What follows belongs to an exercise in optimizing a design on an open flow for small area; a production flow would make more cautious choices. Function was checked by simulation only, so behaviour that the tests miss may differ from the original. Not every run is shown, and edits may drop behaviour that the tests do not exercise. Power and IR drop assume default switching activity.

===== flow/config.mk =====
export PLATFORM = sky130hd
export DESIGN_NAME = Tcp
export DESIGN_NICKNAME = Tcp
export VERILOG_FILES = /design/flow/design.v
export SDC_FILE = /design/flow/constraint.sdc
export NUM_CORES = 4
export LEC_CHECK = 0
export CAP_MARGIN = 20
export CORE_MARGIN = 2
export CORE_UTILIZATION = 40
export SLEW_MARGIN = 20

===== flow/constraint.sdc =====
create_clock -name core_clock -period 5.0 [get_ports {CLOCK}]
set_input_delay 1.0000 -clock core_clock [delete_from_list [all_inputs] [get_ports {CLOCK}]]
set_output_delay 1.0000 -clock core_clock [all_outputs]
set_load 0.01 [all_outputs]

===== flow/design.v =====
`timescale 1ns / 1ps
module Tcp
	#(
		parameter mac  = 48'h000000000000,
		parameter ip   = 32'h11223344,
		parameter port = 16'd80
	) (
		input CLOCK,
		input rst,          
		input newpkt,
		input dataValid,
		input [7:0] data,
		input rejoin,       
		input [15:0] tcpA_src_port,     tcpB_src_port,      tcpC_src_port,      tcpD_src_port,
		input [31:0] tcpA_src_ip,       tcpB_src_ip,        tcpC_src_ip,        tcpD_src_ip,
		input [15:0] tcpA_dst_port,     tcpB_dst_port,      tcpC_dst_port,      tcpD_dst_port,
		input [31:0] tcpA_dst_ip,       tcpB_dst_ip,        tcpC_dst_ip,        tcpD_dst_ip,
		output reg   outDataMatchA,
		output reg   outDataMatchB,
		output reg   outDataMatchC,
		output reg   outDataMatchD,
		output       tcp_matchA,        tcp_matchB,         tcp_matchC,         tcp_matchD,
		output reg   gappedA,
		output reg   gappedB,
		output reg   gappedC,
		output reg   gappedD,
		output reg [7:0] outData,
		output reg outDataPayload,
		output reg outnewpkt,
		output reg [15:0] tcp_src_port,
		output reg [31:0] tcp_src_ip,
		output reg [15:0] tcp_dst_port,
		output reg [31:0] tcp_dst_ip,
		output [7:0] mss
	);
	localparam  [6:0]  sIDLE      = 6'd000;
	localparam  [6:0]  sETH_MACD0 = 6'd002;
	localparam  [6:0]  sETH_MACD1 = 6'd003;
	localparam  [6:0]  sETH_MACD2 = 6'd004;
	localparam  [6:0]  sETH_MACD3 = 6'd005;
	localparam  [6:0]  sETH_MACD4 = 6'd006;
	localparam  [6:0]  sETH_MACD5 = 6'd007;
	localparam  [6:0]  sETH_MACS0 = 6'd008;
	localparam  [6:0]  sETH_MACS1 = 6'd009;
	localparam  [6:0]  sETH_MACS2 = 6'd010;
	localparam  [6:0]  sETH_MACS3 = 6'd011;
	localparam  [6:0]  sETH_MACS4 = 6'd012;
	localparam  [6:0]  sETH_MACS5 = 6'd013;
	localparam  [6:0]  sETH_BADMAC= 6'd014;
	localparam  [6:0]  sETH_TYPE0 = 6'd015;	 
	localparam  [6:0]  sETH_TYPE1 = 6'd016;	 
	localparam  [6:0]  sETH_802Q1 = 6'd017;	 
	localparam  [6:0]  sETH_802Q2 = 6'd018;	 
	localparam  [6:0]  sETH_802Q3 = 6'd019;	 
	localparam  [6:0]  sETH_TYPE_ERR   = 6'd020;
	localparam  [6:0]  sETH_TYPE_ARP_0 = 6'd021;
	localparam  [6:0]  sETH_TYPE_IPV6  = 6'd022;
	localparam  [6:0]  sIPV4_VER_SZ	= 6'd030;
	localparam  [6:0]  sIPV4_DSCP	= 6'd031;
	localparam  [6:0]  sIPV4_LEN0	= 6'd032;
	localparam  [6:0]  sIPV4_LEN1	= 6'd033;
	localparam  [6:0]  sIPV4_ID0		= 6'd034;
	localparam  [6:0]  sIPV4_ID1		= 6'd035;
	localparam  [6:0]  sIPV4_FRAG0	= 6'd036;
	localparam  [6:0]  sIPV4_FRAG1	= 6'd037;
	localparam  [6:0]  sIPV4_TTL		= 6'd038;
	localparam  [6:0]  sIPV4_PCOL	= 6'd039;
	localparam  [6:0]  sIPV4_CHK0	= 6'd040;
	localparam  [6:0]  sIPV4_CHK1	= 6'd041;
	localparam  [6:0]  sIPV4_IPSRC0	= 6'd042;
	localparam  [6:0]  sIPV4_IPSRC1	= 6'd043;
	localparam  [6:0]  sIPV4_IPSRC2	= 6'd044;
	localparam  [6:0]  sIPV4_IPSRC3	= 6'd045;
	localparam  [6:0]  sIPV4_IPDST0	= 6'd046;
	localparam  [6:0]  sIPV4_IPDST1	= 6'd047;
	localparam  [6:0]  sIPV4_IPDST2	= 6'd048;
	localparam  [6:0]  sIPV4_IPDST3	= 6'd049;
	localparam  [6:0]  sIPV4_OPTION0		= 6'd050;	 
	localparam  [6:0]  sIPV4_OPTION1		= 6'd051;
	localparam  [6:0]  sIPV4_OPTION2		= 6'd052;
	localparam  [6:0]  sIPV4_OPTION3		= 6'd053;
	localparam  [7:0]  IPV4_PCOL_ICMP	= 8'h01;	 
	localparam  [7:0]  IPV4_PCOL_IGMP	= 8'h02;	 
	localparam  [7:0]  IPV4_PCOL_TCP		= 8'h06;	 
	localparam  [7:0]  IPV4_PCOL_UDP		= 8'h11;	 
	localparam  [7:0]  IPV4_PCOL_ENCAP	= 8'h62;	 
	localparam  [7:0]  IPV4_PCOL_OSPF	= 8'h59;	 
	localparam  [6:0]  sICMP0			= 6'd055;
	localparam  [6:0]  sIGMP0			= 6'd056;
	localparam  [6:0]  sUDP0				= 6'd057;
	localparam  [6:0]  sIPV4_TYPE_ERR	= 6'd058;
	localparam  [6:0]  sENCAP0			= 6'd059;
	localparam  [6:0]  sOSPF				= 6'd060;
	localparam  [6:0]  sARP0				= 6'd061;
	localparam  [6:0]  sTCP_SRCP0		= 7'd070;
	localparam  [6:0]  sTCP_SRCP1		= 7'd071;
	localparam  [6:0]  sTCP_DSTP0		= 7'd072;
	localparam  [6:0]  sTCP_DSTP1		= 7'd073;
	localparam  [6:0]  sTCP_SEQ0			= 7'd074;
	localparam  [6:0]  sTCP_SEQ1			= 7'd075;
	localparam  [6:0]  sTCP_SEQ2			= 7'd076;
	localparam  [6:0]  sTCP_SEQ3			= 7'd077;
	localparam  [6:0]  sTCP_ACK0			= 7'd078;
	localparam  [6:0]  sTCP_ACK1			= 7'd079;
	localparam  [6:0]  sTCP_ACK2			= 7'd080;
	localparam  [6:0]  sTCP_ACK3			= 7'd081;
	localparam  [6:0]  sTCP_DATAOFF		= 7'd082;
	localparam  [6:0]  sTCP_FLAGS		= 7'd083;
	localparam  [6:0]  sTCP_WINSZ0		= 7'd084;
	localparam  [6:0]  sTCP_WINSZ1		= 7'd085;
	localparam  [6:0]  sTCP_CHK0			= 7'd086;
	localparam  [6:0]  sTCP_CHK1			= 7'd087;
	localparam  [6:0]  sTCP_URG0			= 7'd088;
	localparam  [6:0]  sTCP_URG1			= 7'd089;
	localparam  [6:0]  sTCP_OPT0			= 7'd090;
	localparam  [6:0]  sTCP_OPT1			= 7'd091;
	localparam  [6:0]  sTCP_OPT2			= 7'd092;
	localparam  [6:0]  sTCP_OPT3			= 7'd093;
	localparam  [6:0]  sTCP_DATA			= 7'd095;
	localparam  [15:0]  SZ_IP_TCP_NOOPTIONS	= 16'd20 + 16'd20;
	reg [7:0] pos;
	reg [12:0] eth_vlan;
	reg runt;
	reg [3:0] IPV4_IHeaderLen; 	 
	reg [15:0] IPV4_Size;
	reg [7:0]  IPV4_Pcol;
	reg tcpFlagSYN;
	reg tcpFlagACK;
	reg tcpFlagRST;
	reg tcpFlagPSH;
	reg tcpFlagFIN;
	reg [15:0] tcpData;
	reg [3:0] tcpDataOff;
	reg [31:0] tcpSeqBuf;
	reg [31:0] tcpSeqA,  tcpSeqB, tcpSeqC, tcpSeqD;
	reg [5:0] msa;  
	reg [5:0] mda;  
	reg [5:0] msb;  
	reg [5:0] mdb;  
	reg [5:0] msc;  
	reg [5:0] mdc;  
	reg [5:0] msd;  
	reg [5:0] mdd;  
	assign tcp_matchA = (& msa) && (& mda);
	assign tcp_matchB = (& msb) && (& mdb);
	assign tcp_matchC = (& msc) && (& mdc);
	assign tcp_matchD = (& msd) && (& mdd);
	reg [7:0] counterEthTypeARP;
	reg [7:0] counterEthTypeIPV6;
	reg [7:0] counterEthTypeIPV4;
	reg [7:0] counterEthTypeErr;
	reg [7:0] counterEthMACNotUs;
	reg [7:0] counterEthIPTypeICMP;
	reg [7:0] counterEthIPTypeIGMP;
	reg [7:0] counterEthIPTypeUDP;
	reg [7:0] counterEthIPTypeTCP;
	reg [7:0] counterEthIPTypeOSPF;
	reg [7:0] counterEthIPTypeErr;
	always @(posedge CLOCK)	begin
		if (rst) begin
			outDataMatchA <= 0;
			outDataMatchB <= 0;
			outDataMatchC <= 0;
			outDataMatchD <= 0;
			gappedA <= 0;
			gappedB <= 0;
			gappedC <= 0;
			gappedD <= 0;
			outData <= 0;
			outDataPayload <= 0;
			outnewpkt <= 0;
			tcp_src_port <= 0;
			tcp_src_ip <= 0;
			tcp_dst_port <= 0;
			tcp_dst_ip <= 0;
			pos <= 0;
			eth_vlan <= 0;
			runt <= 0;
			IPV4_IHeaderLen <= 0;
			IPV4_Size <= 0;
			IPV4_Pcol <= 0;
			tcpFlagSYN <= 0;
			tcpFlagACK <= 0;
			tcpFlagRST <= 0;
			tcpFlagPSH <= 0;
			tcpFlagFIN <= 0;
			tcpData <= 0;
			tcpDataOff <= 0;
			tcpSeqBuf <= 0;
			tcpSeqA <= 0;
			tcpSeqB <= 0;
			tcpSeqC <= 0;
			tcpSeqD <= 0;
			msa <= 0;
			mda <= 0;
			msb <= 0;
			mdb <= 0;
			msc <= 0;
			mdc <= 0;
			msd <= 0;
			mdd <= 0;
			counterEthTypeARP <= 0;
			counterEthTypeIPV6 <= 0;
			counterEthTypeIPV4 <= 0;
			counterEthTypeErr <= 0;
			counterEthMACNotUs <= 0;
			counterEthIPTypeICMP <= 0;
			counterEthIPTypeIGMP <= 0;
			counterEthIPTypeUDP <= 0;
			counterEthIPTypeTCP <= 0;
			counterEthIPTypeOSPF <= 0;
			counterEthIPTypeErr <= 0;
		end else begin
		if (newpkt) begin
			pos <= sETH_MACD0;
		end else if (dataValid) begin
			case (pos)
				sIDLE:	pos <= (newpkt) ? sETH_MACD0 : sIDLE;
				sETH_MACD0:	pos <= sETH_MACD1;
				sETH_MACD1:	pos <= sETH_MACD2;
				sETH_MACD2:	pos <= sETH_MACD3;
				sETH_MACD3:	pos <= sETH_MACD4;
				sETH_MACD4:	pos <= sETH_MACD5;
				sETH_MACD5:	pos <= sETH_MACS0;
				sETH_MACS0:	pos <= sETH_MACS1;
				sETH_MACS1:	pos <= sETH_MACS2;
				sETH_MACS2:	pos <= sETH_MACS3;
				sETH_MACS3:	pos <= sETH_MACS4;
				sETH_MACS4:	pos <= sETH_MACS5;
				sETH_MACS5:	pos <= sETH_TYPE0;
				sETH_TYPE0:
						case (data)
							8'h81: pos <= sETH_802Q1;
							8'h86: pos <= sETH_TYPE_IPV6;
							8'h08: pos <= sETH_TYPE1;
							default: pos <= sETH_TYPE_ERR;
						endcase
				sETH_TYPE_ERR: begin
							pos <= sIDLE;
							counterEthTypeErr <= counterEthTypeErr + 1;
						end
				sETH_TYPE_IPV6: begin
							pos <= sIDLE;
							counterEthTypeIPV6 <= counterEthTypeIPV6 + 1;
						end
				sETH_TYPE1:
						case (data)
							8'h00: pos <= sIPV4_VER_SZ;
							8'h06: pos <= sARP0;
							default: pos <= sETH_TYPE_ERR;
						endcase
				sETH_802Q1: pos <= sETH_802Q2;	 
				sETH_802Q2: begin
								pos <= sETH_802Q3;	 
								eth_vlan[12:9] <= data[3:0];
						end
				sETH_802Q3: begin
								pos <= sETH_TYPE0;	 
								eth_vlan[7:0] <= data[7:0];
						end
				sARP0:		begin
								pos <= sIDLE;
								counterEthTypeARP <= counterEthTypeARP + 1;
						end
				sIPV4_VER_SZ: begin
							pos <= sIPV4_DSCP;
							counterEthTypeIPV4 <= counterEthTypeIPV4 + 1;
							IPV4_IHeaderLen <= data[3:0];
						end
				sIPV4_DSCP:	begin
							pos <= sIPV4_LEN0;
							IPV4_IHeaderLen <= IPV4_IHeaderLen - 1;	 
						end
				sIPV4_LEN0:	begin
							pos <= sIPV4_LEN1;
							IPV4_Size[15:8] <= data;
						end
				sIPV4_LEN1:	begin
							pos <= sIPV4_ID0;
							IPV4_Size[7:0] <= data;
						end
				sIPV4_ID0:	begin
							pos <= sIPV4_ID1;
							IPV4_IHeaderLen <= IPV4_IHeaderLen - 1;	 
						end
				sIPV4_ID1:	begin
							pos <= sIPV4_FRAG0;
						end
				sIPV4_FRAG0:	begin
							pos <= sIPV4_FRAG1;
						end
				sIPV4_FRAG1:	begin
							pos <= sIPV4_TTL;
						end
				sIPV4_TTL:	begin
							pos <= sIPV4_PCOL;
							IPV4_IHeaderLen <= IPV4_IHeaderLen - 1;	 
						end
				sIPV4_PCOL:	begin
							pos <= sIPV4_CHK0;
							IPV4_Pcol <= data;
						end
				sIPV4_CHK0:	begin
							pos <= sIPV4_CHK1;
						end
				sIPV4_CHK1:	begin
							pos <= sIPV4_IPSRC0;
						end
				sIPV4_IPSRC0: begin
							pos <= sIPV4_IPSRC1;
							IPV4_IHeaderLen <= IPV4_IHeaderLen - 1;	 
							msa[0] <= (data == tcpA_src_ip[31:24]);
							msb[0] <= (data == tcpB_src_ip[31:24]);
							msc[0] <= (data == tcpC_src_ip[31:24]);
							msd[0] <= (data == tcpD_src_ip[31:24]);
							tcp_src_ip[31:24] <= data;
						end
				sIPV4_IPSRC1: begin
							pos <= sIPV4_IPSRC2;
							msa[1] <= (data == tcpA_src_ip[23:16]);
							msb[1] <= (data == tcpB_src_ip[23:16]);
							msc[1] <= (data == tcpC_src_ip[23:16]);
							msd[1] <= (data == tcpD_src_ip[23:16]);
							tcp_src_ip[23:16] <= data;
						end
				sIPV4_IPSRC2: begin
							pos <= sIPV4_IPSRC3;
							msa[2] <= (data == tcpA_src_ip[15:8]);
							msb[2] <= (data == tcpB_src_ip[15:8]);
							msc[2] <= (data == tcpC_src_ip[15:8]);
							msd[2] <= (data == tcpD_src_ip[15:8]);
							tcp_src_ip[15:8] <= data;
						end
				sIPV4_IPSRC3: begin
							pos <= sIPV4_IPDST0;
							msa[3] <= (data == tcpA_src_ip[7:0]);
							msb[3] <= (data == tcpB_src_ip[7:0]);
							msc[3] <= (data == tcpC_src_ip[7:0]);
							msd[3] <= (data == tcpD_src_ip[7:0]);
							tcp_src_ip[7:0] <= data;
						end
				sIPV4_IPDST0: begin
							pos <= sIPV4_IPDST1;
							IPV4_IHeaderLen <= IPV4_IHeaderLen - 1;	 
							mda[0] <= (data == tcpA_dst_ip[31:24]);
							mdb[0] <= (data == tcpB_dst_ip[31:24]);
							mdc[0] <= (data == tcpC_dst_ip[31:24]);
							mdd[0] <= (data == tcpD_dst_ip[31:24]);
							tcp_dst_ip[31:24] <= data;
						end
				sIPV4_IPDST1: begin
							pos <= sIPV4_IPDST2;
							mda[1] <= (data == tcpA_dst_ip[23:16]);
							mdb[1] <= (data == tcpB_dst_ip[23:16]);
							mdc[1] <= (data == tcpC_dst_ip[23:16]);
							mdd[1] <= (data == tcpD_dst_ip[23:16]);
							tcp_dst_ip[23:16] <= data;
						end
				sIPV4_IPDST2: begin
							pos <= sIPV4_IPDST3;
							mda[2] <= (data == tcpA_dst_ip[15:8]);
							mdb[2] <= (data == tcpB_dst_ip[15:8]);
							mdc[2] <= (data == tcpC_dst_ip[15:8]);
							mdd[2] <= (data == tcpD_dst_ip[15:8]);
							tcp_dst_ip[15:8] <= data;
						end
				sIPV4_IPDST3: begin
							if (IPV4_IHeaderLen == 0)
								case (IPV4_Pcol)
									IPV4_PCOL_ICMP: pos <= sICMP0;
								  	IPV4_PCOL_IGMP: pos <= sIGMP0;
								  	IPV4_PCOL_TCP: pos <= sTCP_SRCP0;
								  	IPV4_PCOL_UDP: pos <= sUDP0;
								  	IPV4_PCOL_ENCAP: pos <= sIPV4_TYPE_ERR;
								  	IPV4_PCOL_OSPF: pos <= sOSPF;
								   	default: pos <= sIPV4_TYPE_ERR;
								endcase
							else pos <= sIPV4_OPTION0;
							mda[3] <= (data == tcpA_dst_ip[7:0]);
							mdb[3] <= (data == tcpB_dst_ip[7:0]);
							mdc[3] <= (data == tcpC_dst_ip[7:0]);
							mdd[3] <= (data == tcpD_dst_ip[7:0]);
							tcp_dst_ip[7:0] <= data;
						end
				 sIPV4_OPTION0: begin
							pos <= sIPV4_OPTION1;
							IPV4_IHeaderLen <= IPV4_IHeaderLen - 1;	 
						end
				 sIPV4_OPTION1: begin
							pos <= sIPV4_OPTION2;
						end
				 sIPV4_OPTION2: begin
							pos <= sIPV4_OPTION3;
						end
				 sIPV4_OPTION3: begin
							if (IPV4_IHeaderLen == 0)
								case (IPV4_Pcol)
									IPV4_PCOL_ICMP: pos <= sICMP0;
								  	IPV4_PCOL_IGMP: pos <= sIGMP0;
								  	IPV4_PCOL_TCP: pos <= sTCP_SRCP0;
								  	IPV4_PCOL_UDP: pos <= sUDP0;
								  	IPV4_PCOL_ENCAP: pos <= sIPV4_TYPE_ERR;
								  	IPV4_PCOL_OSPF: pos <= sOSPF;
								   	default: pos <= sIPV4_TYPE_ERR;
								endcase
							else pos <= sIPV4_OPTION0;
						end
				sICMP0:	begin
							pos <= sIDLE;
							counterEthIPTypeICMP <= counterEthIPTypeICMP + 1;
						end
				sIGMP0:	begin
							pos <= sIDLE;
							counterEthIPTypeIGMP <= counterEthIPTypeIGMP + 1;
						end
				sUDP0:	begin
							pos <= sIDLE;
							counterEthIPTypeUDP <= counterEthIPTypeUDP + 1;
						end
				sIPV4_TYPE_ERR: begin
							pos <= sIDLE;
							counterEthIPTypeErr <= counterEthIPTypeErr + 1;
						end
				sOSPF: begin
							pos <= sIDLE;
							counterEthIPTypeOSPF <= counterEthIPTypeOSPF + 1;
						end
				sTCP_SRCP0: begin
							pos <= sTCP_SRCP1;
							counterEthIPTypeTCP <= counterEthIPTypeTCP + 1;
							msa[4] <= (data == tcpA_src_port[15:8]);
							msb[4] <= (data == tcpB_src_port[15:8]);
							msc[4] <= (data == tcpC_src_port[15:8]);
							msd[4] <= (data == tcpD_src_port[15:8]);
							tcp_src_port[15:8] <= data;
						end
				sTCP_SRCP1: begin
							pos <= sTCP_DSTP0;
							msa[5] <= (data == tcpA_src_port[7:0]);
							msb[5] <= (data == tcpB_src_port[7:0]);
							msc[5] <= (data == tcpC_src_port[7:0]);
							msd[5] <= (data == tcpD_src_port[7:0]);
							tcp_src_port[7:0] <= data;
						end
				sTCP_DSTP0: begin
							pos <= sTCP_DSTP1;
							mda[4] <= (data == tcpA_dst_port[15:8]);
							mdb[4] <= (data == tcpB_dst_port[15:8]);
							mdc[4] <= (data == tcpC_dst_port[15:8]);
							mdd[4] <= (data == tcpD_dst_port[15:8]);
							tcp_dst_port[15:8] <= data;
						end
				sTCP_DSTP1: begin
							pos <= sTCP_SEQ0;
							mda[5] <= (data == tcpA_dst_port[7:0]);
							mdb[5] <= (data == tcpB_dst_port[7:0]);
							mdc[5] <= (data == tcpC_dst_port[7:0]);
							mdd[5] <= (data == tcpD_dst_port[7:0]);
							tcp_dst_port[7:0] <= data;
						end
				sTCP_SEQ0: begin
							pos <= sTCP_SEQ1;
							tcpSeqBuf[31:24] <= data;
						end
				sTCP_SEQ1: begin
							pos <= sTCP_SEQ2;
							tcpSeqBuf[23:16] <= data;
						end
				sTCP_SEQ2: begin
							pos <= sTCP_SEQ3;
							tcpSeqBuf[15:8] <= data;
						end
				sTCP_SEQ3: begin
							pos <= sTCP_ACK0;
							tcpSeqBuf[7:0] <= data;
						end
				sTCP_ACK0: pos <= sTCP_ACK1;
				sTCP_ACK1: pos <= sTCP_ACK2;
				sTCP_ACK2: pos <= sTCP_ACK3;
				sTCP_ACK3: pos <= sTCP_DATAOFF;
				sTCP_DATAOFF: begin
							pos <= sTCP_FLAGS;
							tcpDataOff <= data[7:4];
						end
				sTCP_FLAGS: begin
							pos <= sTCP_WINSZ0;
							tcpFlagFIN <= data[0];
							tcpFlagSYN <= data[1];
							tcpFlagRST <= data[2];
							tcpFlagPSH <= data[3];
							tcpFlagACK <= data[4];
						end
				sTCP_WINSZ0: pos <= sTCP_WINSZ1;
				sTCP_WINSZ1: pos <= sTCP_CHK0;
				sTCP_CHK0: pos <= sTCP_CHK1;
				sTCP_CHK1: pos <= sTCP_URG0;
				sTCP_URG0: pos <= sTCP_URG1;
				sTCP_URG1: begin
							pos <= (tcpDataOff != 5) ? sTCP_OPT0 : 	 
									(tcpData != 0) ? sTCP_DATA:		 
									sIDLE;
						end
				sTCP_OPT0: begin
							pos <= sTCP_OPT1;
							tcpDataOff <= tcpDataOff - 1;  
						end
				sTCP_OPT1: begin
							pos <= sTCP_OPT2;
						end
				sTCP_OPT2: begin
							pos <= sTCP_OPT3;
						end
				sTCP_OPT3: begin
							pos <= (tcpDataOff != 5) ? sTCP_OPT0 :
									(tcpData != 1) ? sTCP_DATA : 		 
									 sIDLE;
						end
				sTCP_DATA: begin
							pos <= (tcpData != 1) ? sTCP_DATA : sIDLE;	 
						end
			endcase
		end
		if (pos == sIPV4_ID0) begin
			tcpData <= IPV4_Size - SZ_IP_TCP_NOOPTIONS;
		end else if ((pos == sIPV4_OPTION0 || pos == sIPV4_OPTION1 || pos == sIPV4_OPTION2 || pos == sIPV4_OPTION3
					|| pos == sTCP_OPT0 || pos == sTCP_OPT1 || pos == sTCP_OPT2 || pos == sTCP_OPT3
					|| pos == sTCP_DATA ) && dataValid) begin
			tcpData <= tcpData - 1;
		end
		outnewpkt <= dataValid && (
						( (pos == sTCP_URG1) && (tcpData != 0) && (tcpDataOff == 5) ) ||
		           		( (pos == sTCP_OPT3) && (tcpData != 0) && (tcpDataOff == 5) )
		           	);
		outDataMatchA <= dataValid && tcp_matchA && pos == sTCP_DATA;
		outDataMatchB <= dataValid && tcp_matchB && pos == sTCP_DATA;
		outDataMatchC <= dataValid && tcp_matchC && pos == sTCP_DATA;
		outDataMatchD <= dataValid && tcp_matchD && pos == sTCP_DATA;
		outDataPayload <= dataValid && pos == sTCP_DATA;
		outData <= data;
		if (pos == sTCP_WINSZ0) begin
			if (tcpFlagSYN) begin
				if (tcp_matchA) tcpSeqA <= tcpSeqBuf;
				if (tcp_matchB) tcpSeqB <= tcpSeqBuf;
			end else begin
				gappedA <= (tcpSeqBuf != tcpSeqA) && tcp_matchA;
				gappedB <= (tcpSeqBuf != tcpSeqB) && tcp_matchB;
			end
		end
		end  
	end
	assign mss = 8'd0;
endmodule

===== flow/run.sh =====
#!/bin/bash
# synth_recipe.tcl (not shown) runs the flow's synth.tcl, then flattens the netlist and writes it again
# the make line also repeats each setting of config.mk as NAME=value (left out here)
make -C /OpenROAD-flow-scripts/flow DESIGN_CONFIG=/design/flow/config.mk WORK_HOME=/design/flow/orfs CLKGATE_MAP_FILE= SYNTH_SCRIPT=/design/flow/synth_recipe.tcl finish

Run 1, M1 wires:
Drawn at 2 px/um.
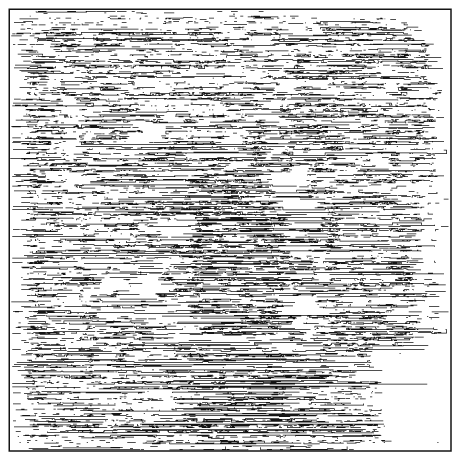
2,953 nets have wire on it. The longest straight run is 122 um. The wires run mostly horizontal. The layer holds 41% of the routed length.

Run 1, met2 routing:
Drawn at 2 px/um.
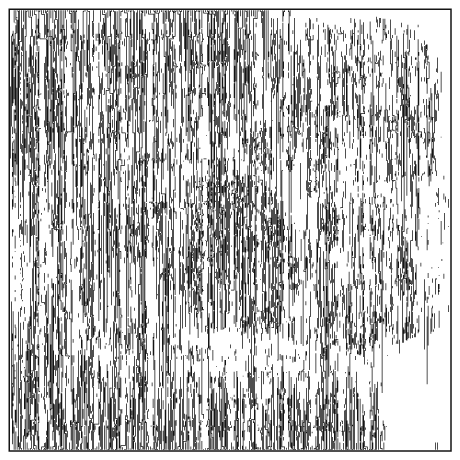
2,554 nets have wire on it. The wires run mostly vertical. The layer holds 49% of the routed length.
Vias: 18.8k
final wirelength: 77.1 mm
M2 GR Usage: 0.545

Run 1, metal 3:
Drawn at 2 px/um.
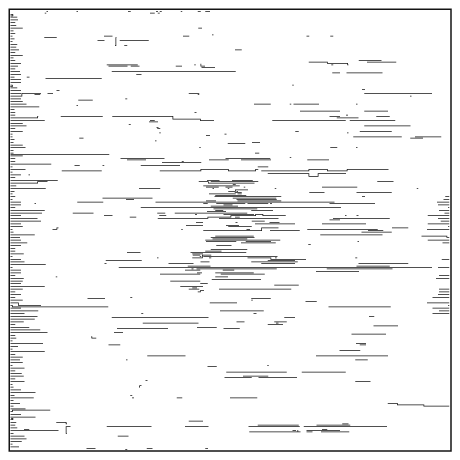
The wires run mostly horizontal. The layer holds 6.3% of the routed length. 362 nets have wire on it. The layer carries 4,830 um of wire.

==> run 1: final cells by class <==
cell class                      count  area [um2]  area share
Antenna cell                        4        10.0    0.000395
Clock buffer                       52        1050      0.0415
Clock inverter                     11        93.8     0.00370
Inverter                           17        63.8     0.00252
Multi-Input combinational cell   1891       11600       0.457
Sequential cell                   312        6250       0.246
Tap cell                          607         759      0.0300
Timing Repair Buffer              566        5540       0.218
==> run 1: metrics by stage <==
stage                     utilization  area (um2)  setup slack, ns  power, mW  hold slack [ns]
final                           0.547       25400             1.41       6.99            0.448
after global routing            0.547       25400             1.21       7.24            0.470
after CTS                       0.547       25300             1.51       7.00            0.451
after detailed placement        0.522       24200             1.38       4.43            0.444
after global placement          0.522       24200             1.42       4.43            0.439
after floorplan                     -       18700             2.40       3.74            0.432
==> run 1: registers in the layout, indices dropped and copies added (netlist names), 7 cells and up <==
name          count
tcpSeqA          32
tcpSeqB          32
tcpSeqBuf        32
tcp_dst_ip       32
tcp_src_ip       32
IPV4_Size        16
tcpData          16
tcp_dst_port     16
tcp_src_port     16
IPV4_Pcol         8
outData           8
pos               7
==> results.txt, run 1 <==
Worst path top cell family by delay=compound AO/OA/AOI/OAI gates; ratio of cells with drive above 1 in the final layout=0.0562; R2R depth=8; leading power group=registers; routability cong.=1.00; DR vias/cell=5.45; Hold EP=tcp_dst_port[12]; Synth area leaders=dfxtp_1, xnor2_1, xor2_1; fin crit share=0.717; Least-Margin Pin Slew=1.22 ns; Comb. pwr=1.81 mW; Pleak=8.91 nW; relative slew slack=0.178; Post-DRT Antenna Nets=0; maxcap violations=0; Site Rows=79; Total GRT Usage=0.309; Seq pwr share=0.374; Post-CTS Setup Inserts=0; number of buffers inserted by port buffering=511; H-tree Lvls=2; Worst Path Arrival=4.01 ns; max-slew violations=0; commonest non-fill, non-tap cell in the layout=clkdlybuf4s50_1; buffers and inverters on the worst path=1; critical path class=reg2reg; Peak VDD IR=0.000286 V; crit path max fanout=21; crit-path max cell delay=0.77 ns; die height=220 um; clk latency of the worst-skew pair=0.52 ns; # DRC=0; placed insts=3,393; routed length per instance=22.3 um; grt ovf=0; seq pwr=2.62 mW; area share of the largest cell type after synthesis=0.334; Most Used Layer, Global Route=met2; Synth Area in Adders=0.00589; asr flop ratio synth=0; DIE AREA=0.0485 mm2; r2r startpoint=pos[6]; placed wire-length estimate=56.9 mm; clock share of power=0.367; number of synthesized flops with an enable pin=0; largest net degree at the start of global routing=180; CTS Buf Count=36; WP depth=8; post-route minimum period=3.59 ns; FF+latch count, synth=312; met1 usage=0.383; fill cell count=4,340; clock slew at reported path FFs=0.06 ns; met3 wire length=4.83 mm; First-pass DRT Iterations=6; NetSw=2.17 mW; main combinational cell family by area after synthesis=simple AND/OR/NAND/NOR gates; Synth area leader=dfxtp_1; Distinct cells, synth=83; ys flop type=dfxtp_1; top-count cell post-synth=nand2_1; slowest cell on the critical path=dfxtp_1; Post-Syn Area=0.0187 mm2; Area growth syn-to-layout=35.7%; switching power share of the total=0.310; clock group power=2.57 mW; Final nets=3,229; initial detailed-routing violation count=1,479; initial antenna violation count=1; Peak Freq=279 MHz; met1 WL=31.5 mm; die extent in x=220 um; Final Non-Filler Cells=3,460; vias in the first global route=18.1k; Initial Util=0.403; Crit. End Element=flip-flop; proportion of synthesized area in mux cells=0.0183; highest metal used=met4; Compound-Gate Fraction of Synth Area=0.122; Clock Tree Buf Depth=3; Fin. Hold Viols=0; Worst Setup EP=pos[0]; status=timing/DRC/antenna clean; met2 wire len=38.1 mm; commonest non-fill, non-tap cells in the layout=clkdlybuf4s50_1, nand2_1, dfxtp_1; post-synthesis sequential area ratio=0.334; Setup crit start=pos[6]; HP Start=tcp_dst_port[12]; Clock Skew=0.0153 ns; hold_buf cts=0; worst r2r dst=pos[0]; Startpoint Class=flip-flop; WP data required=5.42 ns; Int Power=4.82 mW; CTS tree=yes; WHS Path Cells=2; Comb pwr share=0.258; cells after synthesis=2,399; CTS sink cnt=312; R2R Setup Slk=1.41 ns; most instantiated cells after synthesis=nand2_1, dfxtp_1, a21oi_1, xnor2_1, xor2_1; met3 Resource Use GR=0.0473; Post-CTS Resized=0; unrepaired setup endpoints after global routing=false; Hold WC Path Type=reg2reg; core area=0.0464 mm2; first-pass GRT wire length=113 mm; IO Count=523; setup TNS=0 ns; final setup vio count=0; CP cell instances=buf_4 > or3_1 > a211oi_1 > a311oi_1 > o311ai_0 > nor4_1 > nor4_1 > a211oi_1; synth warn=1; syn_area_per_cell=7.79 um2; post-synthesis simple-gate area fraction=0.249; CTS Root Buffer Type=clkbuf_16; pwr dens=276 mW/mm2; Post-Synth XOR/XNOR Area=0.222
Run 1, signal routing as the flow saved it:
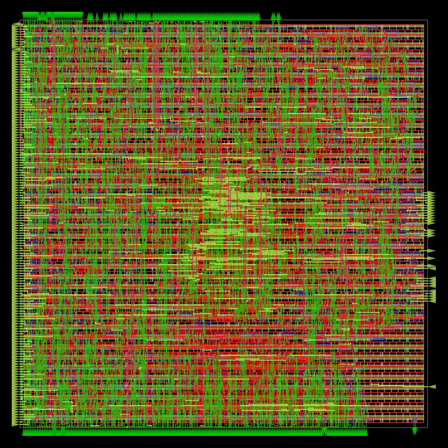

==> run 2: a larger rewrite; changed files in full <==
==> flow/design.v <==
`timescale 1ns / 1ps
module Tcp
	#(
		parameter mac  = 48'h000000000000,
		parameter ip   = 32'h11223344,
		parameter port = 16'd80
	) (
		input CLOCK,
		input rst,          
		input newpkt,
		input dataValid,
		input [7:0] data,
		input rejoin,       
		input [15:0] tcpA_src_port,     tcpB_src_port,      tcpC_src_port,      tcpD_src_port,
		input [31:0] tcpA_src_ip,       tcpB_src_ip,        tcpC_src_ip,        tcpD_src_ip,
		input [15:0] tcpA_dst_port,     tcpB_dst_port,      tcpC_dst_port,      tcpD_dst_port,
		input [31:0] tcpA_dst_ip,       tcpB_dst_ip,        tcpC_dst_ip,        tcpD_dst_ip,
		output reg   outDataMatchA,
		output reg   outDataMatchB,
		output reg   outDataMatchC,
		output reg   outDataMatchD,
		output       tcp_matchA,        tcp_matchB,         tcp_matchC,         tcp_matchD,
		output reg   gappedA,
		output reg   gappedB,
		output       gappedC,
		output       gappedD,
		output reg [7:0] outData,
		output reg outDataPayload,
		output reg outnewpkt,
		output reg [15:0] tcp_src_port,
		output reg [31:0] tcp_src_ip,
		output reg [15:0] tcp_dst_port,
		output reg [31:0] tcp_dst_ip,
		output [7:0] mss
	);
	localparam [6:0] sIDLE  = 7'd0;
	localparam [6:0] sMAC0  = 7'd1;    
	localparam [6:0] sMAC11 = 7'd12;
	localparam [6:0] sTYPE0 = 7'd13;
	localparam [6:0] sQ1    = 7'd14;
	localparam [6:0] sQ2    = 7'd15;
	localparam [6:0] sQ3    = 7'd16;
	localparam [6:0] sTYPE1 = 7'd17;
	localparam [6:0] sVER   = 7'd18;
	localparam [6:0] sDSCP  = 7'd19;
	localparam [6:0] sLEN0  = 7'd20;
	localparam [6:0] sLEN1  = 7'd21;
	localparam [6:0] sID0   = 7'd22;
	localparam [6:0] sID1   = 7'd23;
	localparam [6:0] sFRAG0 = 7'd24;
	localparam [6:0] sFRAG1 = 7'd25;
	localparam [6:0] sTTL   = 7'd26;
	localparam [6:0] sPCOL  = 7'd27;
	localparam [6:0] sCHK0  = 7'd28;
	localparam [6:0] sCHK1  = 7'd29;
	localparam [6:0] sSRC0  = 7'd30;
	localparam [6:0] sSRC1  = 7'd31;
	localparam [6:0] sSRC2  = 7'd32;
	localparam [6:0] sSRC3  = 7'd33;
	localparam [6:0] sDST0  = 7'd34;
	localparam [6:0] sDST1  = 7'd35;
	localparam [6:0] sDST2  = 7'd36;
	localparam [6:0] sDST3  = 7'd37;
	localparam [6:0] sIO0   = 7'd38;
	localparam [6:0] sIO1   = 7'd39;
	localparam [6:0] sIO2   = 7'd40;
	localparam [6:0] sIO3   = 7'd41;
	localparam [6:0] sSP0   = 7'd42;
	localparam [6:0] sSP1   = 7'd43;
	localparam [6:0] sDP0   = 7'd44;
	localparam [6:0] sDP1   = 7'd45;
	localparam [6:0] sSEQ0  = 7'd46;
	localparam [6:0] sSEQ1  = 7'd47;
	localparam [6:0] sSEQ2  = 7'd48;
	localparam [6:0] sSEQ3  = 7'd49;
	localparam [6:0] sACK0  = 7'd50;
	localparam [6:0] sACK1  = 7'd51;
	localparam [6:0] sACK2  = 7'd52;
	localparam [6:0] sACK3  = 7'd53;
	localparam [6:0] sDOFF  = 7'd54;
	localparam [6:0] sFLAGS = 7'd55;
	localparam [6:0] sWIN0  = 7'd56;
	localparam [6:0] sWIN1  = 7'd57;
	localparam [6:0] sTCK0  = 7'd58;
	localparam [6:0] sTCK1  = 7'd59;
	localparam [6:0] sURG0  = 7'd60;
	localparam [6:0] sURG1  = 7'd61;
	localparam [6:0] sTO0   = 7'd62;
	localparam [6:0] sTO1   = 7'd63;
	localparam [6:0] sTO2   = 7'd64;
	localparam [6:0] sTO3   = 7'd65;
	localparam [6:0] sDATA  = 7'd66;
	reg [6:0]  pos;
	reg [3:0]  cnt;         
	reg        isTCP;       
	reg        syn;
	reg [15:0] tlen;        
	reg [31:0] seqBuf;
	reg [31:0] seqA, seqB;
	reg        seqAv, seqBv;
	reg [11:0] fa, fb, fc, fd;   
	assign tcp_matchA = &fa;
	assign tcp_matchB = &fb;
	assign tcp_matchC = &fc;
	assign tcp_matchD = &fd;
	assign gappedC = 1'b0;
	assign gappedD = 1'b0;
	assign mss = 8'd0;
	wire adv = dataValid & ~newpkt;
	wire [11:0] sel;
	assign sel[0]  = (pos == sSRC0);
	assign sel[1]  = (pos == sSRC1);
	assign sel[2]  = (pos == sSRC2);
	assign sel[3]  = (pos == sSRC3);
	assign sel[4]  = (pos == sDST0);
	assign sel[5]  = (pos == sDST1);
	assign sel[6]  = (pos == sDST2);
	assign sel[7]  = (pos == sDST3);
	assign sel[8]  = (pos == sSP0);
	assign sel[9]  = (pos == sSP1);
	assign sel[10] = (pos == sDP0);
	assign sel[11] = (pos == sDP1);
	wire eqA, eqB, eqC, eqD;
	TcpCmp cmpA (.sel(sel), .data(data), .sip(tcpA_src_ip), .dip(tcpA_dst_ip), .sp(tcpA_src_port), .dp(tcpA_dst_port), .eq(eqA));
	TcpCmp cmpB (.sel(sel), .data(data), .sip(tcpB_src_ip), .dip(tcpB_dst_ip), .sp(tcpB_src_port), .dp(tcpB_dst_port), .eq(eqB));
	TcpCmp cmpC (.sel(sel), .data(data), .sip(tcpC_src_ip), .dip(tcpC_dst_ip), .sp(tcpC_src_port), .dp(tcpC_dst_port), .eq(eqC));
	TcpCmp cmpD (.sel(sel), .data(data), .sip(tcpD_src_ip), .dip(tcpD_dst_ip), .sp(tcpD_src_port), .dp(tcpD_dst_port), .eq(eqD));
	wire cnt5   = (cnt == 4'd5);
	wire tlen40 = (tlen == 16'd40);
	wire tlen41 = (tlen == 16'd41);
	wire inData  = (pos == sDATA);
	wire inWin0  = (pos == sWIN0);
	wire decT    = (pos == sIO0) | (pos == sIO1) | (pos == sIO2) | (pos == sIO3) |
	               (pos == sTO0) | (pos == sTO1) | (pos == sTO2) | (pos == sTO3) | inData;
	always @(posedge CLOCK) begin
		if (rst) begin
			pos <= sIDLE;
		end else if (newpkt) begin
			pos <= sMAC0;
		end else if (dataValid) begin
			case (pos)
				sIDLE:  pos <= sIDLE;
				sTYPE0: pos <= (data == 8'h81) ? sQ1 : (data == 8'h08) ? sTYPE1 : sIDLE;
				sQ3:    pos <= sTYPE0;
				sTYPE1: pos <= (data == 8'h00) ? sVER : sIDLE;
				sDST3, sIO3:
				        pos <= !cnt5 ? sIO0 : isTCP ? sSP0 : sIDLE;
				sURG1:  pos <= !cnt5 ? sTO0 : !tlen40 ? sDATA : sIDLE;
				sTO3:   pos <= !cnt5 ? sTO0 : !tlen41 ? sDATA : sIDLE;
				sDATA:  pos <= !tlen41 ? sDATA : sIDLE;
				default: pos <= pos + 7'd1;
			endcase
		end
	end
	always @(posedge CLOCK) begin
		if (adv) begin
			if (pos == sVER)   cnt <= data[3:0];
			if (pos == sDOFF)  cnt <= data[7:4];
			if (pos == sIO0 || pos == sTO0) cnt <= cnt - 4'd1;
			if (pos == sPCOL)  isTCP <= (data == 8'h06);
			if (pos == sFLAGS) syn <= data[1];
			if (pos == sSEQ0 || pos == sSEQ1 || pos == sSEQ2 || pos == sSEQ3)
				seqBuf <= {seqBuf[23:0], data};
			if (pos == sLEN0)  tlen[15:8] <= data;
			if (pos == sLEN1)  tlen[7:0] <= data;
			if (decT)          tlen <= tlen - 16'd1;
		end
	end
	integer k;
	always @(posedge CLOCK) begin
		for (k = 0; k < 11; k = k + 1)
			if (adv && sel[k]) begin
				fa[k] <= eqA;
				fb[k] <= eqB;
				fc[k] <= eqC;
				fd[k] <= eqD;
			end
		if (rst) begin
			fa[11] <= 1'b0;
			fb[11] <= 1'b0;
			fc[11] <= 1'b0;
			fd[11] <= 1'b0;
		end else if (adv && sel[11]) begin
			fa[11] <= eqA;
			fb[11] <= eqB;
			fc[11] <= eqC;
			fd[11] <= eqD;
		end
	end
	wire [7:0]  dr = rst ? 8'd0 : data;
	wire [11:0] cap = {12{rst}} | ({12{adv}} & sel);
	always @(posedge CLOCK) begin
		if (cap[0])  tcp_src_ip[31:24] <= dr;
		if (cap[1])  tcp_src_ip[23:16] <= dr;
		if (cap[2])  tcp_src_ip[15:8]  <= dr;
		if (cap[3])  tcp_src_ip[7:0]   <= dr;
		if (cap[4])  tcp_dst_ip[31:24] <= dr;
		if (cap[5])  tcp_dst_ip[23:16] <= dr;
		if (cap[6])  tcp_dst_ip[15:8]  <= dr;
		if (cap[7])  tcp_dst_ip[7:0]   <= dr;
		if (cap[8])  tcp_src_port[15:8] <= dr;
		if (cap[9])  tcp_src_port[7:0]  <= dr;
		if (cap[10]) tcp_dst_port[15:8] <= dr;
		if (cap[11]) tcp_dst_port[7:0]  <= dr;
	end
	wire seqNz = |seqBuf;
	always @(posedge CLOCK) begin
		if (inWin0 && syn && tcp_matchA) seqA <= seqBuf;
		if (inWin0 && syn && tcp_matchB) seqB <= seqBuf;
	end
	always @(posedge CLOCK) begin
		if (rst) begin
			seqAv <= 1'b0;
			seqBv <= 1'b0;
			gappedA <= 1'b0;
			gappedB <= 1'b0;
		end else if (inWin0) begin
			if (syn) begin
				if (tcp_matchA) seqAv <= 1'b1;
				if (tcp_matchB) seqBv <= 1'b1;
			end else begin
				gappedA <= tcp_matchA && (seqAv ? (seqBuf != seqA) : seqNz);
				gappedB <= tcp_matchB && (seqBv ? (seqBuf != seqB) : seqNz);
			end
		end
	end
	always @(posedge CLOCK) begin
		if (rst) begin
			outData <= 0;
			outDataPayload <= 0;
			outnewpkt <= 0;
			outDataMatchA <= 0;
			outDataMatchB <= 0;
			outDataMatchC <= 0;
			outDataMatchD <= 0;
		end else begin
			outData <= data;
			outDataPayload <= dataValid && inData;
			outnewpkt <= dataValid && (pos == sURG1 || pos == sTO3) && !tlen40 && cnt5;
			outDataMatchA <= dataValid && inData && tcp_matchA;
			outDataMatchB <= dataValid && inData && tcp_matchB;
			outDataMatchC <= dataValid && inData && tcp_matchC;
			outDataMatchD <= dataValid && inData && tcp_matchD;
		end
	end
endmodule
module TcpCmp (
		input  [11:0] sel,
		input  [7:0]  data,
		input  [31:0] sip,
		input  [31:0] dip,
		input  [15:0] sp,
		input  [15:0] dp,
		output        eq
	);
	wire [7:0] c = ({8{sel[0]}}  & sip[31:24]) | ({8{sel[1]}}  & sip[23:16]) |
	               ({8{sel[2]}}  & sip[15:8])  | ({8{sel[3]}}  & sip[7:0])   |
	               ({8{sel[4]}}  & dip[31:24]) | ({8{sel[5]}}  & dip[23:16]) |
	               ({8{sel[6]}}  & dip[15:8])  | ({8{sel[7]}}  & dip[7:0])   |
	               ({8{sel[8]}}  & sp[15:8])   | ({8{sel[9]}}  & sp[7:0])    |
	               ({8{sel[10]}} & dp[15:8])   | ({8{sel[11]}} & dp[7:0]);
	assign eq = (c == data);
endmodule
Run 2, signal routing as the flow saved it:
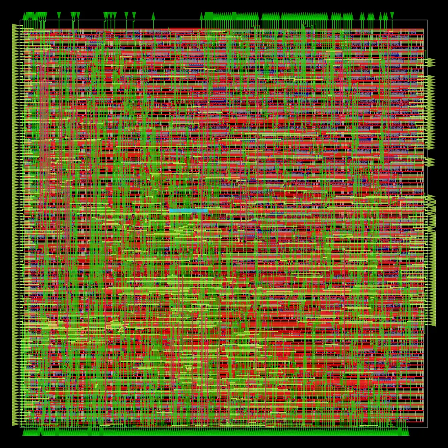
Vias: 12.9k
Total GRT Usage: 0.333

Run 2, metal 3:
Drawn at 2 px/um.
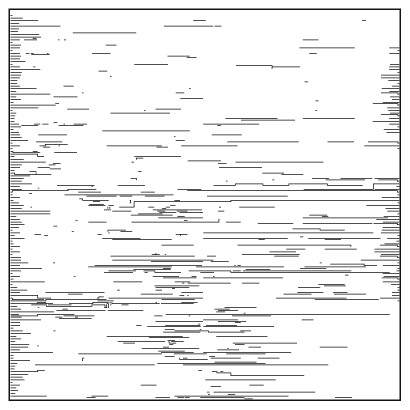
The longest straight run is 112 um. The wires run mostly horizontal. The layer carries 6,310 um of wire. 417 nets have wire on it.

==> run 2 against run 1 <==
  * Critical path depth grew 3
  * Global-route usage grew 2.4 points
  * Sequential cell count shrank 25
  * Synthesized cell count shrank 52%
  * Wire length shrank 16%
  * Setup slack lost 0.57 ns
  * Die area shrank 22%
  * Power shrank 21%
  * Clock skew grew 0.0063 ns
  * Clock power shrank 19%
  * Clock-buffer cell count shrank 15
  * First-iteration DRC count shrank 12%
  * Critical endpoint is now fa[6]
==> results.txt, run 2 <==
Worst Path Arrival=4.41 ns; Setup crit start=pos[0]; placed insts=2,097; WHS Path Cells=2; initial antenna violation count=5; WP depth=11; ys flop type=edfxtp_1; fill cell count=3,042; pwr dens=261 mW/mm2; setup TNS=0 ns; met3 wire length=6.31 mm; Fin. Hold Viols=0; Post-CTS Resized=0; clock slew at reported path FFs=0.06 ns; final wirelength=65.0 mm; CTS sink cnt=287; post-synthesis sequential area ratio=0.572; cells after synthesis=1,151; WP data required=5.26 ns; highest metal used=met5; hold slack=0.483 ns; Site Rows=69; R2R Setup Slk=0.84 ns; Post-Syn Area=0.0146 mm2; Worst Setup EP=fa[6]; met1 WL=26.2 mm; most instantiated cells after synthesis=edfxtp_1, xnor2_1, a22oi_1, mux2i_1, nor3_1; met3 Resource Use GR=0.0711; ratio of cells with drive above 1 in the final layout=0.0982; CTS Root Buffer Type=clkbuf_16; synth warn=1; Area growth syn-to-layout=45.7%; Post-DRT Antenna Nets=0; M2 GR Usage=0.542; commonest non-fill, non-tap cell in the layout=clkdlybuf4s50_1; Crit. End Element=flip-flop; placed wire-length estimate=51.2 mm; fin crit share=0.831; worst r2r dst=fa[6]; Final Core Density=0.593; First-pass DRT Iterations=5; Clock Skew=0.0216 ns; Power Total=5.54 mW; die extent in x=195 um; initial detailed-routing violation count=1,297; commonest non-fill, non-tap cells in the layout=clkdlybuf4s50_1, edfxtp_1, xnor2_1; post-route minimum period=4.16 ns; Peak Freq=241 MHz; unrepaired setup endpoints after global routing=false; number of synthesized flops with an enable pin=258; hold_buf cts=0; Distinct cells, synth=84; DIE AREA=0.0379 mm2; R2R depth=11; Hold EP=gappedA; CTS Buf Count=29; clk latency of the worst-skew pair=0.55 ns; Most Used Layer, Global Route=met2; area share of the largest cell type after synthesis=0.532; vias in the first global route=12.8k; Least-Margin Pin Slew=0.999 ns; Initial Util=0.407; IO Count=523; Final nets=2,073; routed length per instance=30.1 um; r2r startpoint=pos[0]; Clock Tree Buf Depth=3; status=timing/DRC/antenna clean; dpl ws=0.999 ns; Post-CTS Setup Inserts=0; CTS tree=yes; routability cong.=1.04; top-count cell post-synth=edfxtp_1; Synth area leader=edfxtp_1; largest net degree at the start of global routing=39; Worst path top cell family by delay=simple AND/OR/NAND/NOR gates; crit path max fanout=11; Final Non-Filler Cells=2,155; Startpoint Class=flip-flop; core area=0.0357 mm2; post-route cell area=0.0212 mm2; Placed Instance Area=0.0203 mm2; grt ovf=0; critical path class=reg2reg; # DRC=0; H-tree Lvls=1; die height=195 um; first-pass GRT wire length=90.9 mm; number of buffers inserted by port buffering=511; syn_area_per_cell=12.6 um2; buffers and inverters on the worst path=3; Hold WC Path Type=reg2reg; Peak VDD IR=0.000248 V; FF+latch count, synth=287; final setup vio count=0
## run 2: cell families after synthesis
kind of cell / after synthesis / share of synthesized area
flip-flops: 287 / 0.572
AND/OR/NAND/NOR: 339 / 0.137
AO/OA/AOI/OAI: 226 / 0.125
other: 1 / 0.000258
buffers and inverters: 97 / 0.0337
multiplexers: 81 / 0.0579
adder cells (fa/ha/maj): 9 / 0.00774
XOR/XNOR: 111 / 0.0668
## run 2: where the power goes
part / total, mW / switching [mW] / internal, mW / leakage, nW
combinational: 0.778 / 0.325 / 0.453 / 4.07
clock: 2.07 / 0.892 / 1.18 / 0.429
sequential: 2.69 / 0.0281 / 2.66 / 2.59
total: 5.54 / 1.25 / 4.29 / 7.09
## run 2: area by class of cell
type / instances / area (um2) / share of cell area
diodes: 4 / 10.0 / 0.000472
clock buffers: 37 / 756 / 0.0356
clock inverters: 17 / 160 / 0.00755
inverters: 12 / 45.0 / 0.00212
multi-input cells: 776 / 5820 / 0.274
flip-flops and latches: 287 / 8330 / 0.393
well taps: 461 / 577 / 0.0272
repair buffers: 561 / 5500 / 0.260
Run 2, M1 wires:
Drawn at 2 px/um.
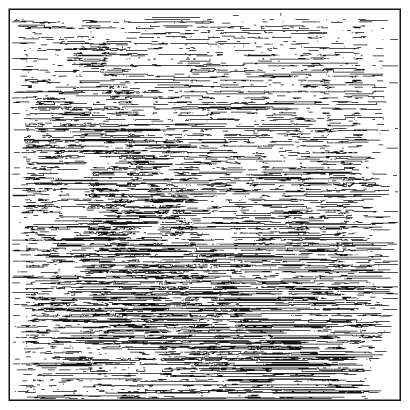

==> run 2 -> run 3 <==
--- a/flow/design.v
+++ b/flow/design.v
@@ -17,6 +17,6 @@
 		input [31:0] tcpA_dst_ip,       tcpB_dst_ip,        tcpC_dst_ip,        tcpD_dst_ip,
-		output reg   outDataMatchA,
-		output reg   outDataMatchB,
-		output reg   outDataMatchC,
-		output reg   outDataMatchD,
+		output       outDataMatchA,
+		output       outDataMatchB,
+		output       outDataMatchC,
+		output       outDataMatchD,
 		output       tcp_matchA,        tcp_matchB,         tcp_matchC,         tcp_matchD,
@@ -105,2 +105,6 @@
 	assign tcp_matchD = &fd;
+	assign outDataMatchA = outDataPayload & tcp_matchA;
+	assign outDataMatchB = outDataPayload & tcp_matchB;
+	assign outDataMatchC = outDataPayload & tcp_matchC;
+	assign outDataMatchD = outDataPayload & tcp_matchD;
 	assign gappedC = 1'b0;
@@ -231,6 +235,2 @@
 			outnewpkt <= 0;
-			outDataMatchA <= 0;
-			outDataMatchB <= 0;
-			outDataMatchC <= 0;
-			outDataMatchD <= 0;
 		end else begin
@@ -239,6 +239,2 @@
 			outnewpkt <= dataValid && (pos == sURG1 || pos == sTO3) && !tlen40 && cnt5;
-			outDataMatchA <= dataValid && inData && tcp_matchA;
-			outDataMatchB <= dataValid && inData && tcp_matchB;
-			outDataMatchC <= dataValid && inData && tcp_matchC;
-			outDataMatchD <= dataValid && inData && tcp_matchD;
 		end
@@ -255,9 +251,21 @@
 	);
-	wire [7:0] c = ({8{sel[0]}}  & sip[31:24]) | ({8{sel[1]}}  & sip[23:16]) |
-	               ({8{sel[2]}}  & sip[15:8])  | ({8{sel[3]}}  & sip[7:0])   |
-	               ({8{sel[4]}}  & dip[31:24]) | ({8{sel[5]}}  & dip[23:16]) |
-	               ({8{sel[6]}}  & dip[15:8])  | ({8{sel[7]}}  & dip[7:0])   |
-	               ({8{sel[8]}}  & sp[15:8])   | ({8{sel[9]}}  & sp[7:0])    |
-	               ({8{sel[10]}} & dp[15:8])   | ({8{sel[11]}} & dp[7:0]);
-	assign eq = (c == data);
+	wire [7:0] ne;
+	genvar b;
+	generate
+		for (b = 0; b < 8; b = b + 1) begin : g
+			wire y0, y1, y2, y3;
+			TcpAoi222 m0 (.a1(sel[0]),  .a2(sip[24+b]), .b1(sel[1]),  .b2(sip[16+b]), .c1(sel[2]),  .c2(sip[8+b]), .y(y0));
+			TcpAoi222 m1 (.a1(sel[3]),  .a2(sip[b]),    .b1(sel[4]),  .b2(dip[24+b]), .c1(sel[5]),  .c2(dip[16+b]), .y(y1));
+			TcpAoi222 m2 (.a1(sel[6]),  .a2(dip[8+b]),  .b1(sel[7]),  .b2(dip[b]),    .c1(sel[8]),  .c2(sp[8+b]), .y(y2));
+			TcpAoi222 m3 (.a1(sel[9]),  .a2(sp[b]),     .b1(sel[10]), .b2(dp[8+b]),   .c1(sel[11]), .c2(dp[b]), .y(y3));
+			assign ne[b] = ~(y0 & y1 & y2 & y3) ^ data[b];
+		end
+	endgenerate
+	assign eq = ~|ne;
 endmodule
+module TcpAoi222 (
+		input  a1, a2, b1, b2, c1, c2,
+		output y
+	);
+	assign y = ~((a1 & a2) | (b1 & b2) | (c1 & c2));
+endmodule
==> flow/flow/run.sh (new file) <==
#!/bin/bash
# Layout: the standard flow (standard synthesis unchanged), with the
# smallest buffer on every input and output port and a clock tree built from
# clkbuf_4 cells without dummy loads. make's full output goes to
# standard.log in the work folder; ORFS keeps each step's log under orfs/logs.
set -euo pipefail
export BUFFER_PORTS_ARGS="-buffer_cell sky130_fd_sc_hd__buf_1"
export CTS_ARGS="-sink_clustering_enable -repair_clock_nets -dont_use_dummy_load -buf_list sky130_fd_sc_hd__clkbuf_4"
bash standard.sh finish > standard.log 2>&1
==> flow/standard.sh (new file) <==
#!/bin/bash
# synth_recipe.tcl (not shown) runs the flow's synth.tcl, then flattens the netlist and writes it again
# the make line also repeats each setting of config.mk as NAME=value (left out here)
make -C /OpenROAD-flow-scripts/flow DESIGN_CONFIG=/design/flow/config.mk WORK_HOME=/design/flow/orfs CLKGATE_MAP_FILE= SYNTH_SCRIPT=/design/flow/synth_recipe.tcl "${@:-finish}"
--- a/flow/config.mk
+++ b/flow/config.mk
@@ -11 +11,3 @@
 export SLEW_MARGIN = 20
+export SYNTH_HIERARCHICAL = 1
+export SYNTH_MINIMUM_KEEP_SIZE = 0
removed: flow/run.sh
Run 3, M1 wires:
Drawn at 2 px/um.
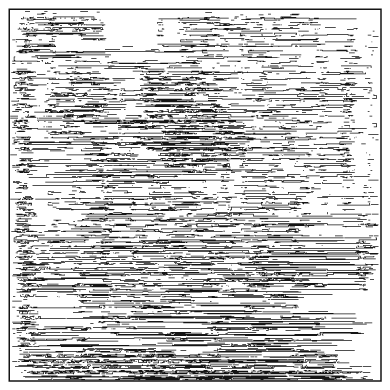
The wires run mostly horizontal. The layer holds 42% of the routed length.
Vias: 12.0k
final wirelength: 55.6 mm
met1 usage: 0.440

==> run 3 against run 2 <==
  * Still clean on timing, DRC and antenna
  * Clock power decreased by about 30%
  * Setup slack improved by 0.044 ns
  * Fmax increased by 1.1%
  * Die area decreased by 9.6%
  * Worst hold slack improved by 0.0055 ns
  * First-iteration DRC count increased by 30%
  * Register-to-register slack improved by 0.04 ns
  * Final cell count decreased by 7.9%
  * Critical endpoint is now fb[11]
==> results.txt, run 3 <==
asr flop ratio synth=0; final setup vio count=0; crit path max fanout=22; Initial Util=0.404; critical path class=reg2reg; DR vias/cell=6.03; die height=185 um; largest net degree at the start of global routing=35; Clock Tree Buf Depth=3; Synth Area in Adders=0.00858; Area growth syn-to-layout=24.2%; Peak VDD IR=0.000128 V; Distinct cells, synth=69; placed wire-length estimate=42.4 mm; H-tree Lvls=3; CTS sink cnt=283; pwr dens=274 mW/mm2; first-pass GRT wire length=77.5 mm; synth warn=7; initial detailed-routing violation count=1,684; Startpoint Class=flip-flop; IO Count=523; met2 wire len=24.8 mm; Post-CTS Setup Inserts=0; met3 Resource Use GR=0.0751; slowest cell on the critical path=and3_2; Site Rows=66; post-route minimum period=4.11 ns; cells after synthesis=943; CP cell instances=nor3b_1 > and3_2 > buf_4 > a222oi_1 > nand4_1 > xnor2_1 > nand4_1 > nor2_1 > mux2i_1 > nor2_1; Worst Path Arrival=4.67 ns; top-count cell post-synth=edfxtp_1; post-synthesis sequential area ratio=0.628; Final Worst Setup Slack=0.888 ns; core area=0.0325 mm2; grt ovf=0; FF+latch count, synth=283; hold_buf cts=0; die extent in x=185 um; status=timing/DRC/antenna clean; WP data required=5.55 ns; clk latency of the worst-skew pair=0.65 ns; Compound-Gate Fraction of Synth Area=0.130; Clock Skew=0.0890 ns; highest metal used=met5; commonest non-fill, non-tap cells in the layout=buf_1, edfxtp_1, a222oi_1; relative slew slack=0.310; main combinational cell family by area after synthesis=compound AO/OA/AOI/OAI gates; Post-DRT Antenna Nets=0; ys flop type=edfxtp_1; CTS tree=yes; Final nets=1,942; Power Total=4.47 mW; number of synthesized flops with an enable pin=258; Synth area leaders=edfxtp_1, a222oi_1, xor2_1; Post-Syn Area=0.0131 mm2; crit-path max cell delay=0.81 ns; Fin. Hold Viols=0; dpl ws=1.02 ns; Peak Freq=243 MHz; Final Non-Filler Cells=1,985; most instantiated cells after synthesis=edfxtp_1, a222oi_1, xor2_1, nor2_1, nand4_1
Run 3, M4 wires:
Drawn at 3 px/um.
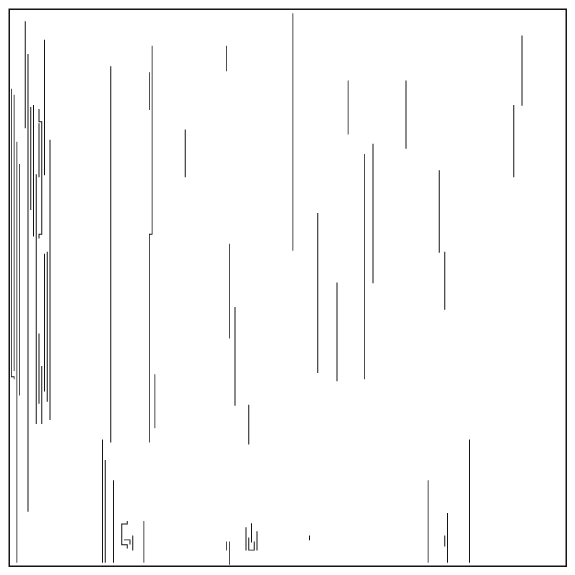
The longest straight run is 152 um. 46 nets have wire on it. The layer holds 3.9% of the routed length.

==> run 3: power by group <==
part / total, mW / switching (mW) / internal, mW / leakage, nW
registers: 2.66 / 0.0192 / 2.64 / 2.54
clock network: 1.44 / 0.777 / 0.663 / 0.336
logic: 0.373 / 0.239 / 0.134 / 2.27
total: 4.47 / 1.03 / 3.43 / 5.15
==> run 3: metrics by stage <==
| step | hold slack, ns | utilization |
|---|---|---|
| after floorplan | 0.460 | - |
| after global placement | 0.474 | 0.484 |
| after detailed placement | 0.478 | 0.484 |
| after CTS | 0.489 | 0.501 |
| after global routing | 0.503 | 0.502 |
| final | 0.488 | 0.502 |
==> run 3: layout make-up <==
cell class	count	area, um2
Fill cell	2989	16200
Sequential cell	283	8250
Multi-Input combinational cell	626	4720
Timing Repair Buffer	543	2170
Tap cell	442	553
Clock buffer	73	548
Inverter	9	33.8
Antenna cell	9	22.5
==> run 3: final timing paths <==
| kind | end | depth (start not counted) | slack (ns) | from |
|---|---|---|---|---|
| max | fb[11] | 10 | 0.89 | pos[6] |
| max reg2reg | fb[11] | 10 | 0.89 | pos[6] |
| min | gappedB | 2 | 0.49 | gappedB |
| min reg2reg | gappedB | 2 | 0.49 | gappedB |
Run 3, signal routing as the flow saved it:
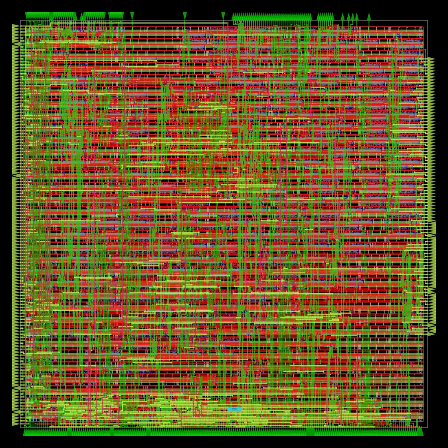

--- run 4 (changed files replaced; the others as in run 3) ---
==> flow/design.v <==
`timescale 1ns / 1ps
module Tcp
	#(
		parameter mac  = 48'h000000000000,
		parameter ip   = 32'h11223344,
		parameter port = 16'd80
	) (
		input CLOCK,
		input rst,          
		input newpkt,
		input dataValid,
		input [7:0] data,
		input rejoin,       
		input [15:0] tcpA_src_port,     tcpB_src_port,      tcpC_src_port,      tcpD_src_port,
		input [31:0] tcpA_src_ip,       tcpB_src_ip,        tcpC_src_ip,        tcpD_src_ip,
		input [15:0] tcpA_dst_port,     tcpB_dst_port,      tcpC_dst_port,      tcpD_dst_port,
		input [31:0] tcpA_dst_ip,       tcpB_dst_ip,        tcpC_dst_ip,        tcpD_dst_ip,
		output       outDataMatchA,
		output       outDataMatchB,
		output       outDataMatchC,
		output       outDataMatchD,
		output       tcp_matchA,        tcp_matchB,         tcp_matchC,         tcp_matchD,
		output reg   gappedA,
		output reg   gappedB,
		output       gappedC,
		output       gappedD,
		output reg [7:0] outData,
		output reg outDataPayload,
		output reg outnewpkt,
		output reg [15:0] tcp_src_port,
		output reg [31:0] tcp_src_ip,
		output reg [15:0] tcp_dst_port,
		output reg [31:0] tcp_dst_ip,
		output [7:0] mss
	);
	localparam [4:0] wIDLE = 5'd0;
	localparam [4:0] wE0   = 5'd1;    
	localparam [4:0] wE1   = 5'd2;    
	localparam [4:0] wE2   = 5'd3;    
	localparam [4:0] wE3   = 5'd4;    
	localparam [4:0] wVQ   = 5'd5;    
	localparam [4:0] wTT   = 5'd6;    
	localparam [4:0] wI0   = 5'd7;    
	localparam [4:0] wI1   = 5'd8;    
	localparam [4:0] wI2   = 5'd9;    
	localparam [4:0] wI3   = 5'd10;   
	localparam [4:0] wI4   = 5'd11;   
	localparam [4:0] wIO   = 5'd12;   
	localparam [4:0] wT0   = 5'd13;   
	localparam [4:0] wT1   = 5'd14;   
	localparam [4:0] wT2   = 5'd15;   
	localparam [4:0] wT3   = 5'd16;   
	localparam [4:0] wT4   = 5'd17;   
	localparam [4:0] wTO   = 5'd18;   
	localparam [4:0] wDATA = 5'd19;   
	reg [4:0]  w;
	reg [1:0]  b;
	reg [3:0]  cnt;         
	reg        isTCP;       
	reg        syn;
	reg [15:0] tlen;        
	reg [31:0] seqBuf;
	reg [31:0] seqA, seqB;
	reg        seqAv, seqBv;
	reg [11:0] fa, fb, fc, fd;   
	assign tcp_matchA = &fa;
	assign tcp_matchB = &fb;
	assign tcp_matchC = &fc;
	assign tcp_matchD = &fd;
	assign outDataMatchA = outDataPayload & tcp_matchA;
	assign outDataMatchB = outDataPayload & tcp_matchB;
	assign outDataMatchC = outDataPayload & tcp_matchC;
	assign outDataMatchD = outDataPayload & tcp_matchD;
	assign gappedC = 1'b0;
	assign gappedD = 1'b0;
	assign mss = 8'd0;
	wire adv = dataValid & ~newpkt;
	wire b0 = (b == 2'd0);
	wire b1 = (b == 2'd1);
	wire b2 = (b == 2'd2);
	wire b3 = (b == 2'd3);
	wire inI3 = (w == wI3);
	wire inI4 = (w == wI4);
	wire inT0 = (w == wT0);
	wire inT3 = (w == wT3);
	wire inOpt = (w == wIO) | (w == wTO);
	wire [11:0] sel = {inT0 & b3, inT0 & b2, inT0 & b1, inT0 & b0,
	                   inI4 & b3, inI4 & b2, inI4 & b1, inI4 & b0,
	                   inI3 & b3, inI3 & b2, inI3 & b1, inI3 & b0};
	wire eqA, eqB, eqC, eqD;
	TcpCmp cmpA (.sel(sel), .data(data), .sip(tcpA_src_ip), .dip(tcpA_dst_ip), .sp(tcpA_src_port), .dp(tcpA_dst_port), .eq(eqA));
	TcpCmp cmpB (.sel(sel), .data(data), .sip(tcpB_src_ip), .dip(tcpB_dst_ip), .sp(tcpB_src_port), .dp(tcpB_dst_port), .eq(eqB));
	TcpCmp cmpC (.sel(sel), .data(data), .sip(tcpC_src_ip), .dip(tcpC_dst_ip), .sp(tcpC_src_port), .dp(tcpC_dst_port), .eq(eqC));
	TcpCmp cmpD (.sel(sel), .data(data), .sip(tcpD_src_ip), .dip(tcpD_dst_ip), .sp(tcpD_src_port), .dp(tcpD_dst_port), .eq(eqD));
	wire cnt5   = (cnt == 4'd5);
	wire tlen40 = (tlen == 16'd40);
	wire tlen41 = (tlen == 16'd41);
	wire inData  = (w == wDATA);
	wire inWin0  = inT3 & b2;
	wire decT    = inOpt | inData;
	always @(posedge CLOCK) begin
		if (rst) begin
			w <= wIDLE;
		end else if (newpkt) begin
			w <= wE0;
			b <= 2'd2;
		end else if (dataValid) begin
			b <= b + 2'd1;
			case (w)
				wIDLE: w <= wIDLE;
				wE0:   if (b3) w <= wE1;
				wE1:   if (b3) w <= wE2;
				wE2:   if (b3) w <= wE3;
				wE3:   if (b2) w <= (data == 8'h81) ? wVQ : (data == 8'h08) ? wTT : wIDLE;
				wVQ:   if (b1) w <= wE3;
				wTT:   w <= (data == 8'h00) ? wI0 : wIDLE;
				wI0:   if (b3) w <= wI1;
				wI1:   if (b3) w <= wI2;
				wI2:   if (b3) w <= wI3;
				wI3:   if (b3) w <= wI4;
				wI4, wIO:
				       if (b3) w <= !cnt5 ? wIO : isTCP ? wT0 : wIDLE;
				wT0:   if (b3) w <= wT1;
				wT1:   if (b3) w <= wT2;
				wT2:   if (b3) w <= wT3;
				wT3:   if (b3) w <= wT4;
				wT4:   if (b3) w <= !cnt5 ? wTO : !tlen40 ? wDATA : wIDLE;
				wTO:   if (b3) w <= !cnt5 ? wTO : !tlen41 ? wDATA : wIDLE;
				wDATA: if (tlen41) w <= wIDLE;
				default: w <= wIDLE;
			endcase
		end
	end
	always @(posedge CLOCK) begin
		if (adv) begin
			if (w == wI0 && b0) cnt <= data[3:0];
			if (inT3 && b0)     cnt <= data[7:4];
			if (inOpt && b0) cnt <= cnt - 4'd1;
			if (w == wI2 && b1) isTCP <= (data == 8'h06);
			if (inT3 && b1) syn <= data[1];
			if (w == wT1)
				seqBuf <= {seqBuf[23:0], data};
			if (w == wI0 && b2) tlen[15:8] <= data;
			if (w == wI0 && b3) tlen[7:0] <= data;
			if (decT)          tlen <= tlen - 16'd1;
		end
	end
	integer k;
	always @(posedge CLOCK) begin
		for (k = 0; k < 11; k = k + 1)
			if (adv && sel[k]) begin
				fa[k] <= eqA;
				fb[k] <= eqB;
				fc[k] <= eqC;
				fd[k] <= eqD;
			end
		if (rst) begin
			fa[11] <= 1'b0;
			fb[11] <= 1'b0;
			fc[11] <= 1'b0;
			fd[11] <= 1'b0;
		end else if (adv && sel[11]) begin
			fa[11] <= eqA;
			fb[11] <= eqB;
			fc[11] <= eqC;
			fd[11] <= eqD;
		end
	end
	wire [7:0]  dr = rst ? 8'd0 : data;
	wire [11:0] cap = {12{rst}} | ({12{adv}} & sel);
	always @(posedge CLOCK) begin
		if (cap[0])  tcp_src_ip[31:24] <= dr;
		if (cap[1])  tcp_src_ip[23:16] <= dr;
		if (cap[2])  tcp_src_ip[15:8]  <= dr;
		if (cap[3])  tcp_src_ip[7:0]   <= dr;
		if (cap[4])  tcp_dst_ip[31:24] <= dr;
		if (cap[5])  tcp_dst_ip[23:16] <= dr;
		if (cap[6])  tcp_dst_ip[15:8]  <= dr;
		if (cap[7])  tcp_dst_ip[7:0]   <= dr;
		if (cap[8])  tcp_src_port[15:8] <= dr;
		if (cap[9])  tcp_src_port[7:0]  <= dr;
		if (cap[10]) tcp_dst_port[15:8] <= dr;
		if (cap[11]) tcp_dst_port[7:0]  <= dr;
	end
	wire [3:0] bsel = {b3, b2, b1, b0};
	wire neA, neB;
	TcpSeqByte sbA (.bsel(bsel & {4{seqAv}}), .q(seqA), .d(data), .ne(neA));
	TcpSeqByte sbB (.bsel(bsel & {4{seqBv}}), .q(seqB), .d(data), .ne(neB));
	reg diffA, diffB;
	always @(posedge CLOCK) begin
		if (adv && w == wT1) begin
			diffA <= (diffA & ~b0) | neA;
			diffB <= (diffB & ~b0) | neB;
		end
	end
	always @(posedge CLOCK) begin
		if (inWin0 && syn && tcp_matchA) seqA <= seqBuf;
		if (inWin0 && syn && tcp_matchB) seqB <= seqBuf;
	end
	always @(posedge CLOCK) begin
		if (rst) begin
			seqAv <= 1'b0;
			seqBv <= 1'b0;
			gappedA <= 1'b0;
			gappedB <= 1'b0;
		end else if (inWin0) begin
			if (syn) begin
				if (tcp_matchA) seqAv <= 1'b1;
				if (tcp_matchB) seqBv <= 1'b1;
			end else begin
				gappedA <= tcp_matchA && diffA;
				gappedB <= tcp_matchB && diffB;
			end
		end
	end
	always @(posedge CLOCK) begin
		if (rst) begin
			outData <= 0;
			outDataPayload <= 0;
			outnewpkt <= 0;
		end else begin
			outData <= data;
			outDataPayload <= dataValid && inData;
			outnewpkt <= dataValid && ((w == wT4 || w == wTO) && b3) && !tlen40 && cnt5;
		end
	end
endmodule
module TcpCmp (
		input  [11:0] sel,
		input  [7:0]  data,
		input  [31:0] sip,
		input  [31:0] dip,
		input  [15:0] sp,
		input  [15:0] dp,
		output        eq
	);
	wire [7:0] ne;
	genvar b;
	generate
		for (b = 0; b < 8; b = b + 1) begin : g
			wire y0, y1, y2, y3;
			TcpAoi222 m0 (.a1(sel[0]),  .a2(sip[24+b]), .b1(sel[1]),  .b2(sip[16+b]), .c1(sel[2]),  .c2(sip[8+b]), .y(y0));
			TcpAoi222 m1 (.a1(sel[3]),  .a2(sip[b]),    .b1(sel[4]),  .b2(dip[24+b]), .c1(sel[5]),  .c2(dip[16+b]), .y(y1));
			TcpAoi222 m2 (.a1(sel[6]),  .a2(dip[8+b]),  .b1(sel[7]),  .b2(dip[b]),    .c1(sel[8]),  .c2(sp[8+b]), .y(y2));
			TcpAoi222 m3 (.a1(sel[9]),  .a2(sp[b]),     .b1(sel[10]), .b2(dp[8+b]),   .c1(sel[11]), .c2(dp[b]), .y(y3));
			assign ne[b] = ~(y0 & y1 & y2 & y3) ^ data[b];
		end
	endgenerate
	assign eq = ~|ne;
endmodule
module TcpAoi222 (
		input  a1, a2, b1, b2, c1, c2,
		output y
	);
	assign y = ~((a1 & a2) | (b1 & b2) | (c1 & c2));
endmodule
module TcpSeqByte (
		input  [3:0]  bsel,
		input  [31:0] q,
		input  [7:0]  d,
		output        ne
	);
	wire [7:0] x;
	genvar i;
	generate
		for (i = 0; i < 8; i = i + 1) begin : g
			wire y0, y1;
			TcpAoi22 m0 (.a1(bsel[0]), .a2(q[24+i]), .b1(bsel[1]), .b2(q[16+i]), .y(y0));
			TcpAoi22 m1 (.a1(bsel[2]), .a2(q[8+i]),  .b1(bsel[3]), .b2(q[i]),    .y(y1));
			assign x[i] = ~(y0 & y1) ^ d[i];
		end
	endgenerate
	assign ne = |x;
endmodule
module TcpAoi22 (
		input  a1, a2, b1, b2,
		output y
	);
	assign y = ~((a1 & a2) | (b1 & b2));
endmodule
==> flow/flow/run.sh <==
#!/bin/bash
# Layout: the standard flow (standard synthesis unchanged), with
#  - the smallest buffer (buf_1) on every input and output port,
#  - a clock tree of clkbuf_4 cells in clusters of at most 10 sinks, without
#    dummy loads,
#  - power recovery (downsizing of gates off the critical paths) after global
#    routing.
# make's full output goes to standard.log in the work folder; ORFS keeps each
# step's own log under orfs/logs.
set -euo pipefail
export BUFFER_PORTS_ARGS="-buffer_cell sky130_fd_sc_hd__buf_1"
export CTS_ARGS="-sink_clustering_enable -repair_clock_nets -dont_use_dummy_load -buf_list sky130_fd_sc_hd__clkbuf_4 -sink_clustering_size 10 -sink_clustering_max_diameter 50"
export RECOVER_POWER=100
bash standard.sh finish > standard.log 2>&1
Run 4, signal routing as the flow saved it:
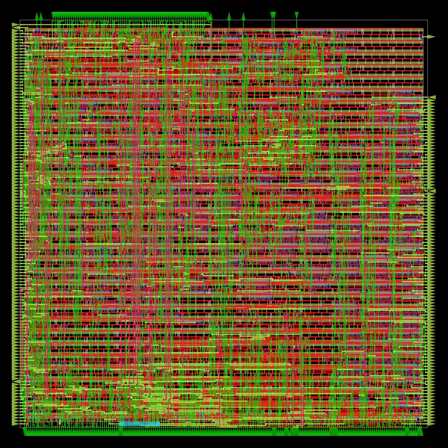
final wirelength: 54.2 mm
Total GRT Usage: 0.314
highest metal used: met5
met2 wire len: 25.3 mm
met3 wire length: 4.43 mm

Run 4, met2 routing:
Drawn at 2 px/um.
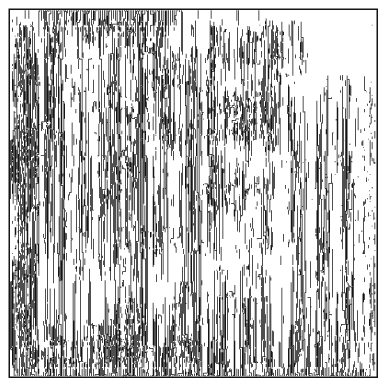
M2 GR Usage: 0.510
Vias: 11.7k

==> run 4 against run 3 <==
  * Now fails the layout checks on max-capacitance violations, max-slew violations
  * Sequential power barely moved
  * Combinational power up 5%
  * Sequential cell count grew 2
  * Critical path depth up 2
  * Final cell count shrank 6.0%
  * Sequential share of layout area increased by 2.7 points
  * Register-to-register slack worse by 0.11 ns
  * Critical path type unchanged
  * Highest routed layer unchanged
==> results.txt, run 4 <==
worst r2r dst=fa[11]; post-route cell area=0.0156 mm2; DR vias/cell=6.25; Compound-Gate Fraction of Synth Area=0.169; # DRC=0; initial antenna violation count=4; Post-CTS Resized=0; r2r startpoint=w[1]; Fin. Hold Viols=0; Int Power=3.12 mW; unrepaired setup endpoints after global routing=false; WP data required=5.57 ns; Hold WC Path Type=reg2reg; fin crit share=0.844; largest net degree at the start of global routing=35; clk latency of the worst-skew pair=0.67 ns; main combinational cell family by area after synthesis=compound AO/OA/AOI/OAI gates; CTS tree=yes; dpl ws=1.27 ns; Comb. pwr=0.392 mW; maxcap violations=3; FF+latch count, synth=285; switching power share of the total=0.238; ratio of cells with drive above 1 in the final layout=0.0754; post-synthesis sequential area ratio=0.648; First-pass DRT Iterations=11; status=complete, but fails checks; Post-DRT Antenna Nets=0; Clock Skew=0.0805 ns; Peak VDD IR=0.000105 V; Post-CTS Setup Inserts=0; Seq pwr share=0.654; Synth area leaders=edfxtp_1, a222oi_1, dfxtp_1; top-count cell post-synth=edfxtp_1; commonest non-fill, non-tap cell in the layout=buf_1; Fail Reasons=max-capacitance violations, max-slew violations; seq pwr=2.68 mW; setup TNS=0 ns; hold_buf cts=0; routed length per instance=29.1 um; met3 Resource Use GR=0.0582; Post-Synth XOR/XNOR Area=0.0334; Worst Setup EP=fa[11]; met1 WL=20.4 mm; DIE AREA=0.0336 mm2; buffers and inverters on the worst path=2; Final nets=1,867; CTS Root Buffer Type=clkbuf_4; pwr dens=262 mW/mm2; post-synthesis simple-gate area fraction=0.120; Synth area leader=edfxtp_1; Pleak=4.57 nW; max-slew violations=103; Synth Area in Adders=0.00876; number of buffers inserted by port buffering=511; clock share of power=0.251; Clock Tree Buf Depth=3; slowest cell on the critical path=dfxtp_1; first-pass GRT wire length=74.7 mm; WHS Path Cells=0; CTS sink cnt=285; CTS Buf Count=36; leading power group=registers; Area growth syn-to-layout=21.5%; Worst path top cell family by delay=simple AND/OR/NAND/NOR gates; Placed Instance Area=0.0154 mm2; die height=183 um; routability cong.=0.984; most instantiated cells after synthesis=edfxtp_1, a222oi_1, nor2_1, nand4_1, a21oi_1; NetSw=0.976 mW; IO Count=523; WP depth=12; Post-Syn Area=0.0129 mm2; clock slew at reported path FFs=0.11 ns; grt ovf=0; die extent in x=183 um; R2R Setup Slk=0.78 ns; CP cell instances=nor2b_1 > nand3_1 > nor2_4 > clkbuf_1 > a222oi_1 > nand4_1 > xnor2_1 > nand4_1 > nor2_1 > clkbuf_1 > nand2_1 > a21oi_1
[run 4: changes by cell type after synthesis, moves of 5 or more]
cell     before  now
nand3_1      11    5
a21oi_1      20   48
xor2_1       69    7
and2_1        6   21
a22oi_2       0   32
o21ai_0      12    7
nor4_1       31   16
buf_6         8    1
nand2_1      23   28
nor3_1       19   13
and3_1       12   17
[run 4: stage by stage]
| step | total power, mW | cells |
|---|---|---|
| 4_1_cts | 4.12 | 1861 |
| 3_3_place_gp | 3.12 | 1825 |
| 3_5_place_dp | 3.12 | 1825 |
| 5_1_grt | 4.24 | 1863 |
| 6_report | 4.10 | 1866 |
| 2_1_floorplan | 2.86 | 911 |
[run 4: cell type report]
type | instances | area [um2]
fill | 2941 | 16000
sequential | 285 | 8330
multi-input combinational | 590 | 4390
timing repair buffer | 539 | 2090
tap | 402 | 503
clock buffer | 36 | 270
inverter | 9 | 33.8
antenna | 5 | 12.5
[run 4: kinds of logic (layout without fill, tap and decap cells)]
kind of cell               Yosys count  count (layout)
muxes                                8               8
and+or+nand+nor                    273             273
adders and majority gates            9               9
buffers and inverters               36             584
AOI/OAI and AO/OA                  241             241
other                                1              15
xor gates and xnor gates            49              49
DFF                                285             285
Run 4, M1 wires:
Drawn at 2 px/um.
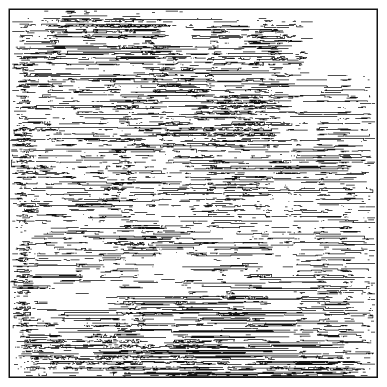

==> run 4 -> run 5 <==
--- a/flow/flow/run.sh
+++ b/flow/flow/run.sh
@@ -4,5 +4,3 @@
 #  - a clock tree of clkbuf_4 cells in clusters of at most 10 sinks, without
-#    dummy loads,
-#  - power recovery (downsizing of gates off the critical paths) after global
-#    routing.
+#    dummy loads.
 # make's full output goes to standard.log in the work folder; ORFS keeps each
@@ -12,3 +10,2 @@
 export CTS_ARGS="-sink_clustering_enable -repair_clock_nets -dont_use_dummy_load -buf_list sky130_fd_sc_hd__clkbuf_4 -sink_clustering_size 10 -sink_clustering_max_diameter 50"
-export RECOVER_POWER=100
 bash standard.sh finish > standard.log 2>&1
Run 5, M1 wires:
Drawn at 2 px/um.
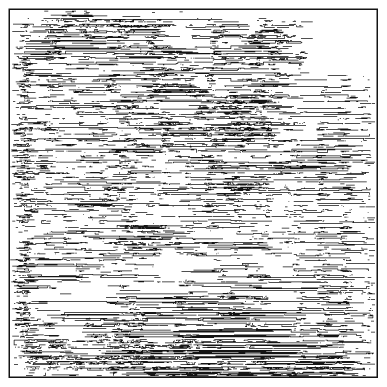
The layer holds 38% of the routed length. The wires run mostly horizontal. The layer carries 20.8 mm of wire. 1,661 nets have wire on it. The longest straight run is 75.8 um.

Run 5, met2 routing:
Drawn at 2 px/um.
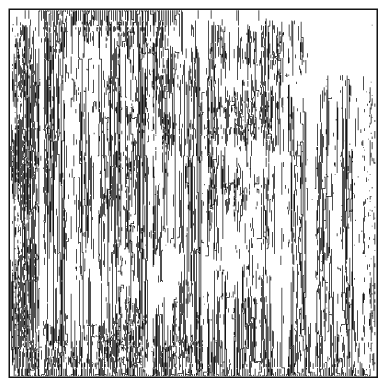
1,659 nets have wire on it. The layer carries 25.2 mm of wire. The layer holds 46% of the routed length. The longest straight run is 111 um.

==> run 5 against run 4 <==
  * Via count decreased by 0.77%
  * Clock power about the same
  * Non-clock buffer count unchanged
  * Global-route usage unchanged
  * Cell area increased by 0.62%
  * Worst hold slack got worse by 0.0020 ns
  * Sequential power about the same
  * Wire length decreased by 0.13%
  * Now clean on timing, DRC and antenna
  * Power increased by 0.16%
  * Sequential share of layout area decreased by 0.33 points
  * Synthesized cell count unchanged
  * Largest cell class unchanged
  * Core utilization increased by 0.30 points
  * Critical path type unchanged
==> results.txt, run 5 <==
DIE AREA=0.0336 mm2; WHS Path Cells=0; Startpoint Class=flip-flop; commonest non-fill, non-tap cells in the layout=buf_1, edfxtp_1, a222oi_1; worst r2r dst=fc[11]; Sequential Area=0.00833 mm2; R2R depth=10; met3 Resource Use GR=0.0582; Worst Path Arrival=4.34 ns; met3 wire length=4.01 mm; max-slew violations=0; slowest cell on the critical path=dfxtp_1; asr flop ratio synth=0; Distinct cells, synth=64; Comb pwr share=0.097; Hold WC Path Type=reg2reg; Seq pwr share=0.652; top-count cell post-synth=edfxtp_1; Pleak=4.66 nW; Peak VDD IR=0.000106 V; area of the multi-input gates=0.00444 mm2; R2R Setup Slk=1.23 ns; Total GRT Usage=0.314; routed length per instance=29.0 um; clock share of power=0.251; r2r startpoint=w[1]; clk latency of the worst-skew pair=0.67 ns; Final nets=1,867; Synth area leader=edfxtp_1; vias in the first global route=10.9k; met1 usage=0.381; dpl ws=1.27 ns; HP Start=seqBuf[27]; Peak Freq=265 MHz; synth warn=7; final setup vio count=0; M2 GR Usage=0.510; pwr dens=261 mW/mm2; hold slack=0.426 ns; die height=183 um; met2 wire len=25.2 mm; clock slew at reported path FFs=0.11 ns; cells after synthesis=902; maxcap violations=0; final wirelength=54.1 mm; Crit. End Element=flip-flop; CTS tree=yes; Final Core Density=0.497; post-route cell area=0.0157 mm2; IO Count=523; WP data required=5.57 ns; highest metal used=met5; DR vias/cell=6.20; Initial Util=0.407; Site Rows=65; number of synthesized flops with an enable pin=262; H-tree Lvls=2; CP cell instances=nor2b_1 > nand3_1 > nor2_4 > a222oi_1 > nand4_1 > xnor2_1 > nand4_1 > nor2_1 > nand2_1 > a21oi_1; FF+latch count, synth=285; Vias=11.6k; area share of the largest cell type after synthesis=0.612; grt ovf=0; buffers and inverters on the worst path=0; largest net degree at the start of global routing=35; post-synthesis sequential area ratio=0.648; initial detailed-routing violation count=1,535; Clock Tree Buf Depth=3; First-pass DRT Iterations=12; post-route minimum period=3.77 ns; unrepaired setup endpoints after global routing=false; commonest non-fill, non-tap cell in the layout=buf_1; syn_area_per_cell=14.3 um2; Setup crit start=w[1]; placed wire-length estimate=41.6 mm; Power Total=4.10 mW; ys flop type=edfxtp_1; status=timing/DRC/antenna clean; Post-DRT Antenna Nets=0; Fin. Hold Viols=0; Placed Instance Area=0.0154 mm2; Worst Setup EP=fc[11]; Synth area leaders=edfxtp_1, a222oi_1, dfxtp_1; Hold EP=seqB[27]; setup TNS=0 ns; met1 WL=20.8 mm; Most Used Layer, Global Route=met2; number of buffers inserted by port buffering=511; CTS sink cnt=285; Least-Margin Pin Slew=1.11 ns; Post-CTS Resized=0; ratio of cells with drive above 1 in the final layout=0.0994; CTS Root Buffer Type=clkbuf_4; crit-path max cell delay=0.77 ns; # DRC=0; initial antenna violation count=4; core area=0.0316 mm2; NetSw=0.979 mW; switching power share of the total=0.239; die extent in x=183 um; Post-CTS Setup Inserts=0; fill cell count=2,922; crit path max fanout=19; Final Non-Filler Cells=1,866; first-pass GRT wire length=74.7 mm; hold_buf cts=0; fin crit share=0.754; Int Power=3.13 mW; most instantiated cells after synthesis=edfxtp_1, a222oi_1, nor2_1, nand4_1, a21oi_1; Post-Syn Area=0.0129 mm2; WP depth=10; relative slew slack=0.259; routability cong.=0.984; Worst path top cell family by delay=simple AND/OR/NAND/NOR gates; critical path class=reg2reg; placed insts=1,825; Area growth syn-to-layout=22.2%; Clock Skew=0.0813 ns; most used cell along the critical path=nand4_1; CTS Buf Count=36; Final Worst Setup Slack=1.23 ns
-- run 5: power groups by stage --
stage / sequential [mW] / clock (mW) / combinational, mW
2_1_floorplan: 2.76 / 0 / 0.0955
5_1_grt: 2.68 / 1.14 / 0.423
3_5_place_dp: 2.73 / 0 / 0.391
3_3_place_gp: 2.73 / 0 / 0.389
4_1_cts: 2.68 / 1.05 / 0.393
6_report: 2.68 / 1.03 / 0.398
-- run 5: final cells by class --
type	count	area share
sequential	285	0.530
tap	402	0.0320
multi-input combinational	590	0.283
timing repair buffer	539	0.135
inverter	9	0.00215
clock buffer	36	0.0172
antenna	5	0.000796
-- run 5: logic make-up (layout without fill, tap and decap cells) --
kind of cell | count (synthesis) | after routing | share of synthesized area
buffers and inverters | 36 | 584 | 0.0145
AOI/OAI and AO/OA | 241 | 241 | 0.169
other | 1 | 15 | 0.000292
adders and majority gates | 9 | 9 | 0.00876
muxes | 8 | 8 | 0.00642
xor gates and xnor gates | 49 | 49 | 0.0334
and+or+nand+nor | 273 | 273 | 0.120
DFF | 285 | 285 | 0.648
Run 5, metal 3:
Drawn at 2 px/um.
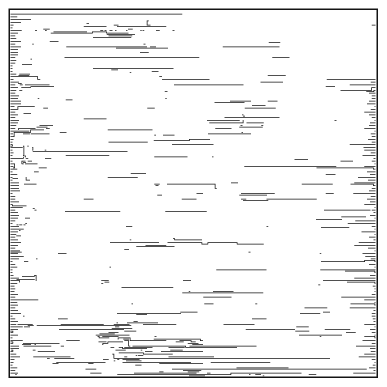

==> run 5 -> run 6 <==
--- a/flow/design.v
+++ b/flow/design.v
@@ -266,6 +266,5 @@
 		for (i = 0; i < 8; i = i + 1) begin : g
-			wire y0, y1;
-			TcpAoi22 m0 (.a1(bsel[0]), .a2(q[24+i]), .b1(bsel[1]), .b2(q[16+i]), .y(y0));
-			TcpAoi22 m1 (.a1(bsel[2]), .a2(q[8+i]),  .b1(bsel[3]), .b2(q[i]),    .y(y1));
-			assign x[i] = ~(y0 & y1) ^ d[i];
+			wire y0;
+			TcpAoi222 m (.a1(bsel[0]), .a2(q[24+i]), .b1(bsel[1]), .b2(q[16+i]), .c1(bsel[2]), .c2(q[8+i]), .y(y0));
+			assign x[i] = ~(y0 & ~(bsel[3] & q[i])) ^ d[i];
 		end
@@ -274,7 +273 @@
 endmodule
-module TcpAoi22 (
-		input  a1, a2, b1, b2,
-		output y
-	);
-	assign y = ~((a1 & a2) | (b1 & b2));
-endmodule
Run 6, metal 3:
Drawn at 2 px/um.
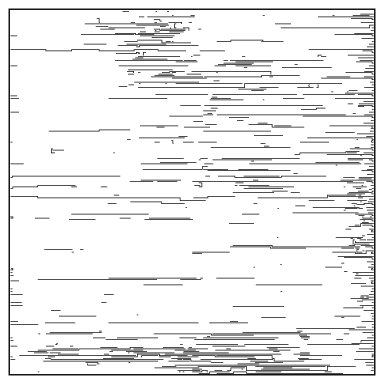
The wires run mostly horizontal. 389 nets have wire on it. The layer carries 6,500 um of wire.

==> run 6 against run 5 <==
  * Critical path depth down 1
  * Global-route usage is 1.9 points higher
  * Core utilization increased by 0.099 points
  * Critical path type unchanged
  * Largest cell class unchanged
  * Largest power group unchanged
==> results.txt, run 6 <==
routability cong.=0.895; status=timing/DRC/antenna clean; DR vias/cell=6.34; final setup vio count=0; die extent in x=182 um; IO Count=523; met1 WL=22.1 mm; post-synthesis sequential area ratio=0.657; H-tree Lvls=2; CTS sink cnt=285; n_diodes=12; area of the multi-input gates=0.00425 mm2; Crit. End Element=flip-flop; syn_area_per_cell=14.4 um2; Hold WC Path Type=reg2reg; maxcap violations=0; setup TNS=0 ns; Synth area leader=edfxtp_1; Post-DRT Antenna Nets=0; leading power group=registers; Post-CTS Setup Inserts=0; clock slew at reported path FFs=0.10 ns; Worst path top cell family by delay=simple AND/OR/NAND/NOR gates; pwr dens=267 mW/mm2; worst r2r dst=fa[7]; WP data required=5.27 ns; largest net degree at the start of global routing=35; Pleak=4.69 nW; number of synthesized flops with an enable pin=262; fill cell count=2,935; Peak Freq=255 MHz; met2 wire len=25.6 mm; dominant class by area=sequential cells; Distinct cells, synth=64; crit path max fanout=22; post-route minimum period=3.92 ns; Peak VDD IR=0.000159 V; R2R Setup Slk=1.08 ns; crit-path max cell delay=0.78 ns; synth warn=7; NonClk Buf Share=0.141; highest metal used=met5; Comb. pwr=0.407 mW; R2R depth=9; Synth Area in Adders=0.00889; top-count cell post-synth=edfxtp_1; cells after synthesis=882; Post-Syn Area=0.0127 mm2; initial antenna violation count=15; Int Power=3.15 mW; Site Rows=65; WP depth=9; met1 usage=0.444; CLK BUF=38; ratio of cells with drive above 1 in the final layout=0.0803; CTS Root Buffer Type=clkbuf_4; post-synthesis simple-gate area fraction=0.112; unrepaired setup endpoints after global routing=false; hold slack=0.434 ns; seq pwr=2.67 mW; Clock Tree Buf Depth=3; critical path class=reg2reg; WHS Path Cells=0; Compound-Gate Fraction of Synth Area=0.156
Run 6, signal routing as the flow saved it:
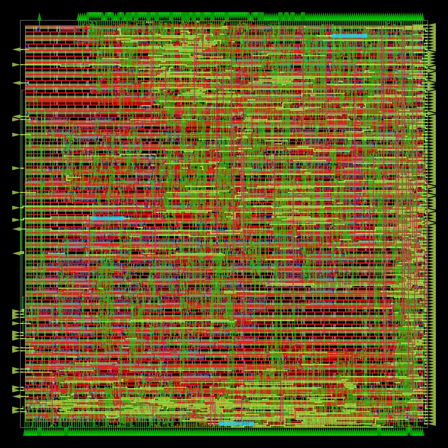
Total GRT Usage: 0.333
Vias: 11.8k
final wirelength: 56.7 mm

[run 6: cell types whose count changed after synthesis]
cell	before	now
a222oi_1	128	144
nand2_1	28	30
and3_1	17	1
a21oi_1	48	32
nor4_1	16	12
a22oi_2	32	0
nand4_1	57	55
xnor2_1	42	58
a21boi_0	0	16
[run 6: Yosys stat by module (local to each module, per instance)]
| module | copies in the design | area [um2] | flip-flops and latches |
|---|---|---|---|
| TcpSeqByte | 2 | 146 | 0 |
| TcpAoi222 | 144 | 10.0 | 0 |
| Tcp | 1 | 10400 | 285 |
| TcpCmp | 4 | 136 | 0 |
[run 6: per-stage QoR]
| stage | worst slack [ns] | total power [mW] | area, um2 | util | std cells |
|---|---|---|---|---|---|
| after floorplan | 0.785 | 2.86 | 12700 | - | 891 |
| after global placement | 1.38 | 3.12 | 15300 | 0.487 | 1808 |
| after detailed placement | 1.35 | 3.12 | 15300 | 0.488 | 1809 |
| after CTS | 1.28 | 4.18 | 15600 | 0.497 | 1847 |
| after global routing | 0.840 | 4.29 | 15600 | 0.498 | 1856 |
| final | 1.08 | 4.17 | 15600 | 0.498 | 1859 |
Run 6, M4 wires:
Drawn at 3 px/um.
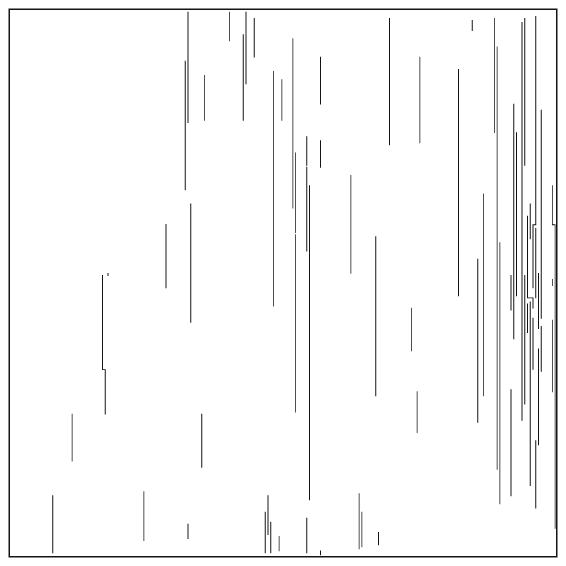

==> run 6 -> run 7 <==
--- a/flow/design.v
+++ b/flow/design.v
@@ -86,3 +86,3 @@
 	wire inOpt = (w == wIO) | (w == wTO);
-	wire [11:0] sel = {inT0 & b3, inT0 & b2, inT0 & b1, inT0 & b0,
+	wire [11:0] sel = {12{adv}} & {inT0 & b3, inT0 & b2, inT0 & b1, inT0 & b0,
 	                   inI4 & b3, inI4 & b2, inI4 & b1, inI4 & b0,
@@ -147,25 +147,18 @@
 	end
+	wire [7:0]  dr = rst ? 8'd0 : data;
+	wire [11:0] cap = {12{rst}} | sel;
+	wire eqAr = eqA & ~rst;
+	wire eqBr = eqB & ~rst;
+	wire eqCr = eqC & ~rst;
+	wire eqDr = eqD & ~rst;
 	integer k;
 	always @(posedge CLOCK) begin
-		for (k = 0; k < 11; k = k + 1)
-			if (adv && sel[k]) begin
-				fa[k] <= eqA;
-				fb[k] <= eqB;
-				fc[k] <= eqC;
-				fd[k] <= eqD;
+		for (k = 0; k < 12; k = k + 1)
+			if (cap[k]) begin
+				fa[k] <= eqAr;
+				fb[k] <= eqBr;
+				fc[k] <= eqCr;
+				fd[k] <= eqDr;
 			end
-		if (rst) begin
-			fa[11] <= 1'b0;
-			fb[11] <= 1'b0;
-			fc[11] <= 1'b0;
-			fd[11] <= 1'b0;
-		end else if (adv && sel[11]) begin
-			fa[11] <= eqA;
-			fb[11] <= eqB;
-			fc[11] <= eqC;
-			fd[11] <= eqD;
-		end
-	end
-	wire [7:0]  dr = rst ? 8'd0 : data;
-	wire [11:0] cap = {12{rst}} | ({12{adv}} & sel);
+	end
 	always @(posedge CLOCK) begin
Run 7, M4 wires:
Drawn at 3 px/um.
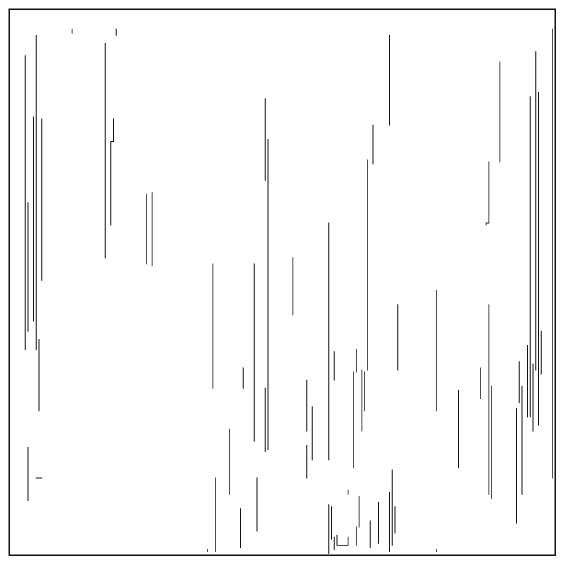
The wires run mostly vertical. The layer carries 2,260 um of wire.
Vias: 11.3k
final wirelength: 49.8 mm

Run 7, metal 3:
Drawn at 2 px/um.
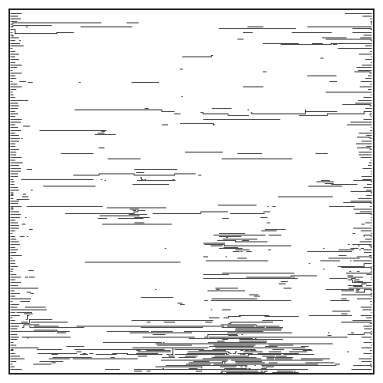
The longest straight run is 88.3 um. The layer holds 11% of the routed length. The layer carries 5,590 um of wire.
met3 Resource Use GR: 0.0858

==> run 7 against run 6 <==
  * Die area is 0.50% lower
  * Area after synthesis decreased by 0.51%
  * Non-clock buffer count rose by 5
  * Cell area is 0.18% lower
  * Final cell count decreased by 1.3%
  * Combinational power fell by 4%
  * Clock skew is 0.0047 ns lower
  * First-iteration DRC count shrank 24%
  * Global-route usage down 4.0 points
  * Sequential power up 1%
  * Critical endpoint is now fb[9]
==> results.txt, run 7 <==
fin crit share=0.784; R2R Setup Slk=1.08 ns; Post-Syn Area=0.0126 mm2; Post-CTS Setup Inserts=0; CTS sink cnt=285; Post-Synth XOR/XNOR Area=0.0445; Final Core Density=0.498; post-route cell area=0.0156 mm2; relative slew slack=0.255; routed length per instance=27.2 um; Comb pwr share=0.094; Total GRT Usage=0.293; number of synthesized flops with an enable pin=266; Setup crit start=w[2]; initial detailed-routing violation count=1,660; r2r startpoint=w[2]; Int Power=3.17 mW; Post-CTS Resized=0; syn_area_per_cell=14.7 um2; # DRC=0; buffers and inverters on the worst path=3; clock share of power=0.256; slowest cell on the critical path=nor2_4; Worst path top cell family by delay=simple AND/OR/NAND/NOR gates; Final Non-Filler Cells=1,834; die extent in x=182 um; Synth Area in Adders=0.00893; commonest non-fill, non-tap cell in the layout=buf_1; first-pass GRT wire length=70.3 mm; clock slew at reported path FFs=0.10 ns; pwr dens=267 mW/mm2; max-slew violations=0; hold slack=0.405 ns; Compound-Gate Fraction of Synth Area=0.155; clk latency of the worst-skew pair=0.66 ns; met2 wire len=23.1 mm; Startpoint Class=flip-flop; Worst Path Arrival=4.40 ns; DIE AREA=0.0330 mm2; die height=182 um; critical path class=reg2reg; placed wire-length estimate=36.4 mm; Power Total=4.16 mW; Synth area leaders=edfxtp_1, a222oi_1, xnor2_1; post-route minimum period=3.92 ns; M2 GR Usage=0.478; commonest non-fill, non-tap cells in the layout=buf_1, edfxtp_1, a222oi_1; NetSw=0.989 mW; Clock Tree Buf Depth=3; setup TNS=0 ns; Most Used Layer, Global Route=met2; initial antenna violation count=12; dpl ws=0.852 ns; unrepaired setup endpoints after global routing=false; CP cell instances=buf_4 > nor2b_1 > nand3_1 > nor2_4 > buf_4 > a222oi_1 > nand4_1 > xnor2_1 > nand4_1 > nor2_1 > nor2b_1 > buf_4; Distinct cells, synth=58; Peak VDD IR=0.000117 V; status=timing/DRC/antenna clean; Site Rows=65; Crit. End Element=flip-flop; most used cell along the critical path=buf_4; FF+latch count, synth=285; number of buffers inserted by port buffering=511; CTS Root Buffer Type=clkbuf_4; top-count cell post-synth=edfxtp_1; vias in the first global route=11.1k; Initial Util=0.403
==> run 7: cell count changes after synthesis, sizes merged, moves of 7 or more <==
cell   before  now
nor2       60   46
and2       21   13
nor2b      10   21
nand2      30   23
nand3       6   13
a21oi      32   23
==> run 7: how the worst min path moves through the flow <==
stage | end | slack [ns] | cells after the start
final | seqB[25] | 0.41 | 0
after global routing | seqB[25] | 0.43 | 0
after CTS | seqB[25] | 0.40 | 0
after detailed placement | seqB[25] | 0.43 | 0
after global placement | seqA[25] | 0.42 | 0
after floorplan | seqA[24] | 0.42 | 0
==> run 7: final cells by class <==
class | instances | area, um2
Multi-Input combinational cell | 544 | 4190
Sequential cell | 285 | 8370
Fill cell | 2819 | 15700
Timing Repair Buffer | 548 | 2200
Tap cell | 402 | 503
Clock buffer | 38 | 285
Antenna cell | 8 | 20.0
Inverter | 9 | 33.8
==> run 7: power groups by stage <==
stage	Clock [mW]	Combinational, mW	Sequential, mW
2_1_floorplan	0	0.0984	2.80
3_3_place_gp	0	0.383	2.76
3_5_place_dp	0	0.385	2.76
4_1_cts	1.10	0.387	2.71
5_1_grt	1.18	0.416	2.72
6_report	1.06	0.392	2.71

[what the ideal ports hide]
Ports are ideal in the flow. The routed layouts listed here were re-timed in OpenROAD.
Step 1 sets driving cells, clkbuf_16 on the clock port and buf_2 on the other inputs (assumed; they add their load-dependent delay and slew).
Step 2 times the ports against the registers' clock, not the clock port: input delays grow and output delays shrink by t, the midpoint of the rising clock arrivals with the driver on.
a / b / c = no drivers / after step 1 / after step 2; a / b = the first two.
run | t (ns) | setup slack, ns | clock arrival spread, ns | worst slew at a driven data input, ns
run 1 | 0.568 | 1.413 / 1.413 / 1.253 | 0.016 / 0.016 | 0.11
run 2 | 0.595 | 0.844 / 0.844 / 0.844 | 0.023 / 0.023 | 0.18
run 3 | 0.670 | 0.888 / 0.888 / 0.888 | 0.132 / 0.132 | 0.18
run 4 | 0.683 | 0.778 / 0.778 / 0.778 | 0.084 / 0.084 | 0.12
run 5 | 0.684 | 1.228 / 1.228 / 1.228 | 0.086 / 0.085 | 0.12
run 6 | 0.654 | 1.082 / 1.082 / 1.082 | 0.112 / 0.112 | 0.19
run 7 | 0.660 | 1.078 / 1.078 / 0.660 | 0.102 / 0.102 | 0.17
For run 7, which loses most, drivers alone change the setup slack by 0.000 ns; drivers and shift together by -0.418 ns.
